From an optimization exercise on the open Yosys and OpenROAD flow, aimed at a short achievable clock period and few clock cycles; shortcuts taken in it are not production practice.
Function was checked by simulation only, so behaviour that the tests miss may differ from the original.
Not every run is shown, and edits may drop behaviour that the tests do not exercise.
No activity file was given, so power comes from the tool's default toggle rates.

### flow/config.mk
export PLATFORM = sky130hd
export DESIGN_NAME = core
export DESIGN_NICKNAME = core
export VERILOG_FILES = /design/flow/design.v
export SDC_FILE = /design/flow/constraint.sdc
export NUM_CORES = 4
export LEC_CHECK = 0
export CAP_MARGIN = 20
export CORE_MARGIN = 2
export CORE_UTILIZATION = 40
export SLEW_MARGIN = 20
### flow/constraint.sdc
create_clock -name core_clock -period 9.0 [get_ports {clk_i}]
set_input_delay 1.8000 -clock core_clock [delete_from_list [all_inputs] [get_ports {clk_i}]]
set_output_delay 1.8000 -clock core_clock [all_outputs]
set_load 0.01 [all_outputs]
### flow/design.v
package alu_pkg;
  typedef enum logic [2:0] {
    ALU_ADD = 3'b000,
    ALU_SUB = 3'b001,
    ALU_XOR = 3'b100,
    ALU_OR  = 3'b110,
    ALU_AND = 3'b111
  } alu_type_t;
endpackage
package comparer_pkg;
  typedef enum logic [2:0] {
    CMP_EQ   = 3'b000,
    CMP_NE   = 3'b001,
    CMP_LT2  = 3'b010,
    CMP_LTU2 = 3'b011,
    CMP_LT   = 3'b100,
    CMP_GE   = 3'b101,
    CMP_LTU  = 3'b110,
    CMP_GEU  = 3'b111
  } comparer_type_t;
endpackage
package shifter_pkg;
  typedef enum logic [1:0] {
    SHIFT_LEFT  = 2'b00,
    SHIFT_RIGHT = 2'b01,
    SHIFT_ARITH = 2'b10
  } shifter_type_t;
endpackage
package immediate_decoder_pkg;
  typedef enum logic [2:0] {
    IMM_I = 3'b000,
    IMM_S = 3'b001,
    IMM_B = 3'b010,
    IMM_U = 3'b011,
    IMM_J = 3'b100
  } immediate_decoder_type_t;
endpackage
package load_memory_decoder_pkg;
  typedef enum logic [2:0] {
    LOAD_B  = 3'b000,
    LOAD_H  = 3'b001,
    LOAD_W  = 3'b010,
    LOAD_BU = 3'b100,
    LOAD_HU = 3'b101
  } load_memory_decoder_type_t;
endpackage
package store_memory_encoder_pkg;
  typedef enum logic [1:0] {
    STORE_B = 2'b00,
    STORE_H = 2'b01,
    STORE_W = 2'b10
  } store_memory_encoder_type_t;
endpackage
package csr_pkg;
  typedef enum logic [1:0] {
    CSR_READ_ONLY = 2'b00,
    CSR_WRITE     = 2'b01,
    CSR_SET       = 2'b10,
    CSR_CLEAR     = 2'b11
  } csr_access_type_t;
  typedef enum logic [30:0] {
    INSTRUCTION_ADDRESS_MISALIGNED_CODE = 0,
    ILLEGAL_INSTRUCTION_CODE            = 2,
    BREAKPOINT_CODE                     = 3,
    LOAD_ADDRESS_MISALIGNED_CODE        = 4,
    STORE_ADDRESS_MISALIGNED_CODE       = 6,
    ECALL_CODE                          = 11
  } exception_cause_t;
endpackage
package controller_pkg;
  typedef enum logic {
    READ  = 1'b0,
    WRITE = 1'b1
  } memory_command_type_t;
  typedef enum logic {
    ZERO           = 1'b0,
    EXECUTE_RESULT = 1'b1
  } trap_value_type_t;
endpackage
module alu #(
    parameter N = 32
) (
    input  logic [  2:0] type_,
    input  logic [N-1:0] in1,
    input  logic [N-1:0] in2,
    output logic [N-1:0] out
);
  always_comb
    case (type_)
      alu_pkg::ALU_ADD: out = in1 + in2;
      alu_pkg::ALU_SUB: out = in1 - in2;
      alu_pkg::ALU_XOR: out = in1 ^ in2;
      alu_pkg::ALU_OR:  out = in1 | in2;
      alu_pkg::ALU_AND: out = in1 & in2;
      default:          out = 'bx;
    endcase
endmodule
module comparer #(
    parameter N = 32
) (
    input  logic [  2:0] type_,
    input  logic [N-1:0] in1,
    input  logic [N-1:0] in2,
    output logic         out
);
  always_comb
    case (type_)
      comparer_pkg::CMP_EQ:   out = in1 == in2;
      comparer_pkg::CMP_NE:   out = in1 != in2;
      comparer_pkg::CMP_LT2:  out = $signed(in1) < $signed(in2);
      comparer_pkg::CMP_LTU2: out = in1 < in2;
      comparer_pkg::CMP_LT:   out = $signed(in1) < $signed(in2);
      comparer_pkg::CMP_GE:   out = $signed(in1) >= $signed(in2);
      comparer_pkg::CMP_LTU:  out = in1 < in2;
      comparer_pkg::CMP_GEU:  out = in1 >= in2;
    endcase
endmodule
module shifter #(
    parameter N = 32
) (
    input  logic [  1:0] type_,
    input  logic [N-1:0] in,
    input  logic [  4:0] shift,
    output logic [N-1:0] out
);
  always_comb
    case (type_)
      shifter_pkg::SHIFT_LEFT: out = in << shift;
      shifter_pkg::SHIFT_RIGHT: out = in >> shift;
      shifter_pkg::SHIFT_ARITH: out = $signed(in) >>> shift;
      default: out = 'bx;
    endcase
endmodule
module immediate_decoder (
    input  logic [ 2:0] type_,
    input  logic [31:0] in,
    output logic [31:0] out
);
  always_comb
    case (type_)
      immediate_decoder_pkg::IMM_I: out = {{21{in[31]}}, in[30:25], in[24:21], in[20]};
      immediate_decoder_pkg::IMM_S: out = {{21{in[31]}}, in[30:25], in[11:8], in[7]};
      immediate_decoder_pkg::IMM_B: out = {{20{in[31]}}, in[7], in[30:25], in[11:8], 1'b0};
      immediate_decoder_pkg::IMM_U: out = {in[31], in[30:20], in[19:12], 12'b0};
      immediate_decoder_pkg::IMM_J:
      out = {{12{in[31]}}, in[19:12], in[20], in[30:25], in[24:21], 1'b0};
      default: out = 'bx;
    endcase
endmodule
module load_memory_decoder (
    input logic [2:0] type_,
    input logic [1:0] offset,
    input logic [31:0] in,
    output logic [31:0] out,
    output logic misaligned_exception
);
  always_comb begin
    misaligned_exception = 0;
    out = 'bx;
    case (type_)
      load_memory_decoder_pkg::LOAD_B:
      case (offset)
        0: out = {{24{in[7]}}, in[7:0]};
        1: out = {{24{in[15]}}, in[15:8]};
        2: out = {{24{in[23]}}, in[23:16]};
        3: out = {{24{in[31]}}, in[31:24]};
      endcase
      load_memory_decoder_pkg::LOAD_H:
      case (offset)
        0: out = {{16{in[15]}}, in[15:0]};
        1: out = {{16{in[23]}}, in[23:8]};
        2: out = {{16{in[31]}}, in[31:16]};
        default: misaligned_exception = 1;
      endcase
      load_memory_decoder_pkg::LOAD_W:
      case (offset)
        0: out = in;
        default: misaligned_exception = 1;
      endcase
      load_memory_decoder_pkg::LOAD_BU:
      case (offset)
        0: out = {24'b0, in[7:0]};
        1: out = {24'b0, in[15:8]};
        2: out = {24'b0, in[23:16]};
        3: out = {24'b0, in[31:24]};
      endcase
      load_memory_decoder_pkg::LOAD_HU:
      case (offset)
        0: out = {16'b0, in[15:0]};
        1: out = {16'b0, in[23:8]};
        2: out = {16'b0, in[31:16]};
        default: misaligned_exception = 1;
      endcase
      default: ;
    endcase
  end
endmodule
module store_memory_encoder (
    input logic [1:0] type_,
    input logic [1:0] offset,
    input logic [31:0] in,
    output logic [31:0] out,
    output logic [3:0] sel,
    output logic misaligned_exception
);
  always_comb begin
    misaligned_exception = 0;
    out = 'bx;
    sel = 4'bx;
    case (type_)
      store_memory_encoder_pkg::STORE_B:
      case (offset)
        0: begin
          out = {24'bx, in[7:0]};
          sel = 4'b0001;
        end
        1: begin
          out = {16'bx, in[7:0], 8'bx};
          sel = 4'b0010;
        end
        2: begin
          out = {8'bx, in[7:0], 16'bx};
          sel = 4'b0100;
        end
        3: begin
          out = {in[7:0], 24'bx};
          sel = 4'b1000;
        end
      endcase
      store_memory_encoder_pkg::STORE_H:
      case (offset)
        0: begin
          out = {16'bx, in[15:0]};
          sel = 4'b0011;
        end
        1: begin
          out = {8'bx, in[15:0], 8'bx};
          sel = 4'b0110;
        end
        2: begin
          out = {in[15:0], 16'bx};
          sel = 4'b1100;
        end
        default: misaligned_exception = 1;
      endcase
      store_memory_encoder_pkg::STORE_W:
      case (offset)
        0: begin
          out = in;
          sel = 4'b1111;
        end
        default: misaligned_exception = 1;
      endcase
      default: ;
    endcase
  end
endmodule
module regcell #(
    parameter N = 32
) (
    input  logic         clk,
    input  logic [N-1:0] in,
    input  logic         write_enable,
    output logic [N-1:0] out
);
  always_ff @(posedge clk) if (write_enable) out <= in;
endmodule
module regcell_reset #(
    parameter RESET_VALUE = 0
) (
    input  logic        clk,
    input  logic        reset,
    input  logic [31:0] in,
    input  logic        write_enable,
    output logic [31:0] out
);
  always_ff @(posedge clk)
    if (reset) out <= RESET_VALUE;
    else if (write_enable) out <= in;
endmodule
module register_file (
    input  logic        clk,
    input  logic [ 4:0] read_address1,
    input  logic [ 4:0] read_address2,
    input  logic [ 4:0] write_address,
    input  logic [31:0] write_data,
    input  logic        write_enable,
    output logic [31:0] read_data1,
    output logic [31:0] read_data2
);
  logic [31:0] rf[31:0];
  logic [31:0] d1, d2;
  always_ff @(posedge clk)
    if (write_enable) rf[write_address] <= write_data;
    else begin
      d1 <= rf[read_address1];
      d2 <= rf[read_address2];
    end
  assign read_data1 = read_address1 == 0 ? 0 : d1;
  assign read_data2 = read_address2 == 0 ? 0 : d2;
endmodule
typedef enum logic [11:0] {
  MSTATUS   = 12'h300,
  MISA      = 12'h301,
  MIE       = 12'h304,
  MTVEC     = 12'h305,
  MSCRATCH  = 12'h340,
  MEPC      = 12'h341,
  MCAUSE    = 12'h342,
  MTVAL     = 12'h343,
  MVENDORID = 12'hf11,
  MARCHID   = 12'hf12,
  MIMPID    = 12'hf13,
  MHARTID   = 12'hf14
} csr_id_t;
module csr (
    input  logic        clk,
    input  logic        reset,
    input  logic [11:0] csr_id,
    input  logic [ 1:0] access_type,
    input  logic [31:0] in,
    output logic [31:0] out,
    input  logic        external_interrupt,
    input  logic        timer_interrupt,
    input  logic        software_interrupt,
    input  logic        exception,
    input  logic [30:0] exception_cause,
    input  logic [31:0] trap_value,
    input  logic        exit_trap,
    input  logic [31:0] current_pc,
    output logic [31:0] trap_pc,
    output logic [31:0] ret_pc,
    input  logic        handle_trap,
    output logic        interrupted
);
  logic [29:0] mtvec;
  logic [31:0] mscratch;
  logic [29:0] mepc;
  logic [31:0] mcause;
  logic [31:0] mtval;
  logic        mie_meie;
  logic        mie_mtie;
  logic        mie_msie;
  logic        mstatus_mie;
  logic        mstatus_mpie;
  logic        write_enable;
  logic [31:0] current;
  logic [31:0] next;
  assign write_enable = access_type != csr_pkg::CSR_READ_ONLY;
  assign interrupted = (mstatus_mie && (external_interrupt && mie_meie || timer_interrupt &&
                                        mie_mtie || software_interrupt && mie_msie));
  always_ff @(posedge clk)
    if (reset) begin
      mepc <= 0;
      mtvec <= 0;
      mcause <= 0;
      mie_meie <= 0;
      mie_mtie <= 0;
      mie_msie <= 0;
      mstatus_mie <= 0;
      mstatus_mpie <= 0;
    end else if (handle_trap) begin
      mepc <= current_pc[31:2];
      mstatus_mpie <= mstatus_mie;
      mstatus_mie <= 0;
      mcause[31] <= exception ? 0 : 1;
      mtval <= trap_value;
      case (1'b1)
        mstatus_mie && external_interrupt && mie_meie: mcause[30:0] <= 11;
        mstatus_mie && software_interrupt && mie_msie: mcause[30:0] <= 3;
        mstatus_mie && timer_interrupt && mie_mtie: mcause[30:0] <= 7;
        default: mcause[30:0] <= exception_cause;
      endcase
    end else if (exit_trap) begin
      mstatus_mie  <= mstatus_mpie;
      mstatus_mpie <= 1;
    end else if (write_enable)
      case (csr_id)
        MTVEC: mtvec <= next[31:2];
        MSCRATCH: mscratch <= next;
        MEPC: mepc <= next[31:2];
        MCAUSE: mcause <= next;
        MIE: begin
          mie_meie <= next[11];
          mie_mtie <= next[7];
          mie_msie <= next[3];
        end
        MSTATUS: begin
          mstatus_mie  <= next[3];
          mstatus_mpie <= next[7];
        end
        default: ;
      endcase
  assign out = current;
  assign trap_pc = {mtvec, 2'b0};
  assign ret_pc = {mepc, 2'b0};
  always_comb
    case (csr_id)
      MISA: current = 32'h40000000    | (32'b1 << 8)   ;
      MVENDORID: current = 32'b0;
      MARCHID: current = 32'b0;
      MIMPID: current = 32'b0;
      MHARTID: current = 32'b0;
      MSTATUS: begin
        current = 32'b0;
        current[7] = mstatus_mpie;
        current[3] = mstatus_mie;
      end
      MIE: begin
        current = 32'b0;
        current[11] = mie_meie;
        current[7] = mie_mtie;
        current[3] = mie_msie;
      end
      MTVEC: current = {mtvec, 2'b0};
      MSCRATCH: current = mscratch;
      MEPC: current = {mepc, 2'b0};
      MCAUSE: current = mcause;
      MTVAL: current = mtval;
      default: current = 32'b0;
    endcase
  always_comb
    case (access_type)
      csr_pkg::CSR_WRITE: next = in;
      csr_pkg::CSR_SET: next = current | in;
      csr_pkg::CSR_CLEAR: next = current & ~in;
      default: next = 'bx;
    endcase
endmodule
typedef enum logic [6:0] {
  LUI    = 7'b0110111,
  AUIPC  = 7'b0010111,
  JAR    = 7'b1101111,
  JALR   = 7'b1100111,
  BRANCH = 7'b1100011,
  LOAD   = 7'b0000011,
  STORE  = 7'b0100011,
  CALCI  = 7'b0010011,
  CALCR  = 7'b0110011,
  FENCE  = 7'b0001111,
  SYSTEM = 7'b1110011
} opcode_t;
typedef enum logic [31:0] {
  MRET   = 32'b0011000_00010_00000_000_00000_1110011,
  ECALL  = 32'b000000000000_00000_000_00000_1110011,
  EBREAK = 32'b000000000001_00000_000_00000_1110011
} system_instruction_t;
module controller (
    input logic clk,
    input logic reset,
    input logic [31:0] next_pc,
    input logic [31:0] instruction,
    input logic [31:0] read_memory_address,
    input logic [31:0] write_memory_address,
    input logic ack_i,
    input logic interrupted,
    input logic misaligned_exception,
    output logic execute_result_write_enable,
    output logic load_memory_data_write_enable,
    output logic pc_write_enable,
    output logic instruction_write_enable,
    output logic register_file_write_enable,
    output logic memory_command,
    output logic [31:0] adr_o,
    output logic stb_o,
    output logic write_immediate_to_register_file,
    output logic write_pc_inc_to_register_file,
    output logic write_execute_result_to_pc,
    output logic clear_pc_lsb,
    output logic write_execute_result_to_pc_if_compare_met,
    output logic write_load_memory_to_register_file,
    output logic use_execute_result_for_read_memory,
    output logic execute_alu,
    output logic execute_compare,
    output logic execute_shift,
    output logic execute_csr,
    output logic use_immediate,
    output logic use_immediate_for_compare,
    output logic use_pc_for_alu,
    output logic [2:0] immediate_type,
    output logic [2:0] alu_type,
    output logic [1:0] shift_type,
    output logic [2:0] compare_type,
    output logic [2:0] load_memory_decoder_type,
    output logic [1:0] store_memory_encoder_type,
    output logic [1:0] csr_access_type,
    output logic [11:0] csr_id,
    output logic        handle_trap,
    output logic        exit_trap,
    output logic        trap_value_type,
    output logic [ 2:0] debug_state,
    output logic        exception,
    output logic [30:0] exception_cause
);
  logic [6:0] opcode;
  logic [2:0] funct3;
  logic [6:0] funct7;
  typedef enum logic [2:0] {
    state_fetch,
    state_decode,
    state_execute,
    state_memory,
    state_write_back,
    state_trap
  } state;
  state current_state;
  state next_state;
  logic next_exception;
  logic [30:0] next_exception_cause;
  logic next_trap_value_type;
  always_ff @(posedge clk)
    if (reset) begin
      current_state <= state_fetch;
      exception <= 0;
      exception_cause <= 0;
      trap_value_type <= controller_pkg::ZERO;
    end else begin
      current_state <= next_state;
      exception <= next_exception;
      exception_cause <= next_exception_cause;
      trap_value_type <= next_trap_value_type;
    end
  assign opcode = instruction[6:0];
  assign funct3 = instruction[14:12];
  assign funct7 = instruction[31:25];
  always_comb begin
    execute_result_write_enable = 0;
    load_memory_data_write_enable = 0;
    pc_write_enable = 0;
    instruction_write_enable = 0;
    register_file_write_enable = 0;
    memory_command = 1'bx;
    adr_o = 32'bx;
    stb_o = 0;
    write_immediate_to_register_file = 0;
    write_pc_inc_to_register_file = 0;
    write_execute_result_to_pc = 0;
    clear_pc_lsb = 0;
    write_execute_result_to_pc_if_compare_met = 0;
    write_load_memory_to_register_file = 0;
    use_execute_result_for_read_memory = 0;
    execute_alu = 0;
    execute_compare = 0;
    execute_shift = 0;
    execute_csr = 0;
    use_immediate = 0;
    use_immediate_for_compare = 0;
    use_pc_for_alu = 0;
    immediate_type = 3'bx;
    alu_type = 3'bx;
    compare_type = 3'bx;
    shift_type = 2'bx;
    load_memory_decoder_type = funct3;
    store_memory_encoder_type = funct3[1:0];
    csr_access_type = csr_pkg::CSR_READ_ONLY;
    csr_id = instruction[31:20];
    handle_trap = 0;
    exit_trap = 0;
    next_exception = exception;
    next_exception_cause = exception_cause;
    next_trap_value_type = trap_value_type;
    case (current_state)
      state_fetch: begin
        next_state = state_fetch;
        next_exception = 0;
        next_exception_cause = 0;
        next_trap_value_type = controller_pkg::ZERO;
        memory_command = controller_pkg::READ;
        adr_o = read_memory_address;
        stb_o = 1;
        if (ack_i) begin
          next_state = state_decode;
          instruction_write_enable = 1;
        end
      end
      state_decode: begin
        next_state = state_execute;
        if (interrupted) next_state = state_trap;
      end
      state_execute: begin
        next_state = state_write_back;
        execute_result_write_enable = 1;
        case (opcode)
          LUI:   ;
          AUIPC, JAR, BRANCH: begin
            execute_alu = 1;
            alu_type = alu_pkg::ALU_ADD;
            use_pc_for_alu = 1;
            use_immediate = 1;
            case (opcode)
              AUIPC: immediate_type = immediate_decoder_pkg::IMM_U;
              JAR: immediate_type = immediate_decoder_pkg::IMM_J;
              BRANCH: begin
                immediate_type = immediate_decoder_pkg::IMM_B;
                compare_type   = funct3;
              end
              default: immediate_type = 3'bx;
            endcase
          end
          JALR: begin
            execute_alu = 1;
            alu_type = alu_pkg::ALU_ADD;
            use_immediate = 1;
            immediate_type = immediate_decoder_pkg::IMM_I;
          end
          LOAD, STORE: begin
            execute_alu = 1;
            alu_type = alu_pkg::ALU_ADD;
            use_immediate = 1;
            immediate_type = (opcode == LOAD) ? immediate_decoder_pkg::IMM_I :
                immediate_decoder_pkg::IMM_S;
            next_state = state_memory;
          end
          CALCI, CALCR: begin
            if (opcode == CALCI) begin
              use_immediate = 1;
              use_immediate_for_compare = 1;
              immediate_type = immediate_decoder_pkg::IMM_I;
            end
            casez (funct3)
              3'b01?: begin
                execute_compare = 1;
                compare_type = funct3;
              end
              3'b?01: begin
                execute_shift = 1;
                case ({
                  funct3[2], funct7
                })
                  8'b00000000: shift_type = shifter_pkg::SHIFT_LEFT;
                  8'b10000000: shift_type = shifter_pkg::SHIFT_RIGHT;
                  8'b10100000: shift_type = shifter_pkg::SHIFT_ARITH;
                  default: begin
                    next_exception = 1;
                    next_exception_cause = csr_pkg::ILLEGAL_INSTRUCTION_CODE;
                  end
                endcase
              end
              default: begin
                execute_alu = 1;
                alu_type = (opcode == CALCR && funct7 == 7'b0100000) ? alu_pkg::ALU_SUB : funct3;
              end
            endcase
          end
          FENCE: begin
            next_state = state_write_back;
          end
          SYSTEM: begin
            case (funct3)
              3'b000, 3'b100: begin
                case (instruction)
                  MRET: exit_trap = 1;
                  EBREAK: begin
                    next_exception = 1;
                    next_exception_cause = csr_pkg::BREAKPOINT_CODE;
                  end
                  ECALL: begin
                    next_exception = 1;
                    next_exception_cause = csr_pkg::ECALL_CODE;
                  end
                  default: begin
                    next_exception = 1;
                    next_exception_cause = csr_pkg::ILLEGAL_INSTRUCTION_CODE;
                  end
                endcase
              end
              default: begin
                execute_csr   = 1;
                use_immediate = funct3[2];
                case (funct3[1:0])
                  2'b01:   csr_access_type = csr_pkg::CSR_WRITE;
                  2'b10:   csr_access_type = csr_pkg::CSR_SET;
                  2'b11:   csr_access_type = csr_pkg::CSR_CLEAR;
                  default: ;
                endcase
              end
            endcase
            next_state = state_write_back;
          end
          default: begin
            next_exception = 1;
            next_exception_cause = csr_pkg::ILLEGAL_INSTRUCTION_CODE;
          end
        endcase
        if (next_exception) next_state = state_trap;
      end
      state_memory: begin
        next_state = state_memory;
        if (opcode == LOAD) begin
          use_execute_result_for_read_memory = 1;
          memory_command = controller_pkg::READ;
          adr_o = read_memory_address;
        end else begin
          memory_command = controller_pkg::WRITE;
          adr_o = write_memory_address;
        end
        if (misaligned_exception) begin
          next_state = state_trap;
          next_exception = 1;
          next_exception_cause = (opcode == LOAD) ? csr_pkg::LOAD_ADDRESS_MISALIGNED_CODE :
              csr_pkg::STORE_ADDRESS_MISALIGNED_CODE;
          next_trap_value_type = controller_pkg::EXECUTE_RESULT;
        end else begin
          stb_o = 1;
          if (ack_i) begin
            next_state = state_write_back;
            if (opcode == LOAD) begin
              load_memory_data_write_enable = 1;
            end
          end
        end
      end
      state_write_back: begin
        case (opcode)
          LUI: begin
            write_immediate_to_register_file = 1;
            immediate_type = immediate_decoder_pkg::IMM_U;
          end
          JAR, JALR: begin
            write_pc_inc_to_register_file = 1;
            write_execute_result_to_pc = 1;
            clear_pc_lsb = opcode == JALR;
          end
          BRANCH: write_execute_result_to_pc_if_compare_met = 1;
          LOAD: write_load_memory_to_register_file = 1;
          SYSTEM: if (instruction == MRET) write_execute_result_to_pc = 1;
          default: ;
        endcase
        if ((opcode == JAR || opcode == JALR || opcode == BRANCH) && next_pc[1:0] != 0) begin
          next_state = state_trap;
          next_exception = 1;
          next_exception_cause = csr_pkg::INSTRUCTION_ADDRESS_MISALIGNED_CODE;
        end else begin
          next_state = state_fetch;
          pc_write_enable = 1;
          case (opcode)
            LUI, AUIPC, JAR, JALR, LOAD, CALCI, CALCR: register_file_write_enable = 1;
            SYSTEM: begin
              if (funct3 != 3'b000 && funct3 != 3'b100) register_file_write_enable = 1;
            end
            default: ;
          endcase
        end
      end
      state_trap: begin
        next_state = state_fetch;
        pc_write_enable = 1;
        handle_trap = 1;
      end
      default: next_state = state_fetch;   
    endcase
  end
  assign debug_state = current_state;
endmodule
module data_path #(
    parameter START_ADDRESS = 0
) (
    input logic clk,
    input logic reset,
    input logic memory_command,
    input logic [31:0] read_memory_data,
    output logic [31:0] read_memory_address,
    output logic [31:0] write_memory_data,
    output logic [31:0] write_memory_address,
    output logic [3:0] sel_o,
    input logic execute_result_write_enable,
    input logic load_memory_data_write_enable,
    input logic pc_write_enable,
    input logic instruction_write_enable,
    input logic register_file_write_enable,
    input logic write_immediate_to_register_file,
    input logic write_load_memory_to_register_file,
    input logic write_execute_result_to_pc,
    input logic clear_pc_lsb,
    input logic write_execute_result_to_pc_if_compare_met,
    input logic write_pc_inc_to_register_file,
    input logic use_execute_result_for_read_memory,
    input logic execute_alu,
    input logic execute_compare,
    input logic execute_shift,
    input logic execute_csr,
    input logic use_immediate,
    input logic use_immediate_for_compare,
    input logic use_pc_for_alu,
    input logic handle_trap,
    input logic exit_trap,
    input logic [2:0] immediate_type,
    input logic [2:0] alu_type,
    input logic [1:0] shift_type,
    input logic [2:0] compare_type,
    input logic [2:0] load_memory_decoder_type,
    input logic [1:0] store_memory_encoder_type,
    output logic [31:0] instruction,
    output logic [31:0] current_pc,
    output logic [31:0] next_pc,
    input  logic [31:0] csr_trap_pc,
    input  logic [31:0] csr_ret_pc,
    output logic [31:0] csr_in,
    input  logic [31:0] csr_out,
    output logic misaligned_exception,
    input logic trap_value_type,
    output logic [31:0] trap_value,
    output logic [31:0] debug_in1,
    output logic [31:0] debug_in2,
    output logic [31:0] debug_result
);
  logic        use_execute_result_to_pc;
  logic [31:0] pc_inc;
  logic [31:0] register_file_write_data;
  logic [31:0] register_file_read_data1;
  logic [31:0] register_file_read_data2;
  logic [31:0] immediate;
  logic [31:0] alu_in1;
  logic [31:0] alu_in2;
  logic [31:0] alu_out;
  logic [31:0] compare_in2;
  logic        compare_out;
  logic [31:0] compare_out_extended;
  logic        compare_result;
  logic [ 4:0] shift_count;
  logic [31:0] shift_out;
  logic [31:0] execute_result_in;
  logic [31:0] execute_result;
  logic [31:0] load_memory_decoder_out;
  logic [31:0] load_memory_data;
  logic        load_misaligned_exception;
  logic        store_misaligned_exception;
  regcell_reset #(START_ADDRESS) reg_pc (
      clk,
      reset,
      next_pc,
      pc_write_enable,
      current_pc
  );
  regcell reg_instruction (
      clk,
      read_memory_data,
      instruction_write_enable,
      instruction
  );
  register_file register_file (
      clk,
      instruction[19:15],
      instruction[24:20],
      instruction[11:7],
      register_file_write_data,
      register_file_write_enable,
      register_file_read_data1,
      register_file_read_data2
  );
  immediate_decoder immediate_decoder (
      immediate_type,
      instruction,
      immediate
  );
  alu alu (
      alu_type,
      alu_in1,
      alu_in2,
      alu_out
  );
  comparer comparer (
      compare_type,
      register_file_read_data1,
      compare_in2,
      compare_out
  );
  regcell #(1) reg_compare_result (
      clk,
      compare_out,
      execute_result_write_enable,
      compare_result
  );
  shifter shifter (
      shift_type,
      register_file_read_data1,
      shift_count,
      shift_out
  );
  regcell reg_execute_result (
      clk,
      execute_result_in,
      execute_result_write_enable,
      execute_result
  );
  load_memory_decoder load_memory_decoder (
      load_memory_decoder_type,
      execute_result[1:0],
      read_memory_data,
      load_memory_decoder_out,
      load_misaligned_exception
  );
  regcell reg_load_memory_data (
      clk,
      load_memory_decoder_out,
      load_memory_data_write_enable,
      load_memory_data
  );
  store_memory_encoder store_memory_encoder (
      store_memory_encoder_type,
      execute_result[1:0],
      register_file_read_data2,
      write_memory_data,
      sel_o,
      store_misaligned_exception
  );
  assign debug_result = execute_result_in;
  assign debug_in1 = alu_in1;
  assign debug_in2 = alu_in2;
  assign pc_inc = current_pc + 4;
  assign use_execute_result_to_pc = (
      write_execute_result_to_pc || (write_execute_result_to_pc_if_compare_met && compare_result));
  always_comb
    case (1'b1)
      use_execute_result_to_pc: next_pc = {execute_result[31:1], execute_result[0] & ~clear_pc_lsb};
      handle_trap: next_pc = csr_trap_pc;
      default: next_pc = pc_inc;
    endcase
  always_comb
    case (1'b1)
      write_pc_inc_to_register_file: register_file_write_data = pc_inc;
      write_immediate_to_register_file: register_file_write_data = immediate;
      write_load_memory_to_register_file: register_file_write_data = load_memory_data;
      default: register_file_write_data = execute_result;
    endcase
  assign alu_in1 = use_pc_for_alu ? current_pc : register_file_read_data1;
  assign alu_in2 = use_immediate ? immediate : register_file_read_data2;
  assign compare_in2 = use_immediate_for_compare ? immediate : register_file_read_data2;
  assign compare_out_extended = {31'b0, compare_out};
  assign shift_count = use_immediate ? instruction[24:20] : register_file_read_data2[4:0];
  always_comb
    case (1'b1)
      execute_alu: execute_result_in = alu_out;
      execute_compare: execute_result_in = compare_out_extended;
      execute_shift: execute_result_in = shift_out;
      execute_csr: execute_result_in = csr_out;
      exit_trap: execute_result_in = csr_ret_pc;
      default: execute_result_in = 'bx;
    endcase
  assign read_memory_address = use_execute_result_for_read_memory ? execute_result : current_pc;
  assign write_memory_address = execute_result;
  assign csr_in = use_immediate ? {27'b0, instruction[19:15]} : register_file_read_data1;
  assign misaligned_exception = (memory_command == controller_pkg::READ && load_misaligned_exception
      ) || (memory_command == controller_pkg::WRITE && store_misaligned_exception);
  always_comb
    case (trap_value_type)
      controller_pkg::ZERO: trap_value = 0;
      controller_pkg::EXECUTE_RESULT: trap_value = execute_result;
      default: trap_value = 'bx;
    endcase
endmodule
module core #(
    parameter START_ADDRESS = 0
) (
    input logic clk_i,
    input logic rst_i,
    input  logic        ack_i,
    input  logic [31:0] data_i,
    output logic [31:0] adr_o,
    output logic [31:0] data_o,
    output logic [ 3:0] sel_o,
    output logic        we_o,
    output logic        stb_o,
    input logic external_interrupt,
    input logic timer_interrupt,
    input logic software_interrupt
);
  logic [ 2:0] debug_state;
  logic [31:0] debug_in1;
  logic [31:0] debug_in2;
  logic [31:0] debug_result;
  logic                      [31:0] instruction;
  logic                             interrupted;
  logic                             misaligned_exception;
  logic                             memory_command;
  logic                      [31:0] read_memory_address;
  logic                      [31:0] write_memory_address;
  logic                             execute_result_write_enable;
  logic                             load_memory_data_write_enable;
  logic                             pc_write_enable;
  logic                             instruction_write_enable;
  logic                             register_file_write_enable;
  logic                             write_immediate_to_register_file;
  logic                             write_pc_inc_to_register_file;
  logic                             write_execute_result_to_pc;
  logic                             clear_pc_lsb;
  logic                             write_execute_result_to_pc_if_compare_met;
  logic                             write_load_memory_to_register_file;
  logic                             use_execute_result_for_read_memory;
  logic                             execute_alu;
  logic                             execute_compare;
  logic                             execute_shift;
  logic                             execute_csr;
  logic                             use_immediate;
  logic                             use_immediate_for_compare;
  logic                             use_pc_for_alu;
  logic                      [ 2:0] immediate_type;
  logic                      [ 2:0] alu_type;
  logic                      [ 1:0] shift_type;
  logic                      [ 2:0] compare_type;
  logic                      [ 2:0] load_memory_decoder_type;
  logic                      [ 1:0] store_memory_encoder_type;
  csr_pkg::csr_access_type_t        csr_access_type;
  logic                      [11:0] csr_id;
  logic                             handle_trap;
  logic                             exit_trap;
  logic                      [31:0] current_pc;
  logic                      [31:0] next_pc;
  logic                      [31:0] csr_trap_pc;
  logic                      [31:0] csr_ret_pc;
  logic                             exception;
  logic                      [30:0] exception_cause;
  logic                             trap_value_type;
  logic                      [31:0] trap_value;
  logic                      [31:0] csr_in;
  logic                      [31:0] csr_out;
  controller controller (
      clk_i,
      rst_i,
      next_pc,
      instruction,
      read_memory_address,
      write_memory_address,
      ack_i,
      interrupted,
      misaligned_exception,
      execute_result_write_enable,
      load_memory_data_write_enable,
      pc_write_enable,
      instruction_write_enable,
      register_file_write_enable,
      memory_command,
      adr_o,
      stb_o,
      write_immediate_to_register_file,
      write_pc_inc_to_register_file,
      write_execute_result_to_pc,
      clear_pc_lsb,
      write_execute_result_to_pc_if_compare_met,
      write_load_memory_to_register_file,
      use_execute_result_for_read_memory,
      execute_alu,
      execute_compare,
      execute_shift,
      execute_csr,
      use_immediate,
      use_immediate_for_compare,
      use_pc_for_alu,
      immediate_type,
      alu_type,
      shift_type,
      compare_type,
      load_memory_decoder_type,
      store_memory_encoder_type,
      csr_access_type,
      csr_id,
      handle_trap,
      exit_trap,
      trap_value_type,
      debug_state,
      exception,
      exception_cause
  );
  data_path #(START_ADDRESS) data_path (
      clk_i,
      rst_i,
      memory_command,
      data_i,
      read_memory_address,
      data_o,
      write_memory_address,
      sel_o,
      execute_result_write_enable,
      load_memory_data_write_enable,
      pc_write_enable,
      instruction_write_enable,
      register_file_write_enable,
      write_immediate_to_register_file,
      write_load_memory_to_register_file,
      write_execute_result_to_pc,
      clear_pc_lsb,
      write_execute_result_to_pc_if_compare_met,
      write_pc_inc_to_register_file,
      use_execute_result_for_read_memory,
      execute_alu,
      execute_compare,
      execute_shift,
      execute_csr,
      use_immediate,
      use_immediate_for_compare,
      use_pc_for_alu,
      handle_trap,
      exit_trap,
      immediate_type,
      alu_type,
      shift_type,
      compare_type,
      load_memory_decoder_type,
      store_memory_encoder_type,
      instruction,
      current_pc,
      next_pc,
      csr_trap_pc,
      csr_ret_pc,
      csr_in,
      csr_out,
      misaligned_exception,
      trap_value_type,
      trap_value,
      debug_in1,
      debug_in2,
      debug_result
  );
  csr csr (
      clk_i,
      rst_i,
      csr_id,
      csr_access_type,
      csr_in,
      csr_out,
      external_interrupt,
      timer_interrupt,
      software_interrupt,
      exception,
      exception_cause,
      trap_value,
      exit_trap,
      current_pc,
      csr_trap_pc,
      csr_ret_pc,
      handle_trap,
      interrupted
  );
  assign we_o = memory_command == controller_pkg::WRITE;
endmodule
### flow/run.sh
#!/bin/bash
# synth_recipe.tcl (not shown) runs the flow's synth.tcl, then flattens the netlist and writes it again
# the make line also repeats each setting of config.mk as NAME=value (left out here)
make -C /OpenROAD-flow-scripts/flow DESIGN_CONFIG=/design/flow/config.mk WORK_HOME=/design/flow/orfs CLKGATE_MAP_FILE= SYNTH_SCRIPT=/design/flow/synth_recipe.tcl finish
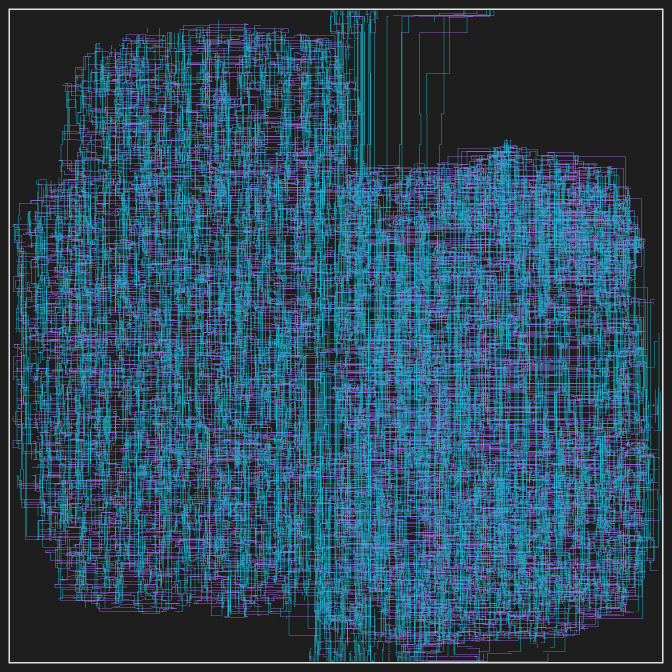
*Metal layers overlaid, run 1*
Only two layers are drawn.
legend:
  met2:
    colour: cyan
    wire_length: 145 mm
  met1:
    colour: purple
    wire_length: 118 mm
wire length per cell: 36.6 um
GRT Total Usage: 31.9%
Via Count: 58,300

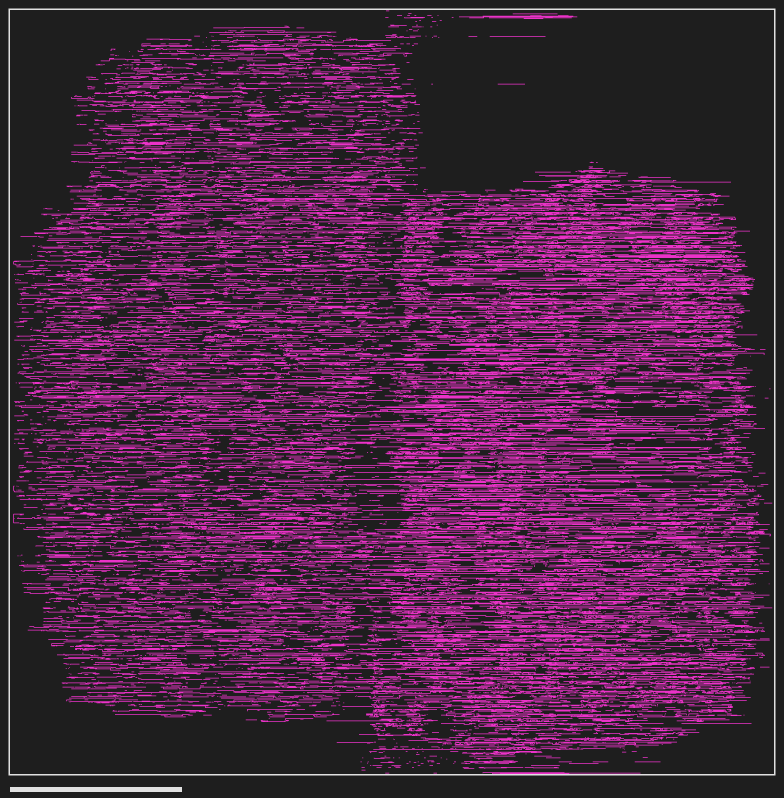
*Metal 1, run 1*
Bar = 100 um.
main direction: horizontal
wire length on this layer: 118 mm
nets with wire on the layer: 5,960
grt met1 use: 41.0%
routed wire length: 319,000 um

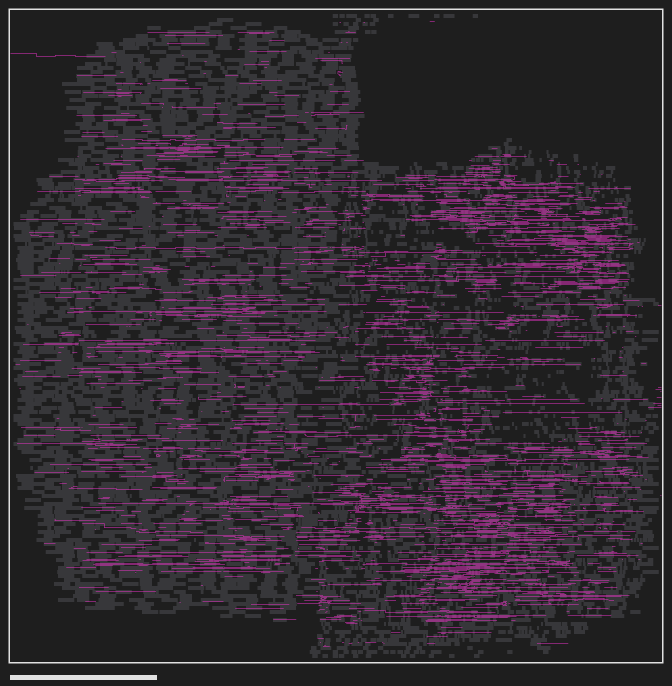
*Signal wires on met3, run 1*
Bar = 100 um.
main direction: horizontal
wire length on this layer: 30.5 mm
longest straight run: 224 um
share of all routed wire: 9.6%

==> results by group, run 1 <==
Power and ir drop
  • Leakage power: 29.2 nW
  • Worst vdd ir: 0.168 mV
  • Total power: 20.5 mW

Floorplan
  • Ports: 108
  • Core footprint: 0.192 mm2
  • Die X: 443 um
  • Overall die height: around 440 um

Clock network
  • Inserted Clock Buffers: 152
  • Clock latency (worst-skew pair): 840 ps
  • # H-tree levels: 4
  • # resized after CTS: 0
  • Clock Sinks: ~1,400

Global route
  • Met2 Usage GRT: 49.3%
  • Global route hottest layer: met2

Timing
  • Fin worst setup slack: 1290 ps
  • RSZ-0062 raised after global routing: no
  • Clock Skews: 80.1 ps
  • Setup TNS: 0 ps
  • Slew Limit Headroom: 22.8%
  • Fin crit share: a little under nine tenths
  • Tightest Pin Transition: 1150 ps
  • Endpoints failing hold: 0
  • # setup viols final: 0

Yosys
  • Synth area leaders: edfxtp_1 49%, mux4_2 16%, dfxtp_1 3.6%, mux2i_1 3.1%, nand2_1 3.1%
  • Area leader, netlist: edfxtp_1
  • EDFF count, synth: 1,249
  • Unique cell type count in the Yosys netlist: 107
  • Register area share after synthesis: 52.1%
  • Area fraction of the dominant cell type after synthesis: 48.6%

Detailed routing
  • Detail Route Antenna Nets: 0
  • DRT iter0 DRCs: around 8,500

Status
  • Status: complete, no violations

Worst setup path
  • R2R Setup Slk: ~1300 ps
  • Largest stage delay, worst path: 630 ps
  • Critical path buffers and inverters: 1
  • Critical Path RT: 9580 ps
  • Critical path startpoint category: register

Layout
  • Area delta synth->final: 12.7%
  • Final std cells w/o fill: 8,707

Place
  • Final Wtd Congestion: 1.06
Testbench counts for the RTL of run 1, summed over its fixed seeds: cycles 2,376,083.
-- run 1: cell type report --
| class | count | area [um2] |
|---|---|---|
| Fill cell | 17300 | 105000 |
| Sequential cell | 1387 | 40300 |
| Multi-Input combinational cell | 4050 | 35200 |
| Clock buffer | 190 | 4020 |
| Tap cell | 2526 | 3160 |
| Timing Repair Buffer | 314 | 2780 |
| Clock inverter | 91 | 1080 |
| Inverter | 141 | 536 |
| Antenna cell | 8 | 20.0 |
-- run 1: layer usage --
| metal | wire length (um) | up-vias | share of wire, % |
|---|---|---|---|
| met5 | 60 | - | 0.019 |
| met4 | 25700 | 10 | 8.1 |
| met3 | 30500 | 849 | 9.6 |
| met2 | 145000 | 3757 | 45 |
| met1 | 118000 | 29800 | 37 |
| li1 | - | 23900 | - |
-- run 1: flip-flops by register name (all words and copies together) (netlist names), 3 cells and up --
register,flops
data_path.register_file.rf,1024
csr.mcause,32
csr.mscratch,32
csr.mtval,32
data_path.reg_execute_result.out,32
data_path.reg_instruction.out,32
data_path.reg_load_memory_data.out,32
data_path.reg_pc.out,32
data_path.register_file.d1,32
data_path.register_file.d2,32
csr.mepc,30
csr.mtvec,30
controller.exception_cause,4
controller.current_state,3
-- run 1: report_power, final --
part	switching, mW	internal, mW	total [mW]
Sequential	0.425	7.25	7.68
Combinational	4.19	2.24	6.44
Clock	2.74	3.65	6.39
Total	7.36	13.1	20.5
-- run 1: per-stage QoR --
stage / cell area (um2) / utilization, %
2_1_floorplan: 77200 / -
3_3_place_gp: 81800 / 42.6
3_5_place_dp: 81900 / 42.6
4_1_cts: 87000 / 45.3
5_1_grt: 87100 / 45.3
6_report: 87100 / 45.3
-- run 1: worst min-delay path, stage by stage, from the launching register on --
cell and delay, ps:
dfxtp_1 310, nand3_1 60, a21oi_1 50
-- run 1: placed cells by master, fill, tap and decap left out, drive strengths merged, types with 82 or more instances in the layout --
cell,count
edfxtp,1249
nand2,634
mux4,565
nor2,443
a21oi,400
o21ai,262
mux2i,243
buf,208
clkbuf,190
inv,144
ha,142
dfxtp,138
nand3,119
clkdlybuf4s50,106
a211oi,92
a22oi,86
o22ai,82
-- run 1: worst paths after layout --
| kind | from | to | depth (start not counted) |
|---|---|---|---|
| worst max register to register | data_path.reg_instruction.out[13]$_DFFE_PP_ | data_path.reg_execute_result.out[26]$_DFFE_PP_ | 25 |
| worst min register to register | csr.mcause[15]$_SDFFE_PP0P_ | csr.mcause[15]$_SDFFE_PP0P_ | 2 |
| worst min-delay path | csr.mcause[15]$_SDFFE_PP0P_ | csr.mcause[15]$_SDFFE_PP0P_ | 2 |
| worst max-delay path | data_path.reg_instruction.out[13]$_DFFE_PP_ | data_path.reg_execute_result.out[26]$_DFFE_PP_ | 25 |
-- run 1: logic make-up after synthesis --
group / Yosys count / share of synthesized area (%)
buffers and inverters: 618 / 3.13
AOI/OAI and AO/OA: 1464 / 12.5
muxes: 864 / 20.4
xor gates and xnor gates: 83 / 0.941
and+or+nand+nor: 1496 / 8.54
DFF: 1387 / 52.1
adders and majority gates: 143 / 2.33
### Worst path highlighted, run 1

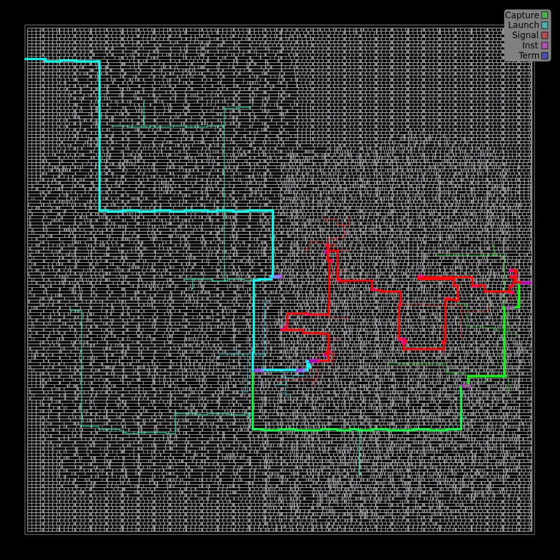

==> run 2: a larger rewrite; changed files in full <==
==> flow/design.v <==
module core #(
    parameter START_ADDRESS = 0
) (
    input logic clk_i,
    input logic rst_i,
    input  logic        ack_i,
    input  logic [31:0] data_i,
    output logic [31:0] adr_o,
    output logic [31:0] data_o,
    output logic [ 3:0] sel_o,
    output logic        we_o,
    output logic        stb_o,
    input logic external_interrupt,
    input logic timer_interrupt,
    input logic software_interrupt
);
  localparam logic [31:0] START = START_ADDRESS;
  localparam int IW = 6;   
  localparam int N = 1 << IW;
  localparam int TW = 14 - IW;   
  logic [31:2] fpc;   
  logic        fetch_live;   
  logic        ld_ph;   
  logic [31:0] dc_adr;   
  logic        lm;   
  logic        lm_issued;   
  logic        lm_wr;
  logic [ 4:0] lm_rd;
  logic [ 2:0] lm_f3;
  logic [31:0] lm_adr;
  logic [ 1:0] bus_kind;   
  logic [11:0] idle;   
  logic        ir_valid;
  logic [31:0] ir;
  logic [31:2] xpc;
  logic        ir_pred;   
  logic [31:0] a;
  logic [31:0] op2;   
  logic [31:0] imm;
  logic d_lui, d_auipc, d_jal, d_jalr, d_branch, d_load, d_store, d_calci, d_csr, d_mret;
  logic d_sub, d_wr, d_exc;
  logic [3:0] d_cause;
  logic        wb_we;
  logic [ 4:0] wb_rd;
  logic [31:0] wb_d;
  logic [31:0] rf[32];
  logic [31:0] ic_data[N];
  logic [TW-1:0] ic_tag[N];
  logic [N-1:0] ic_valid;
  logic [N-1:0] ic_pred;   
  logic [15:2] ic_ptgt[N];   
  logic [31:0] dc_data[N];
  logic [TW-1:0] dc_tag[N];
  logic [N-1:0] dc_valid;
  logic [31:2] mtvec;
  logic [31:0] mscratch;
  logic [31:2] mepc;
  logic [31:0] mcause;
  logic [31:0] mtval;
  logic mie_meie, mie_mtie, mie_msie;
  logic mstatus_mie, mstatus_mpie;
  logic [4:0] rd;
  logic [2:0] f3;
  logic [6:0] f7;
  assign rd = ir[11:7];
  assign f3 = ir[14:12];
  assign f7 = ir[31:25];
  logic [31:0] pc;
  assign pc = {xpc, 2'b00};
  logic [32:0] diff;   
  assign diff = {1'b0, a} - {1'b0, op2};
  logic lt_u, lt_s, eq;
  assign lt_u = diff[32];
  assign lt_s = (a[31] ^ op2[31]) ? a[31] : diff[32];
  assign eq   = a == op2;
  logic [4:0] shamt;
  assign shamt = op2[4:0];
  logic [31:0] sll_out, srl_out, sra_out;
  assign sll_out = a << shamt;
  assign srl_out = a >> shamt;
  assign sra_out = $signed(a) >>> shamt;
  logic [31:0] alu_out;
  always_comb
    if (d_sub) alu_out = diff[31:0];
    else
      case (f3)
        3'b000:  alu_out = a + op2;
        3'b001:  alu_out = sll_out;
        3'b010:  alu_out = {31'b0, lt_s};
        3'b011:  alu_out = {31'b0, lt_u};
        3'b100:  alu_out = a ^ op2;
        3'b101:  alu_out = f7[5] ? sra_out : srl_out;
        3'b110:  alu_out = a | op2;
        default: alu_out = a & op2;
      endcase
  logic br_cond;
  always_comb
    case (f3)
      3'b000: br_cond = eq;
      3'b001: br_cond = !eq;
      3'b010, 3'b100: br_cond = lt_s;
      3'b011, 3'b110: br_cond = lt_u;
      3'b101: br_cond = !lt_s;
      default: br_cond = !lt_u;
    endcase
  logic [31:0] tgt, ea, pc4;
  assign tgt = pc + imm;
  assign ea  = a + imm;
  assign pc4 = pc + 4;
  logic [1:0] off;
  assign off = ea[1:0];
  logic ld_misaligned, st_misaligned;
  assign ld_misaligned = ((f3 == 3'b001 || f3 == 3'b101) && off == 2'b11) ||
      (f3 == 3'b010 && off != 2'b00);
  assign st_misaligned = (f3[1:0] == 2'b01 && off == 2'b11) || (f3[1:0] == 2'b10 && off != 2'b00);
  logic [3:0] st_sel;
  logic [31:0] st_data;
  always_comb
    case (f3[1:0])
      2'b00: begin
        st_sel  = 4'b0001 << off;
        st_data = {4{op2[7:0]}};
      end
      2'b01: begin
        st_sel  = 4'b0011 << off;
        st_data = (off == 2'b01) ? {op2[7:0], op2[15:0], op2[15:8]} : {op2[15:0], op2[15:0]};
      end
      default: begin
        st_sel  = 4'b1111;
        st_data = op2;
      end
    endcase
  logic [IW-1:0] dc_idx;
  assign dc_idx = dc_adr[IW+1:2];
  logic dc_hit;
  assign dc_hit = dc_valid[dc_idx] && dc_tag[dc_idx] == dc_adr[15:IW+2] && dc_adr[31:16] == 16'b0;
  logic [31:0] ld_word;
  assign ld_word = dc_data[dc_idx];
  logic [31:0] ld_shifted;
  assign ld_shifted = ld_word >> {dc_adr[1:0], 3'b000};
  logic [31:0] ld_data;
  always_comb
    case (f3)
      3'b000:  ld_data = {{24{ld_shifted[7]}}, ld_shifted[7:0]};
      3'b001:  ld_data = {{16{ld_shifted[15]}}, ld_shifted[15:0]};
      3'b100:  ld_data = {24'b0, ld_shifted[7:0]};
      3'b101:  ld_data = {16'b0, ld_shifted[15:0]};
      default: ld_data = ld_word;
    endcase
  logic [31:0] lm_shifted;
  assign lm_shifted = data_i >> {lm_adr[1:0], 3'b000};
  logic [31:0] lm_data;
  always_comb
    case (lm_f3)
      3'b000:  lm_data = {{24{lm_shifted[7]}}, lm_shifted[7:0]};
      3'b001:  lm_data = {{16{lm_shifted[15]}}, lm_shifted[15:0]};
      3'b100:  lm_data = {24'b0, lm_shifted[7:0]};
      3'b101:  lm_data = {16'b0, lm_shifted[15:0]};
      default: lm_data = data_i;
    endcase
  logic [11:0] csr_id;
  assign csr_id = ir[31:20];
  logic [31:0] csr_cur, csr_in, csr_next;
  always_comb
    case (csr_id)
      12'h300: csr_cur = {24'b0, mstatus_mpie, 3'b0, mstatus_mie, 3'b0};
      12'h301: csr_cur = 32'h40000100;
      12'h304: csr_cur = {20'b0, mie_meie, 3'b0, mie_mtie, 3'b0, mie_msie, 3'b0};
      12'h305: csr_cur = {mtvec, 2'b00};
      12'h340: csr_cur = mscratch;
      12'h341: csr_cur = {mepc, 2'b00};
      12'h342: csr_cur = mcause;
      12'h343: csr_cur = mtval;
      default: csr_cur = 32'b0;
    endcase
  assign csr_in = f3[2] ? {27'b0, ir[19:15]} : a;
  always_comb
    case (f3[1:0])
      2'b01:   csr_next = csr_in;
      2'b10:   csr_next = csr_cur | csr_in;
      default: csr_next = csr_cur & ~csr_in;
    endcase
  logic irq;
  assign irq = mstatus_mie && (external_interrupt && mie_meie || timer_interrupt && mie_mtie ||
                               software_interrupt && mie_msie);
  logic [3:0] irq_cause;
  always_comb
    if (external_interrupt && mie_meie) irq_cause = 4'd11;
    else if (software_interrupt && mie_msie) irq_cause = 4'd3;
    else irq_cause = 4'd7;
  logic ld_trap, st_trap, tgt_trap;
  assign ld_trap  = d_load && ld_misaligned;
  assign st_trap  = d_store && st_misaligned;
  assign tgt_trap = (d_jal && imm[1]) || (d_branch && imm[1] && br_cond) || (d_jalr && ea[1]);
  logic xv;   
  assign xv = ir_valid && !lm;
  logic x_trap, x_int;
  assign x_int  = xv && irq;
  assign x_trap = xv && (irq || d_exc || ld_trap || st_trap || tgt_trap);
  logic [3:0] exc_cause;
  always_comb
    if (d_exc) exc_cause = d_cause;
    else if (ld_trap) exc_cause = 4'd4;
    else if (st_trap) exc_cause = 4'd6;
    else exc_cause = 4'd0;
  logic bus_free;
  assign bus_free = !stb_o || ack_i;
  logic ack_fetch, ack_load;
  assign ack_fetch = stb_o && ack_i && bus_kind == 2'd0;
  assign ack_load  = stb_o && ack_i && bus_kind == 2'd1;
  logic x_ld_go, lm_issue, x_st_issue, x_retire, x_redirect;
  logic [31:2] x_target;
  assign x_ld_go = xv && !x_trap && d_load && ld_ph;   
  assign lm_issue = lm && !lm_issued && bus_free;
  assign x_st_issue = xv && !x_trap && d_store && bus_free;
  logic x_wants_bus;   
  assign x_wants_bus = xv && (d_load || d_store) || lm && !lm_issued;
  assign x_retire = xv && (x_trap || !(d_store && !bus_free || d_load && !ld_ph));
  always_comb begin
    x_redirect = 1'b0;
    x_target   = tgt[31:2];
    if (x_trap) begin
      x_redirect = 1'b1;
      x_target   = mtvec;
    end else if (xv) begin
      if (d_jal) begin
        x_redirect = !ir_pred;
        x_target   = tgt[31:2];
      end else if (d_branch) begin
        x_redirect = br_cond ^ ir_pred;
        x_target   = br_cond ? tgt[31:2] : pc4[31:2];
      end else if (d_jalr) begin
        x_redirect = 1'b1;
        x_target   = ea[31:2];
      end else if (d_mret) begin
        x_redirect = 1'b1;
        x_target   = mepc;
      end
    end
  end
  logic x_fwd;   
  assign x_fwd = xv && d_wr && !d_load;
  logic [31:0] rf_wd;
  always_comb
    if (d_lui) rf_wd = imm;
    else if (d_auipc) rf_wd = tgt;
    else if (d_jal || d_jalr) rf_wd = pc4;
    else if (d_csr) rf_wd = csr_cur;
    else rf_wd = alu_out;
  logic rf_we;
  assign rf_we = xv && d_wr && !x_trap && (!d_load || dc_hit);
  always_ff @(posedge clk_i) begin
    wb_rd <= lm ? lm_rd : rd;
    wb_d  <= lm ? lm_data : d_load ? ld_data : rf_wd;
    if (wb_we) rf[wb_rd] <= wb_d;
  end
  logic [IW-1:0] f_idx;
  assign f_idx = fpc[IW+1:2];
  logic f_hit;
  assign f_hit = ic_valid[f_idx] && ic_tag[f_idx] == fpc[15:IW+2] && fpc[31:16] == 16'b0 && !idle[11];
  logic st_block;
  assign st_block = x_st_issue && ea[IW+1:2] == f_idx;
  logic ir_free;
  assign ir_free = !ir_valid || x_retire;
  logic fill_pred;
  logic [31:2] fill_tgt;
  assign fill_pred = (data_i[6:0] == 7'b1101111 || (data_i[6:0] == 7'b1100011 && data_i[31])) &&
      fill_tgt[31:16] == 16'b0;
  assign fill_tgt = adr_o[31:2] + ((data_i[2]) ?
      {{12{data_i[31]}}, data_i[19:12], data_i[20], data_i[30:22]} :
      {{19{data_i[31]}}, data_i[31], data_i[7], data_i[30:25], data_i[11:9]});
  logic f_bypass;   
  assign f_bypass = fetch_live && ack_fetch;
  logic [31:0] w;
  assign w = f_bypass ? data_i : ic_data[f_idx];
  logic [6:0] w_op;
  logic [2:0] w_f3;
  logic [6:0] w_f7;
  logic [4:0] w_rd, w_rs1, w_rs2;
  assign w_op  = w[6:0];
  assign w_rd  = w[11:7];
  assign w_f3  = w[14:12];
  assign w_rs1 = w[19:15];
  assign w_rs2 = w[24:20];
  assign w_f7  = w[31:25];
  logic w_lui, w_auipc, w_jal, w_jalr, w_branch, w_load, w_store, w_calci, w_calcr, w_fence;
  logic w_system;
  assign w_lui    = w_op == 7'b0110111;
  assign w_auipc  = w_op == 7'b0010111;
  assign w_jal    = w_op == 7'b1101111;
  assign w_jalr   = w_op == 7'b1100111;
  assign w_branch = w_op == 7'b1100011;
  assign w_load   = w_op == 7'b0000011;
  assign w_store  = w_op == 7'b0100011;
  assign w_calci  = w_op == 7'b0010011;
  assign w_calcr  = w_op == 7'b0110011;
  assign w_fence  = w_op == 7'b0001111;
  assign w_system = w_op == 7'b1110011;
  logic w_priv, w_mret, w_ecall, w_ebreak, w_csr;
  assign w_priv   = w_system && w_f3[1:0] == 2'b00;   
  assign w_mret   = w == 32'b0011000_00010_00000_000_00000_1110011;
  assign w_ecall  = w == 32'b000000000000_00000_000_00000_1110011;
  assign w_ebreak = w == 32'b000000000001_00000_000_00000_1110011;
  assign w_csr    = w_system && !w_priv;
  logic w_shift_illegal;
  assign w_shift_illegal = (w_f3 == 3'b001 && w_f7 != 7'b0000000) ||
      (w_f3 == 3'b101 && w_f7 != 7'b0000000 && w_f7 != 7'b0100000);
  logic w_illegal;
  assign w_illegal = !(w_lui || w_auipc || w_jal || w_jalr || w_branch || w_load || w_store ||
                       w_calci || w_calcr || w_fence || w_system) ||
      ((w_calci || w_calcr) && w_shift_illegal) || (w_priv && !w_mret && !w_ecall && !w_ebreak);
  logic [3:0] w_cause;
  always_comb
    if (w_illegal) w_cause = 4'd2;
    else if (w_ebreak) w_cause = 4'd3;
    else w_cause = 4'd11;
  logic [31:0] w_imm;
  always_comb
    if (w_lui || w_auipc) w_imm = {w[31:12], 12'b0};
    else if (w_jal) w_imm = {{12{w[31]}}, w[19:12], w[20], w[30:21], 1'b0};
    else if (w_branch) w_imm = {{20{w[31]}}, w[7], w[30:25], w[11:8], 1'b0};
    else if (w_store) w_imm = {{21{w[31]}}, w[30:25], w[11:7]};
    else w_imm = {{21{w[31]}}, w[30:20]};
  logic w_sub;
  assign w_sub = w_calcr && w_f7 == 7'b0100000 &&
      (w_f3 == 3'b000 || w_f3 == 3'b100 || w_f3[2:1] == 2'b11);
  logic w_wr;
  assign w_wr = w_rd != 0 && (w_lui || w_auipc || w_jal || w_jalr || w_calci || w_calcr || w_csr ||
                              w_load);
  logic [31:0] f_a, f_b;
  always_comb begin
    if (w_rs1 == 0) f_a = 32'b0;
    else if (x_fwd && rd == w_rs1) f_a = rf_wd;
    else if (wb_we && wb_rd == w_rs1) f_a = wb_d;
    else f_a = rf[w_rs1];
    if (w_rs2 == 0) f_b = 32'b0;
    else if (x_fwd && rd == w_rs2) f_b = rf_wd;
    else if (wb_we && wb_rd == w_rs2) f_b = wb_d;
    else f_b = rf[w_rs2];
  end
  logic ld_use;
  assign ld_use = xv && d_load && d_wr && (rd == w_rs1 || rd == w_rs2);
  logic f_take_hit, f_take_bus, f_take;
  assign f_take_hit = ir_free && !lm && !ld_use && !x_redirect && !st_block && f_hit;
  assign f_take_bus = ir_free && !lm && !ld_use && !x_redirect && !st_block && f_bypass;
  assign f_take = f_take_hit || f_take_bus;
  logic f_issue;
  assign f_issue = !f_hit && !fetch_live && bus_free && !x_wants_bus;
  always_ff @(posedge clk_i)
    if (rst_i) begin
      fpc <= START[31:2];
      fetch_live <= 1'b0;
      ir_valid <= 1'b0;
      lm <= 1'b0;
      ld_ph <= 1'b0;
      stb_o <= 1'b0;
      idle <= 0;
      ic_valid <= 0;
      dc_valid <= 0;
      wb_we <= 1'b0;
    end else begin
      idle  <= (stb_o && ack_i) ? 12'd0 : idle + {11'd0, !idle[11]};
      wb_we <= lm ? ack_load && lm_wr : rf_we;
      if (stb_o && ack_i) stb_o <= 1'b0;
      if (lm_issue) begin
        stb_o <= 1'b1;
        we_o <= 1'b0;
        adr_o <= lm_adr;
        bus_kind <= 2'd1;
      end else if (x_st_issue) begin
        stb_o <= 1'b1;
        we_o <= 1'b1;
        adr_o <= ea;
        sel_o <= st_sel;
        data_o <= st_data;
        bus_kind <= 2'd2;
      end else if (f_issue) begin
        stb_o <= 1'b1;
        we_o <= 1'b0;
        adr_o <= {fpc, 2'b00};
        bus_kind <= 2'd0;
      end
      if (xv && !x_trap && d_load) ld_ph <= !ld_ph;
      if (x_ld_go && !dc_hit) begin
        lm <= 1'b1;
        lm_issued <= 1'b0;
      end else if (lm) begin
        if (lm_issue) lm_issued <= 1'b1;
        if (ack_load) lm <= 1'b0;
      end
      if (ack_fetch) ic_valid[adr_o[IW+1:2]] <= adr_o[31:16] == 16'b0;
      if (x_st_issue) ic_valid[ea[IW+1:2]] <= 1'b0;
      if (ack_load) dc_valid[adr_o[IW+1:2]] <= adr_o[31:16] == 16'b0;
      if (x_st_issue) dc_valid[ea[IW+1:2]] <= st_sel == 4'b1111 && ea[31:16] == 16'b0;
      if (x_redirect) begin
        fpc <= x_target;
        ir_valid <= 1'b0;
        fetch_live <= 1'b0;
      end else if (f_take_hit && ic_pred[f_idx]) begin
        fpc <= {16'b0, ic_ptgt[f_idx]};
        ir_valid <= 1'b1;
        fetch_live <= 1'b0;
      end else if (f_take) begin
        fpc <= fpc + 1'b1;
        ir_valid <= 1'b1;
        fetch_live <= 1'b0;
      end else begin
        if (ir_free) ir_valid <= 1'b0;
        if (f_issue) fetch_live <= 1'b1;
        else if (ack_fetch) fetch_live <= 1'b0;
      end
    end
  always_ff @(posedge clk_i) begin
    if (ack_load) begin
      dc_data[adr_o[IW+1:2]] <= data_i;
      dc_tag[adr_o[IW+1:2]]  <= adr_o[15:IW+2];
    end else if (x_st_issue) begin
      for (int k = 0; k < 4; k++) if (st_sel[k]) dc_data[ea[IW+1:2]][8*k+:8] <= st_data[8*k+:8];
      dc_tag[ea[IW+1:2]] <= ea[15:IW+2];
    end
    if (xv && d_load && !ld_ph) dc_adr <= ea;
    if (x_ld_go) begin
      lm_wr  <= d_wr;
      lm_rd  <= rd;
      lm_f3  <= f3;
      lm_adr <= dc_adr;
    end
    if (ack_fetch) begin
      ic_data[adr_o[IW+1:2]] <= data_i;
      ic_tag[adr_o[IW+1:2]]  <= adr_o[15:IW+2];
      ic_pred[adr_o[IW+1:2]] <= fill_pred;
      ic_ptgt[adr_o[IW+1:2]] <= fill_tgt[15:2];
    end
    if (f_take) begin
      ir <= w;
      xpc <= fpc;
      ir_pred <= f_take_hit && ic_pred[f_idx];
      a <= f_a;
      op2 <= w_calci ? w_imm : f_b;
      imm <= w_imm;
      d_lui <= w_lui;
      d_auipc <= w_auipc;
      d_jal <= w_jal;
      d_jalr <= w_jalr;
      d_branch <= w_branch;
      d_load <= w_load;
      d_store <= w_store;
      d_calci <= w_calci;
      d_csr <= w_csr;
      d_mret <= w_mret;
      d_sub <= w_sub;
      d_wr <= w_wr;
      d_exc <= w_illegal || w_ecall || w_ebreak;
      d_cause <= w_cause;
    end
  end
  always_ff @(posedge clk_i)
    if (rst_i) begin
      mepc <= 0;
      mtvec <= 0;
      mcause <= 0;
      mie_meie <= 0;
      mie_mtie <= 0;
      mie_msie <= 0;
      mstatus_mie <= 0;
      mstatus_mpie <= 0;
    end else if (x_trap) begin
      mepc <= xpc;
      mstatus_mpie <= mstatus_mie;
      mstatus_mie <= 1'b0;
      mcause <= x_int ? {1'b1, 27'b0, irq_cause} : {28'b0, exc_cause};
      mtval <= (!x_int && (ld_trap || st_trap)) ? ea : 32'b0;
    end else if (xv && d_mret) begin
      mstatus_mie  <= mstatus_mpie;
      mstatus_mpie <= 1'b1;
    end else if (xv && d_csr)
      case (csr_id)
        12'h305: mtvec <= csr_next[31:2];
        12'h340: mscratch <= csr_next;
        12'h341: mepc <= csr_next[31:2];
        12'h342: mcause <= csr_next;
        12'h304: begin
          mie_meie <= csr_next[11];
          mie_mtie <= csr_next[7];
          mie_msie <= csr_next[3];
        end
        12'h300: begin
          mstatus_mie  <= csr_next[3];
          mstatus_mpie <= csr_next[7];
        end
        default: ;
      endcase
endmodule
==> flow/config.mk <==
export PLATFORM = sky130hd
export DESIGN_NAME = core
export DESIGN_NICKNAME = core
export VERILOG_FILES = /design/flow/design.v
export SDC_FILE = /design/flow/constraint.sdc
export NUM_CORES = 4
export LEC_CHECK = 0
export ABC_CLOCK_PERIOD_IN_PS = 3500
export CAP_MARGIN = 20
export CORE_MARGIN = 2
export CORE_UTILIZATION = 40
export SETUP_SLACK_MARGIN = 4.0
export SLEW_MARGIN = 20
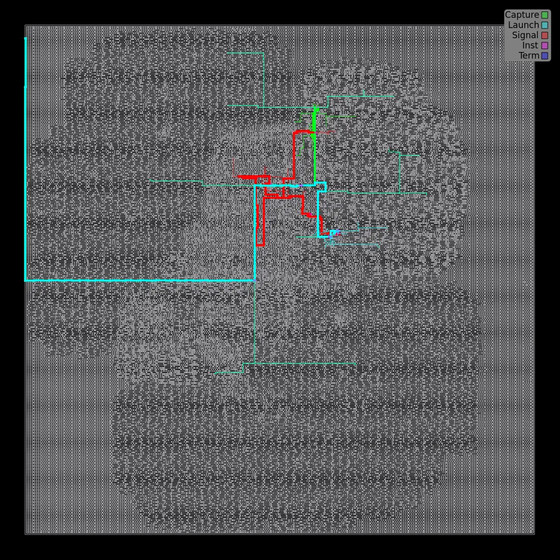
*Worst path highlighted, run 2*
fin worst setup slack: 3820 ps
setup TNS: 0 ps
final std cells w/o fill: 34,000
Min Clock Period, post-route: 5180 ps

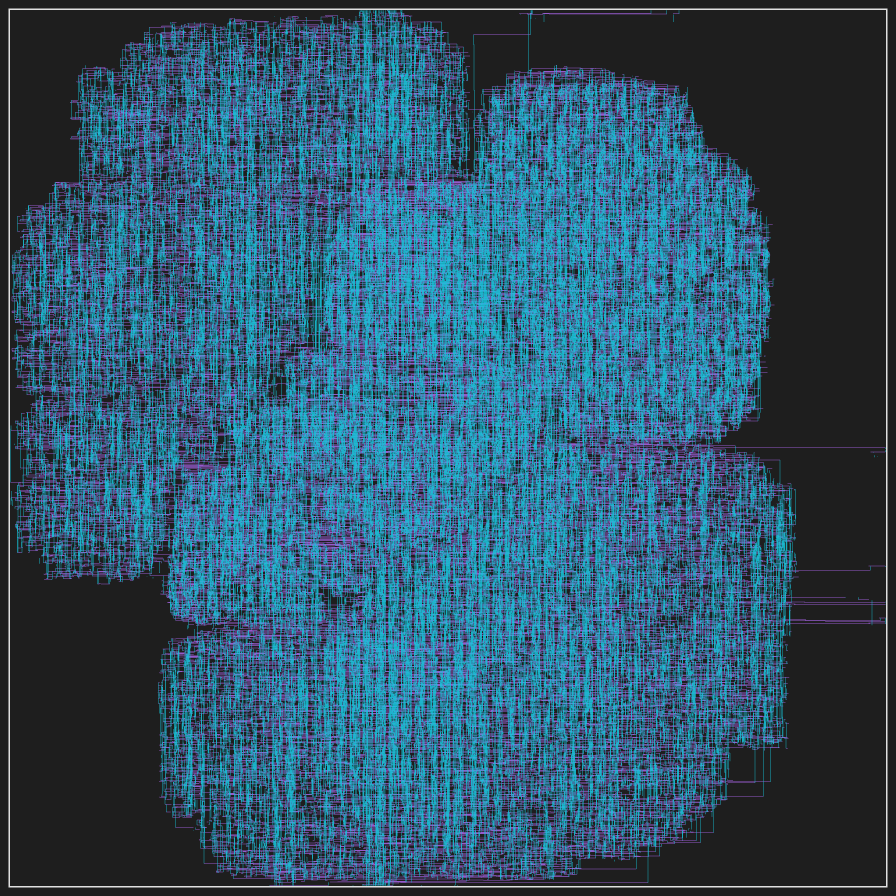
*Metal layers overlaid, run 2*
Only two layers are drawn.
legend:
  met1:
    colour: purple
    wire_length: 456 mm
  met2:
    colour: cyan
    wire_length: 540 mm
GRT Total Usage: 27.8%
wire length per cell: 36.1 um
Via Count: 217,000

==> run 2 against run 1 <==
Against the previous run:
- non-clock buffer count is 1372 higher
- still clean
- largest cell class unchanged
- via count grew to 3.7 times the previous value
- final area grew to 4.5 times the previous value
- critical path type unchanged
==> results by group, run 2 <==
Status
  • Status: complete, no violations

Worst setup path
  • Largest stage delay, worst path: approximately 760 ps
  • Slowest stage cell, crit path: o21ai_0
  • Critical path startpoint category: register
  • Critical Path RT: 10,040 ps
  • Crit path cell chain: buf_12 > o21ai_0 > mux2i_1 > o21ai_0 > mux2i_1 > o221ai_1 > o22ai_1 > mux2_2 > nor3_1 > o22a_1 > nor2_1 > o31ai_1
  • Critical path buffers and inverters: 1

Clock network
  • # H-tree levels: 6
  • Inserted Clock Buffers: 779
  • Clock Sinks: 7,799
  • Clock latency (worst-skew pair): roughly 1200 ps

Global route
  • Largest net degree at the start of global routing: 117

Yosys
  • Syn Area/Cell: around 16 um2
  • #FFs+latches synth: 7,799
  • EDFF count, synth: roughly 7,500
  • Register area share after synthesis: 68.9%
  • Synth area leaders: edfxtp_1 67%, mux4_2 13%, nand2_1 3.2%, dfxtp_1 1.9%, nor2_1 1.3%
  • Area fraction of the dominant cell type after synthesis: 67.0%
  • Unique cell type count in the Yosys netlist: 109
  • Area leader, netlist: edfxtp_1

Power and ir drop
  • Worst vdd ir: 0.241 mV
  • Leakage power: 127 nW
  • Total power: approximately 79 mW

Layout
  • Commonest non-fill, non-tap cell in the layout: edfxtp_1
  • Reg area: ~0.23 mm2
  • Share of layout cells above drive strength 1: 24.9%
  • Final instance area: 0.393 mm2
  • Most frequent cells in the layout: 7,477 x edfxtp_1, 2,769 x nand2_1, 1,907 x mux4_2, 1,090 x buf_4, 899 x nor2_1
  • Filler cells: roughly 70,000
  • Layout Utilization: a little under half
  • Area delta synth->final: 17.4%
  • Multi-input logic area: 0.103 mm2

Timing
  • Endpoints failing hold: 0
  • Fin crit share: 57.5%
  • Clock Skews: 72.7 ps
  • Tightest Pin Transition: 1300 ps
  • Slew Limit Headroom: 11.0%
  • RSZ-0062 raised after global routing: yes
  • # setup viols final: 0

Place
  • DP Area: 0.356 mm2
  • Final Wtd Congestion: 0.997

Detailed routing
  • Routed wire length: 1,220,000 um
  • DRT iter0 DRCs: around 35,000
  • Detail Route Antenna Nets: 0

Floorplan
  • Core footprint: 0.836 mm2
  • Ports: 108
  • DIE AREA: between 0.8 and 0.9 mm2
Testbench counts for the RTL of run 2, summed over its fixed seeds: cycles 523,299.
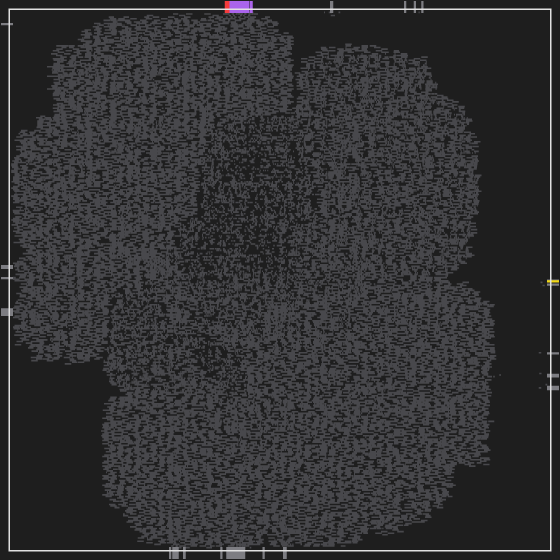
*I/O pins on the die edge, run 2*
Pins as bars across the die edge, other pins in grey.
legend:
  `sel_o`:
    colour: red
    pins: 4
    direction: output
    edge: north
  `software_interrupt`:
    colour: yellow
    pins: 1
    direction: input
    edge: east
  `data_o`:
    colour: purple
    pins: 32
    direction: output
    edge: north
overall die height: 919 um
Buffers on Ports: 107
Die X: 919 um

-- run 2: where the power goes --
group | internal (mW) | switching, mW | total (mW)
combinational | 1.92 | 4.43 | 6.36
clock | 18.3 | 14.5 | 32.7
sequential | 40.1 | 0.0990 | 40.2
-- run 2: path summary, 6_finish.rpt --
check | from | to | slack [ps] | cells after the start
max | op2[0]$_DFFE_PP_ | wb_d[12]$_DFF_P_ | 3820 | 12
min | dc_adr[16]$_DFFE_PP_ | lm_adr[16]$_DFFE_PP_ | 450 | 0
max reg2reg | op2[0]$_DFFE_PP_ | wb_d[12]$_DFF_P_ | 3820 | 12
min reg2reg | dc_adr[16]$_DFFE_PP_ | lm_adr[16]$_DFFE_PP_ | 450 | 0
-- run 2: final cells by class --
type / instances / area share, %
diodes: 67 / 0.0426
clock buffers: 968 / 5.18
clock inverters: 467 / 1.28
inverters: 277 / 0.307
multi-input cells: 11500 / 26.2
flip-flops and latches: 7799 / 58.7
well taps: 11200 / 3.55
repair buffers: 1686 / 4.74
repair inverters: 5 / 0.0111
-- run 2: cell families (layout without fill, tap and decap cells) --
| family | Yosys count | in the layout | synth area share [%] |
|---|---|---|---|
| buffers and inverters | 1673 | 3403 | 2.13 |
| multiplexers | 2437 | 2438 | 14.4 |
| AO/OA/AOI/OAI | 2826 | 2833 | 5.56 |
| flip-flops | 7799 | 7799 | 68.9 |
| other | 0 | 67 | 0 |
| XOR/XNOR | 216 | 216 | 0.565 |
| AND/OR/NAND/NOR | 5829 | 5836 | 7.59 |
| adder cells (fa/ha/maj) | 207 | 207 | 0.784 |
-- run 2: repair_timing --
item	CTS	global route
gates cloned	61	26
endpoints found under the setup margin	6713	5092
pin swaps	90	126
buffers inserted	268	175
hold buffers	0	0
resized for setup	694	603
-- run 2: worst reg2reg max path: stages (launching register included) --
cell	delay (ps)
edfxtp_1	540
buf_12	250
o21ai_0	650
mux2i_1	250
o21ai_0	760
mux2i_1	370
o221ai_1	420
o22ai_1	180
mux2_2	290
nor3_1	190
o22a_1	710
nor2_1	100
o31ai_1	350
-- run 2: layer usage --
layer | global-route usage, % | part of all wire, %
met2 | 41.6 | 44
met4 | 13.5 | 6.1
met1 | 37.8 | 37
met5 | 0.174 | 0.050
met3 | 7.32 | 13
### Metal 1, run 2

Bar = 200 um.
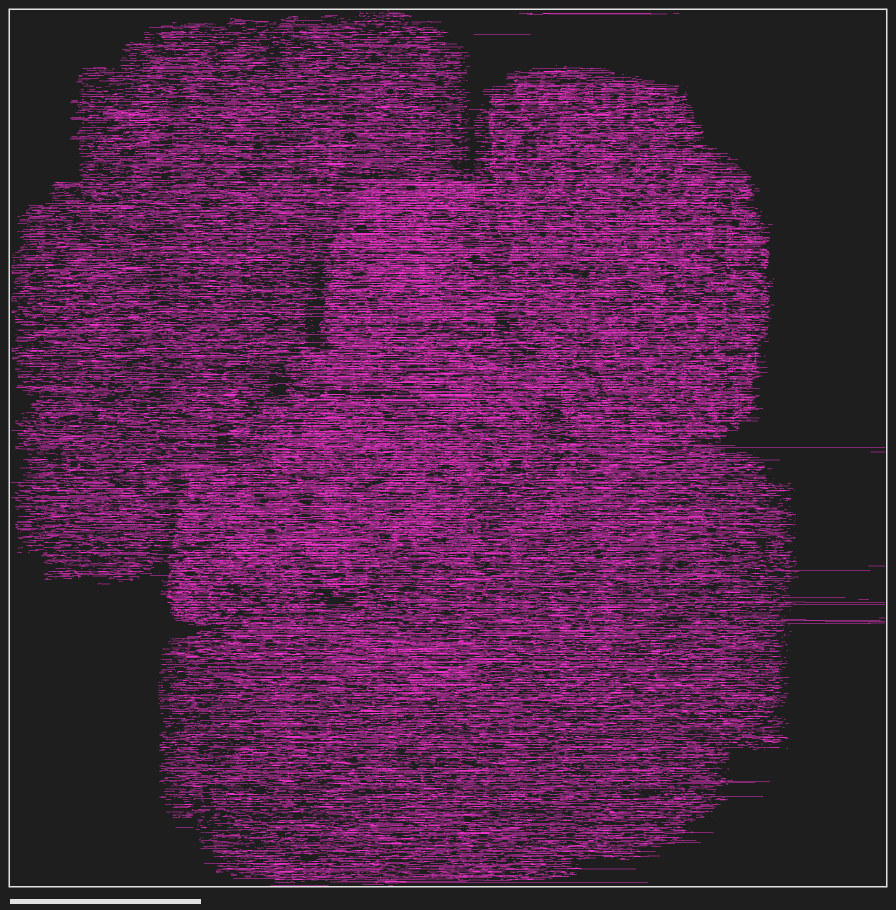

## Run 3: what changed since run 2
--- a/flow/design.v
+++ b/flow/design.v
@@ -212,5 +212,5 @@
   logic [31:2] x_target;
-  assign x_ld_go = xv && !x_trap && d_load && ld_ph;   
+  assign x_ld_go = xv && d_load && ld_ph;
   assign lm_issue = lm && !lm_issued && bus_free;
-  assign x_st_issue = xv && !x_trap && d_store && bus_free;
+  assign x_st_issue = xv && d_store && !irq && !st_misaligned && bus_free;
   logic x_wants_bus;   
@@ -382,3 +382,3 @@
       end
-      if (xv && !x_trap && d_load) ld_ph <= !ld_ph;
+      if (xv && d_load && (ld_ph || !irq && !ld_misaligned)) ld_ph <= !ld_ph;
       if (x_ld_go && !dc_hit) begin
--- a/flow/config.mk
+++ b/flow/config.mk
@@ -7,3 +7,3 @@
 export LEC_CHECK = 0
-export ABC_CLOCK_PERIOD_IN_PS = 3500
+export ABC_CLOCK_PERIOD_IN_PS = 3000
 export CAP_MARGIN = 20
@@ -11,3 +11,4 @@
 export CORE_UTILIZATION = 40
-export SETUP_SLACK_MARGIN = 4.0
+export SETUP_SLACK_MARGIN = 5.0
 export SLEW_MARGIN = 20
+export TNS_END_PERCENT = 20
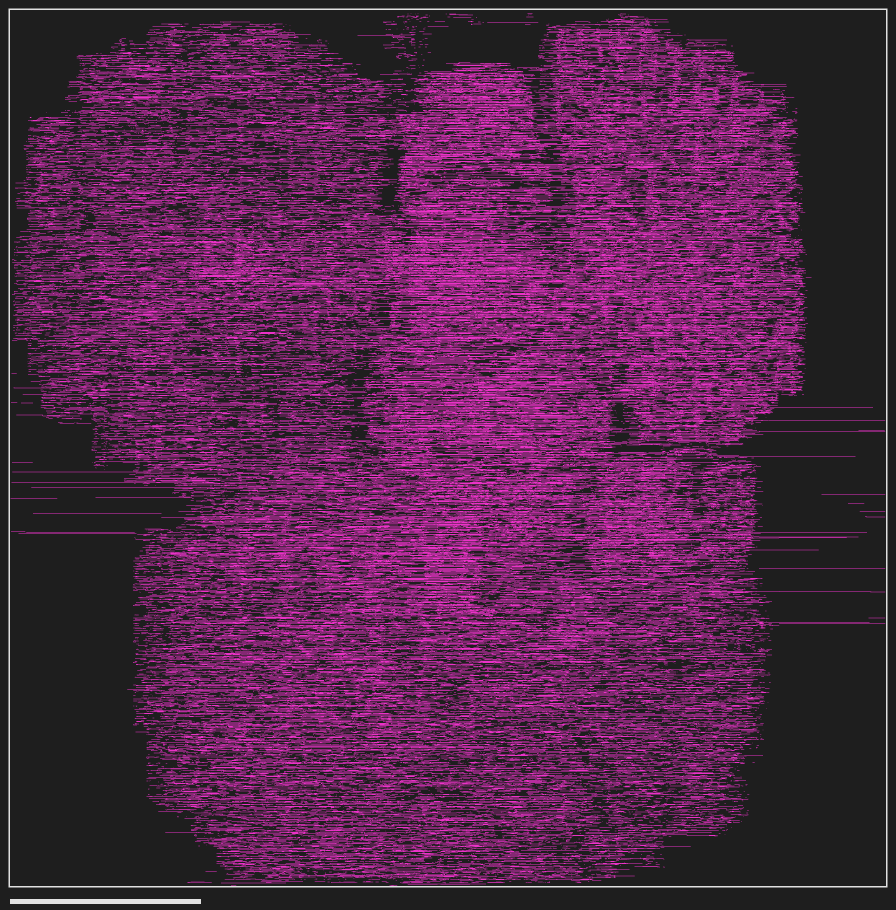
*Metal 1, run 3*
Bar = 200 um.
main direction: horizontal
longest straight run: 226 um
share of all routed wire: 36%
nets with wire on the layer: 22,304

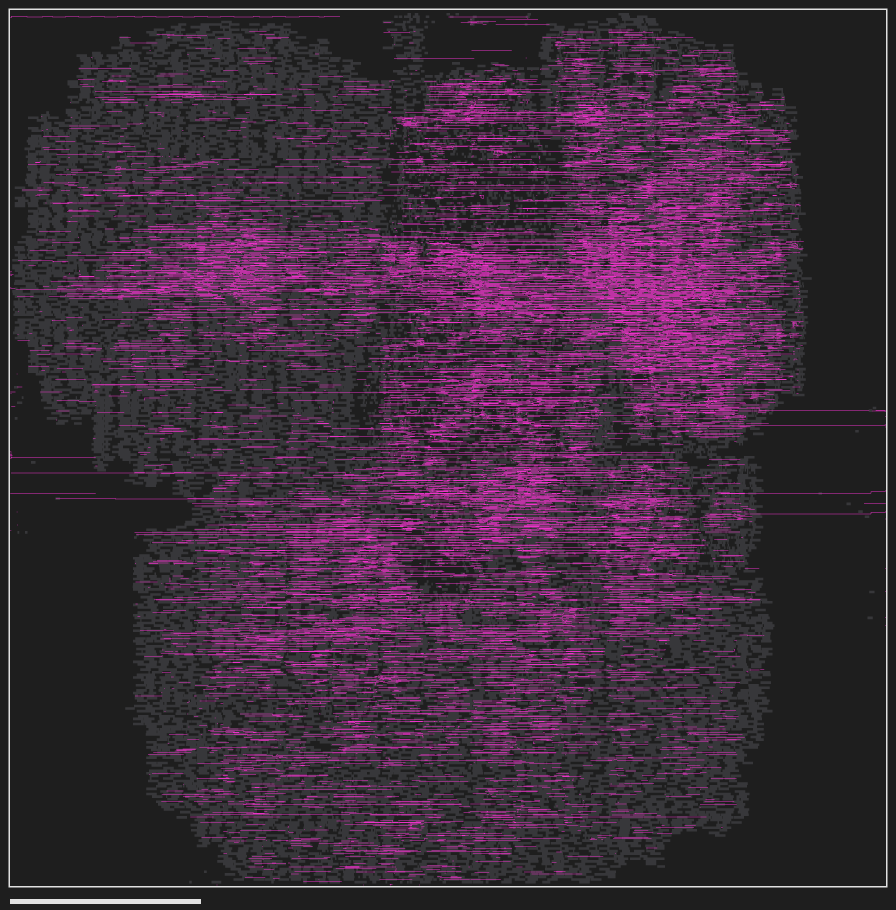
*Signal wires on met3, run 3*
Bar = 200 um.
share of all routed wire: 13%
longest straight run: 307 um
main direction: horizontal
nets with wire on the layer: 3,634
Via Count: 228,000
routed wire length: 1,370,000 um

==> run 3 against run 2 <==
Against the previous run:
- first-iteration DRC count is 11% higher
- total power is 4.8% higher
- clock power about the same
- critical path depth grew 5
- highest routed layer unchanged
- combinational power is 55% higher
- wire length rose by 12%
- hold slack improved by 17 ps
- fmax about the same
- die area barely moved
- clock-buffer cell count down 8
- largest cell class unchanged
==> results by group, run 3 <==
Layout
  • Commonest non-fill, non-tap cell in the layout: edfxtp_1
  • Area delta synth->final: 23.0%
  • Layout Utilization: between 40% and 50%
  • Share of layout cells above drive strength 1: 29.8%
  • Most frequent cells in the layout: 7,477 x edfxtp_1, 2,927 x nand2_1, 1,801 x mux4_2, 1,216 x buf_4, 857 x clkbuf_16

Worst setup path
  • Critical path startpoint category: register
  • Crit path cell chain: buf_12 > buf_6 > buf_16 > mux4_2 > a22o_4 > a31oi_2 > nand4_1 > nand3_4 > and2_4 > buf_12 > xnor2_2 > nor4_4 > buf_4 > or3_4 > nor2_4 > o211ai_1 > o211ai_1
  • Worst R2R Path Depth: 17
  • Largest stage delay, worst path: about 510 ps
  • Reg2Reg Capture Point: a[16]$_SDFFCE_PN0P_
  • R2R Setup Slk: 3830 ps
  • Worst setup path end: a[16]$_SDFFCE_PN0P_
  • Critical Path RT: 10,060 ps
  • Slowest stage cell, crit path: mux4_2
  • WP depth: 17
  • Critical path buffers and inverters: 5

Detailed routing
  • Wire length per cell: about 39 um
  • DRT iter0 DRCs: 39,100
  • Detail Route Antenna Nets: 0

Global route
  • M3 GR Usage: 9.22%
  • GRT Total Usage: 30.6%
  • Global route hottest layer: met2
  • Grt met1 use: 40.1%
  • Met2 Usage GRT: 44.8%
  • Largest net degree at the start of global routing: 105

Power and ir drop
  • Worst vdd ir: 0.200 mV
  • Leakage power: around 130 nW

Timing
  • # setup viols final: 0
  • Endpoints failing hold: 0
  • RSZ-0062 raised after global routing: yes
  • Fin crit share: 57.5%
  • Slew Limit Headroom: 13.1%
  • Tightest Pin Transition: 1290 ps
  • Setup TNS: 0 ps
  • Min Clock Period, post-route: between 5000 and 6000 ps

Clock network
  • Clock Sinks: 7,799
  • Hold buffers post-CTS: 0
  • # H-tree levels: 6
  • Clk slew on worst S/H paths: ~70 ps
  • Clock latency (worst-skew pair): 1240 ps
  • Clock tree buffer depth: 4
  • Inserted Clock Buffers: 779

Yosys
  • Area leader, netlist: edfxtp_1
  • Area fraction of the dominant cell type after synthesis: 66.9%
  • Unique cell type count in the Yosys netlist: 102
  • Synth area leaders: edfxtp_1 67%, mux4_2 12%, nand2_1 3.4%, dfxtp_1 1.9%, mux2i_1 1.3%
  • Syn Area/Cell: 15.8 um2
  • Register area share after synthesis: 68.9%
  • Cells after synthesis: ~21,000
  • #FFs+latches synth: 7,799
  • EDFF count, synth: 7,477

Floorplan
  • Core footprint: 0.836 mm2
  • DIE AREA: ~0.85 mm2
  • Ports: 108

Place
  • Buffers on Ports: 107
  • Final Wtd Congestion: roughly 1.0

Status
  • Status: complete, no violations
Testbench counts for the RTL of run 3, summed over its fixed seeds: cycles 523,299.
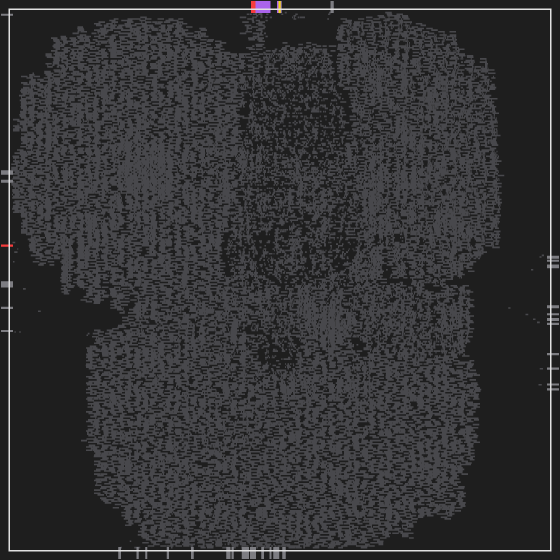
*I/O pins on the die edge, run 3*
Pins as bars across the die edge, other pins in grey.
legend:
  `sel_o`:
    colour: red
    pins: 4
    direction: output
    edge: 3 north, 1 west
  `software_interrupt`:
    colour: yellow
    pins: 1
    direction: input
    edge: north
  `data_o`:
    colour: purple
    pins: 32
    direction: output
    edge: north
all pins by edge: 41 north, 35 south, 16 east, 16 west
overall die height: 920 um
Die X: 920 um

==> run 3: cell count changes in the layout (fill, tap and decap cells not counted), moves of 81 or more <==
| cell | before | now |
|---|---|---|
| a21oi_2 | 31 | 147 |
| buf_12 | 186 | 374 |
| nor2_4 | 172 | 299 |
| a211oi_1 | 134 | 53 |
| a21oi_1 | 698 | 609 |
| nor2_1 | 899 | 784 |
| nand2_1 | 2769 | 2927 |
| buf_16 | 61 | 226 |
| nand3_1 | 786 | 539 |
| buf_4 | 1090 | 1216 |
| mux4_2 | 1907 | 1801 |
==> run 3: cell families (layout without fill, tap and decap cells) <==
logic type	count (synthesis)	after routing	share of synthesized area, %
other	0	70	0
and+or+nand+nor	5827	5835	7.46
AOI/OAI and AO/OA	3077	3080	6.14
adders and majority gates	207	207	0.783
xor gates and xnor gates	220	220	0.575
buffers and inverters	1710	4114	2.18
DFF	7799	7799	68.9
muxes	2358	2358	14.0
==> run 3: how the worst min path moves through the flow <==
stage	start	endpoint	slack [ps]	cells past startpoint
4_1_cts	dc_adr[14]$_DFFE_PP_	lm_adr[14]$_DFFE_PP_	410	0
5_1_grt	dc_adr[14]$_DFFE_PP_	lm_adr[14]$_DFFE_PP_	450	0
6_report	dc_adr[18]$_DFFE_PP_	lm_adr[18]$_DFFE_PP_	460	0
3_5_place_dp	mcause[15]$_SDFFE_PP0P_	mcause[15]$_SDFFE_PP0P_	440	2
2_1_floorplan	fpc[10]$_SDFFE_PP0P_	xpc[10]$_DFFE_PP_	410	0
3_3_place_gp	dc_adr[27]$_DFFE_PP_	lm_adr[27]$_DFFE_PP_	430	0
==> run 3: worst register-to-register path, cell delays in order, from the launching register on <==
cell and delay (ps):
dfxtp_4 430, buf_12 210, buf_6 170, buf_16 160, mux4_2 520, a22o_4 260
a31oi_2 150, nand4_1 450, nand3_4 330, and2_4 450, buf_12 220, xnor2_2 150
nor4_4 70, buf_4 150, or3_4 460, nor2_4 270, o211ai_1 380, o211ai_1 240
==> run 3: report_power, final <==
part	leakage, nW	total [mW]	switching, mW	internal [mW]
registers	69.9	40.3	0.131	40.2
logic	52.0	9.85	6.44	3.41
clock network	12.4	32.9	14.6	18.3
total	134	83.1	21.1	61.9
==> run 3: layout make-up <==
| class | instances | area, um2 |
|---|---|---|
| diodes | 70 | 175 |
| clock buffers | 960 | 20500 |
| clock inverters | 486 | 4910 |
| fillers | 68500 | 424000 |
| inverters | 307 | 1560 |
| multi-input cells | 11700 | 109000 |
| flip-flops and latches | 7799 | 231000 |
| well taps | 11200 | 14000 |
| repair buffers | 2356 | 31700 |
| repair inverters | 5 | 43.8 |
==> run 3: layer usage <==
layer / share of wire, % / vias to the layer above
met2: 43 / 17900
met5: 0.038 / -
li1: - / 87700
met4: 8.3 / 60
met3: 13 / 4495
met1: 35 / 117000
==> run 3: metrics by stage <==
stage	power (mW)	setup slack [ps]	cells	area, um2
2_1_floorplan	44.9	277	21200	335000
3_3_place_gp	47.8	468	31900	354000
3_5_place_dp	47.9	607	31900	354000
4_1_cts	82.1	4110	34300	402000
5_1_grt	84.6	3830	34800	413000
6_report	83.1	3830	34800	413000
==> run 3: what timing repair did <==
action                      CTS  global route
setup endpoints to repair  9834          7383
pin swaps                   437           449
gates resized for setup    2081          1286
cloned                      212            84
hold endpoints to repair      0             0
setup buffers               693           397
### Metal layers overlaid, run 3

Only two layers are drawn.
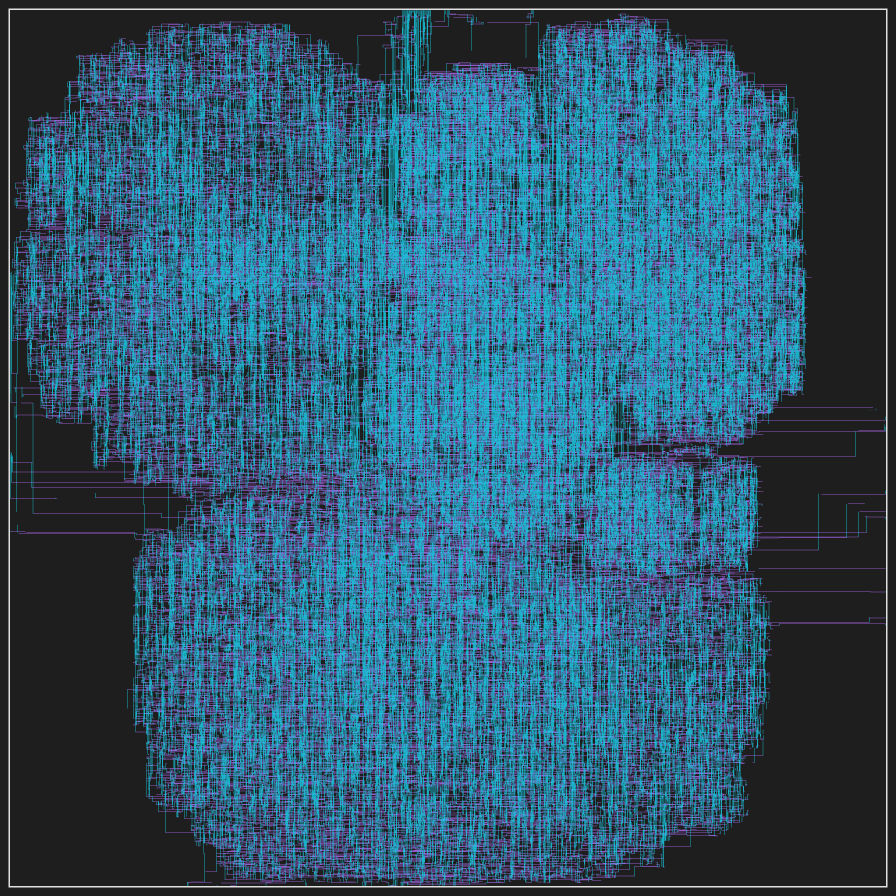

## Run 4: what changed since run 3
--- a/flow/design.v
+++ b/flow/design.v
@@ -32,2 +32,6 @@
   logic [11:0] idle;   
+  logic        f2_valid;
+  logic [31:0] f2_w;
+  logic [31:2] f2_pc;
+  logic        f2_pred;
   logic        ir_valid;
@@ -237,2 +241,5 @@
         x_target   = mepc;
+      end else if (d_store) begin
+        x_redirect = x_st_issue && st_hazard;
+        x_target   = pc4[31:2];
       end
@@ -260,4 +267,4 @@
   assign f_hit = ic_valid[f_idx] && ic_tag[f_idx] == fpc[15:IW+2] && fpc[31:16] == 16'b0 && !idle[11];
-  logic st_block;
-  assign st_block = x_st_issue && ea[IW+1:2] == f_idx;
+  logic st_hazard;
+  assign st_hazard = ea[IW+1:2] == f_idx || f2_valid && ea[IW+1:2] == f2_pc[IW+1:2];
   logic ir_free;
@@ -273,4 +280,6 @@
   assign f_bypass = fetch_live && ack_fetch;
+  logic [31:0] w1;
+  assign w1 = f_bypass ? data_i : ic_data[f_idx];
   logic [31:0] w;
-  assign w = f_bypass ? data_i : ic_data[f_idx];
+  assign w = f2_w;
   logic [6:0] w_op;
@@ -342,6 +351,9 @@
   assign ld_use = xv && d_load && d_wr && (rd == w_rs1 || rd == w_rs2);
-  logic f_take_hit, f_take_bus, f_take;
-  assign f_take_hit = ir_free && !lm && !ld_use && !x_redirect && !st_block && f_hit;
-  assign f_take_bus = ir_free && !lm && !ld_use && !x_redirect && !st_block && f_bypass;
-  assign f_take = f_take_hit || f_take_bus;
+  logic x_stall, ir_en;
+  assign x_stall = lm || d_store && !bus_free || d_load && !ld_ph;
+  assign ir_en = !ir_valid || !x_stall;
+  logic f2_take, f2_free, f1_fire;
+  assign f2_take = f2_valid && ir_free && !lm && !ld_use && !x_redirect;
+  assign f2_free = !f2_valid || f2_take;
+  assign f1_fire = (f_hit || f_bypass) && f2_free && !x_redirect;
   logic f_issue;
@@ -353,2 +365,3 @@
       ir_valid <= 1'b0;
+      f2_valid <= 1'b0;
       lm <= 1'b0;
@@ -396,17 +409,13 @@
         fpc <= x_target;
-        ir_valid <= 1'b0;
         fetch_live <= 1'b0;
-      end else if (f_take_hit && ic_pred[f_idx]) begin
-        fpc <= {16'b0, ic_ptgt[f_idx]};
-        ir_valid <= 1'b1;
+      end else if (f1_fire) begin
+        fpc <= (!f_bypass && ic_pred[f_idx]) ? {16'b0, ic_ptgt[f_idx]} : fpc + 1'b1;
         fetch_live <= 1'b0;
-      end else if (f_take) begin
-        fpc <= fpc + 1'b1;
-        ir_valid <= 1'b1;
-        fetch_live <= 1'b0;
-      end else begin
-        if (ir_free) ir_valid <= 1'b0;
-        if (f_issue) fetch_live <= 1'b1;
-        else if (ack_fetch) fetch_live <= 1'b0;
-      end
+      end else if (f_issue) fetch_live <= 1'b1;
+      else if (ack_fetch) fetch_live <= 1'b0;
+      if (x_redirect) f2_valid <= 1'b0;
+      else if (f2_free) f2_valid <= f1_fire;
+      if (x_redirect) ir_valid <= 1'b0;
+      else if (f2_take) ir_valid <= 1'b1;
+      else if (ir_free) ir_valid <= 1'b0;
     end
@@ -433,6 +442,11 @@
     end
-    if (f_take) begin
+    if (f2_free) begin
+      f2_w <= w1;
+      f2_pc <= fpc;
+      f2_pred <= !f_bypass && ic_pred[f_idx];
+    end
+    if (ir_en) begin
       ir <= w;
-      xpc <= fpc;
-      ir_pred <= f_take_hit && ic_pred[f_idx];
+      xpc <= f2_pc;
+      ir_pred <= f2_pred;
       a <= f_a;
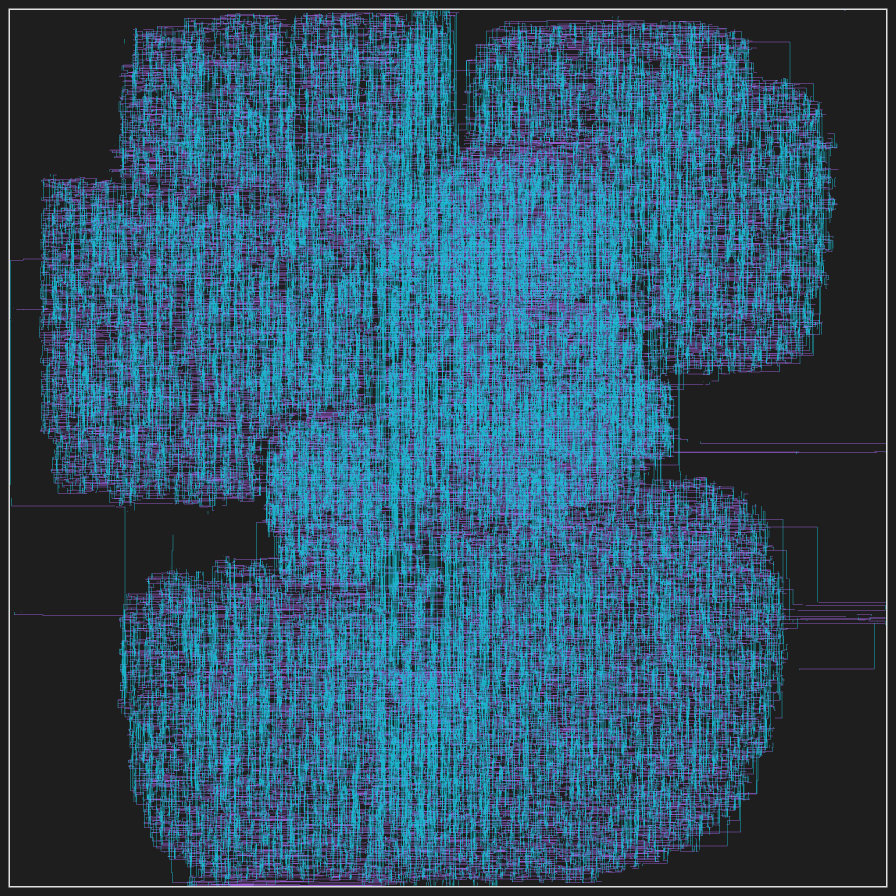
*Metal layers overlaid, run 4*
Only two layers are drawn.
legend:
  met1:
    colour: purple
    wire_length: 453 mm
  met2:
    colour: cyan
    wire_length: 526 mm
wire length per cell: 38.2 um
GRT Total Usage: 26.7%
routed wire length: 1,190,000 um

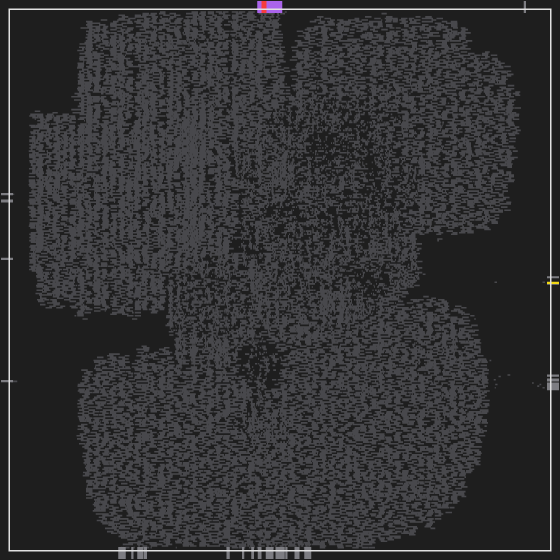
*I/O pins on the die edge, run 4*
Pins as bars across the die edge, other pins in grey.
legend:
  `data_o`:
    colour: purple
    pins: 32
    direction: output
    edge: north
  `sel_o`:
    colour: red
    pins: 4
    direction: output
    edge: north
  `software_interrupt`:
    colour: yellow
    pins: 1
    direction: input
    edge: east
all pins by edge: 52 south, 37 north, 14 east, 5 west

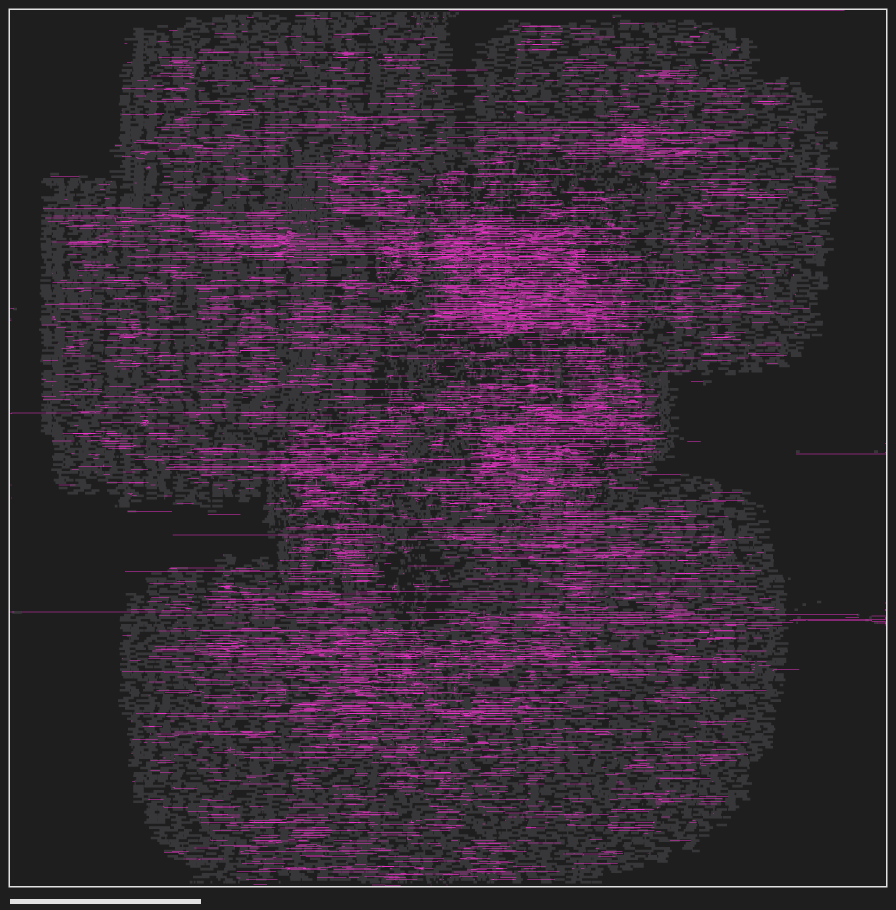
*Signal wires on met3, run 4*
Bar = 200 um.
wire length on this layer: 140 mm
main direction: horizontal

==> run 4 against run 3 <==
Against the previous run:
- sequential share of layout area is 2.1 points higher
- final cell count is 10% lower
- non-clock buffer count is 496 lower
- combinational power is about 10% lower
- synthesized area is 0.19% lower
- die area is 0.19% lower
- wire length is 13% lower
- critical endpoint is now ic_pred[46]$_DFFE_PP_
- setup slack better by 340 ps
- flip-flop and latch count is 74 higher
- fmax is 7.0% higher
- first-iteration DRC count is 20% lower
- largest cell class unchanged
==> results by group, run 4 <==
Status
  • Status: complete, no violations

Global route
  • Largest net degree at the start of global routing: 138

Worst setup path
  • CP Launch Point: data_i[13]
  • Critical R2R Launch: a[3]$_SDFFCE_PN0P_
  • Slowest stage cell, crit path: buf_2
  • Largest stage delay, worst path: 580 ps

Layout
  • Final instance area: 0.402 mm2
  • Multi-input logic area: 0.106 mm2

Timing
  • Fin worst setup slack: between 4000 and 5000 ps
  • Endpoints failing hold: 0

Place
  • Final Wtd Congestion: 1.01
  • Placement Setup Slack: around 720 ps
  • Placed insts: 28,600

Power and ir drop
  • Leakage power: 127 nW
  • Int Pwr: 62.4 mW

Yosys
  • Register area share after synthesis: 69.6%
  • Cells after synthesis: around 18,000
  • Area leader, netlist: edfxtp_1

Clock network
  • Clk slew on worst S/H paths: 60 ps
  • Clock Sinks: 7,873
  • Inserted Clock Buffers: 785

Floorplan
  • Core footprint: 0.836 mm2
  • DIE AREA: 0.844 mm2

Worst hold path
  • HP Start: f2_pc[23]$_DFFE_PN_

Detailed routing
  • DRT iter0 DRCs: ~31,000
Testbench counts for the RTL of run 4, summed over its fixed seeds: cycles 539,886.
==> run 4: cell types whose count changed in the layout (fill, tap and decap cells not counted), moves of 71 or more <==
cell	before	now
nand2_1	2927	835
a22oi_1	268	183
a21oi_1	609	408
mux2i_1	422	217
nand3_1	539	98
buf_12	374	262
buf_16	226	76
a311oi_1	184	27
mux4_2	1801	2681
and3_1	335	50
bufbuf_16	86	15
a31oi_1	138	36
buf_4	1216	1128
==> run 4: worst max-delay path: cells and delay by family <==
kind            cells  cell delay (ps)
compound gates      6             1250
fa+ha+maj           1              220
buf+inv             4             1100
simple gates        6             1420
==> run 4: logic make-up after synthesis <==
| logic type | after synthesis | synth area share (%) |
|---|---|---|
| flip-flops | 7873 | 69.6 |
| AND/OR/NAND/NOR | 3054 | 4.02 |
| multiplexers | 3057 | 19.2 |
| buffers and inverters | 1355 | 1.62 |
| XOR/XNOR | 222 | 0.587 |
| AO/OA/AOI/OAI | 2105 | 4.15 |
| adder cells (fa/ha/maj) | 207 | 0.785 |
==> run 4: power by group through the flow <==
| stage | logic, mW | registers, mW | clock network, mW |
|---|---|---|---|
| 2_1_floorplan | 3.58 | 42.0 | 0 |
| 3_3_place_gp | 6.83 | 42.2 | 0 |
| 3_5_place_dp | 6.84 | 42.3 | 0 |
| 4_1_cts | 7.58 | 41.4 | 33.4 |
| 5_1_grt | 8.97 | 41.5 | 34.8 |
| 6_report | 8.83 | 41.5 | 33.1 |
==> run 4: path summary, 6_finish.rpt <==
path,depth (start not counted),slack (ps),endpoint
worst max register to register,18,4180,dc_valid[6]$_SDFF_PP0_
worst min register to register,0,420,xpc[23]$_DFFE_PP_
worst max-delay path,17,4160,ic_pred[46]$_DFFE_PP_
worst min-delay path,0,420,xpc[23]$_DFFE_PP_
==> run 4: repair_timing <==
item                                    in CTS  in global routing
buffers inserted                           549                450
hold buffers                                 0                  0
pin swaps                                  327                416
resized for setup                         1204               1317
endpoints found under the setup margin    9831               8735
gates cloned                                56                100
==> run 4: metal layers <==
layer  up-vias  routed length [um]  global-route usage (%)
li1      77200                   -                       -
met1    106000              453000                    37.2
met2     13500              526000                    39.5
met3      2671              140000                    6.44
met4        46               73100                    13.0
met5         -                 507                       0
==> run 4: area by class of cell <==
class / instances / area share, %
flip-flops and latches: 7873 / 58.0
multi-input cells: 8681 / 26.5
repair buffers: 1860 / 5.34
clock buffers: 969 / 5.15
well taps: 11200 / 3.47
clock inverters: 477 / 1.25
inverters: 202 / 0.228
diodes: 45 / 0.0280

[port drivers added, routing unchanged]
How much do the figures lean on ideal ports? The routed layouts below were timed once more, with nothing changed but the port constraints.
Step 1 sets driving cells, clkbuf_16 on the clock port and buf_2 on the other inputs (assumed; they add their load-dependent delay and slew).
Step 2, shift: input delay + t, output delay - t, t = (earliest + latest rising clock arrival at the registers) / 2. This alone moves slack from input paths to output paths.
Three values: no drivers, after step 1, after step 2; two values: the first two.
run | shift t [ns] | setup WS [ns] | hold slack, ns | worst setup path after step 2 | clock arrival spread, ns
run 1 | 0.898 | 1.290 / 1.290 / 1.290 | 0.463 / 0.463 / 0.463 | register to register | 0.080 / 0.080
run 2 | 1.305 | 3.823 / 3.823 / 2.618 | 0.445 / 0.445 / 0.445 | input to register | 0.091 / 0.092
run 3 | 1.350 | 3.826 / 3.826 / 2.518 | 0.462 / 0.462 / 0.462 | input to register | 0.087 / 0.087
run 4 | 1.328 | 4.162 / 4.022 / 2.695 | 0.419 / 0.419 / 0.419 | input to register | 0.111 / 0.111
After both steps every run listed still meets setup and hold. The setup slack of run 4, which loses most, moves by -0.140 ns with the drivers and by -1.467 ns with both steps.
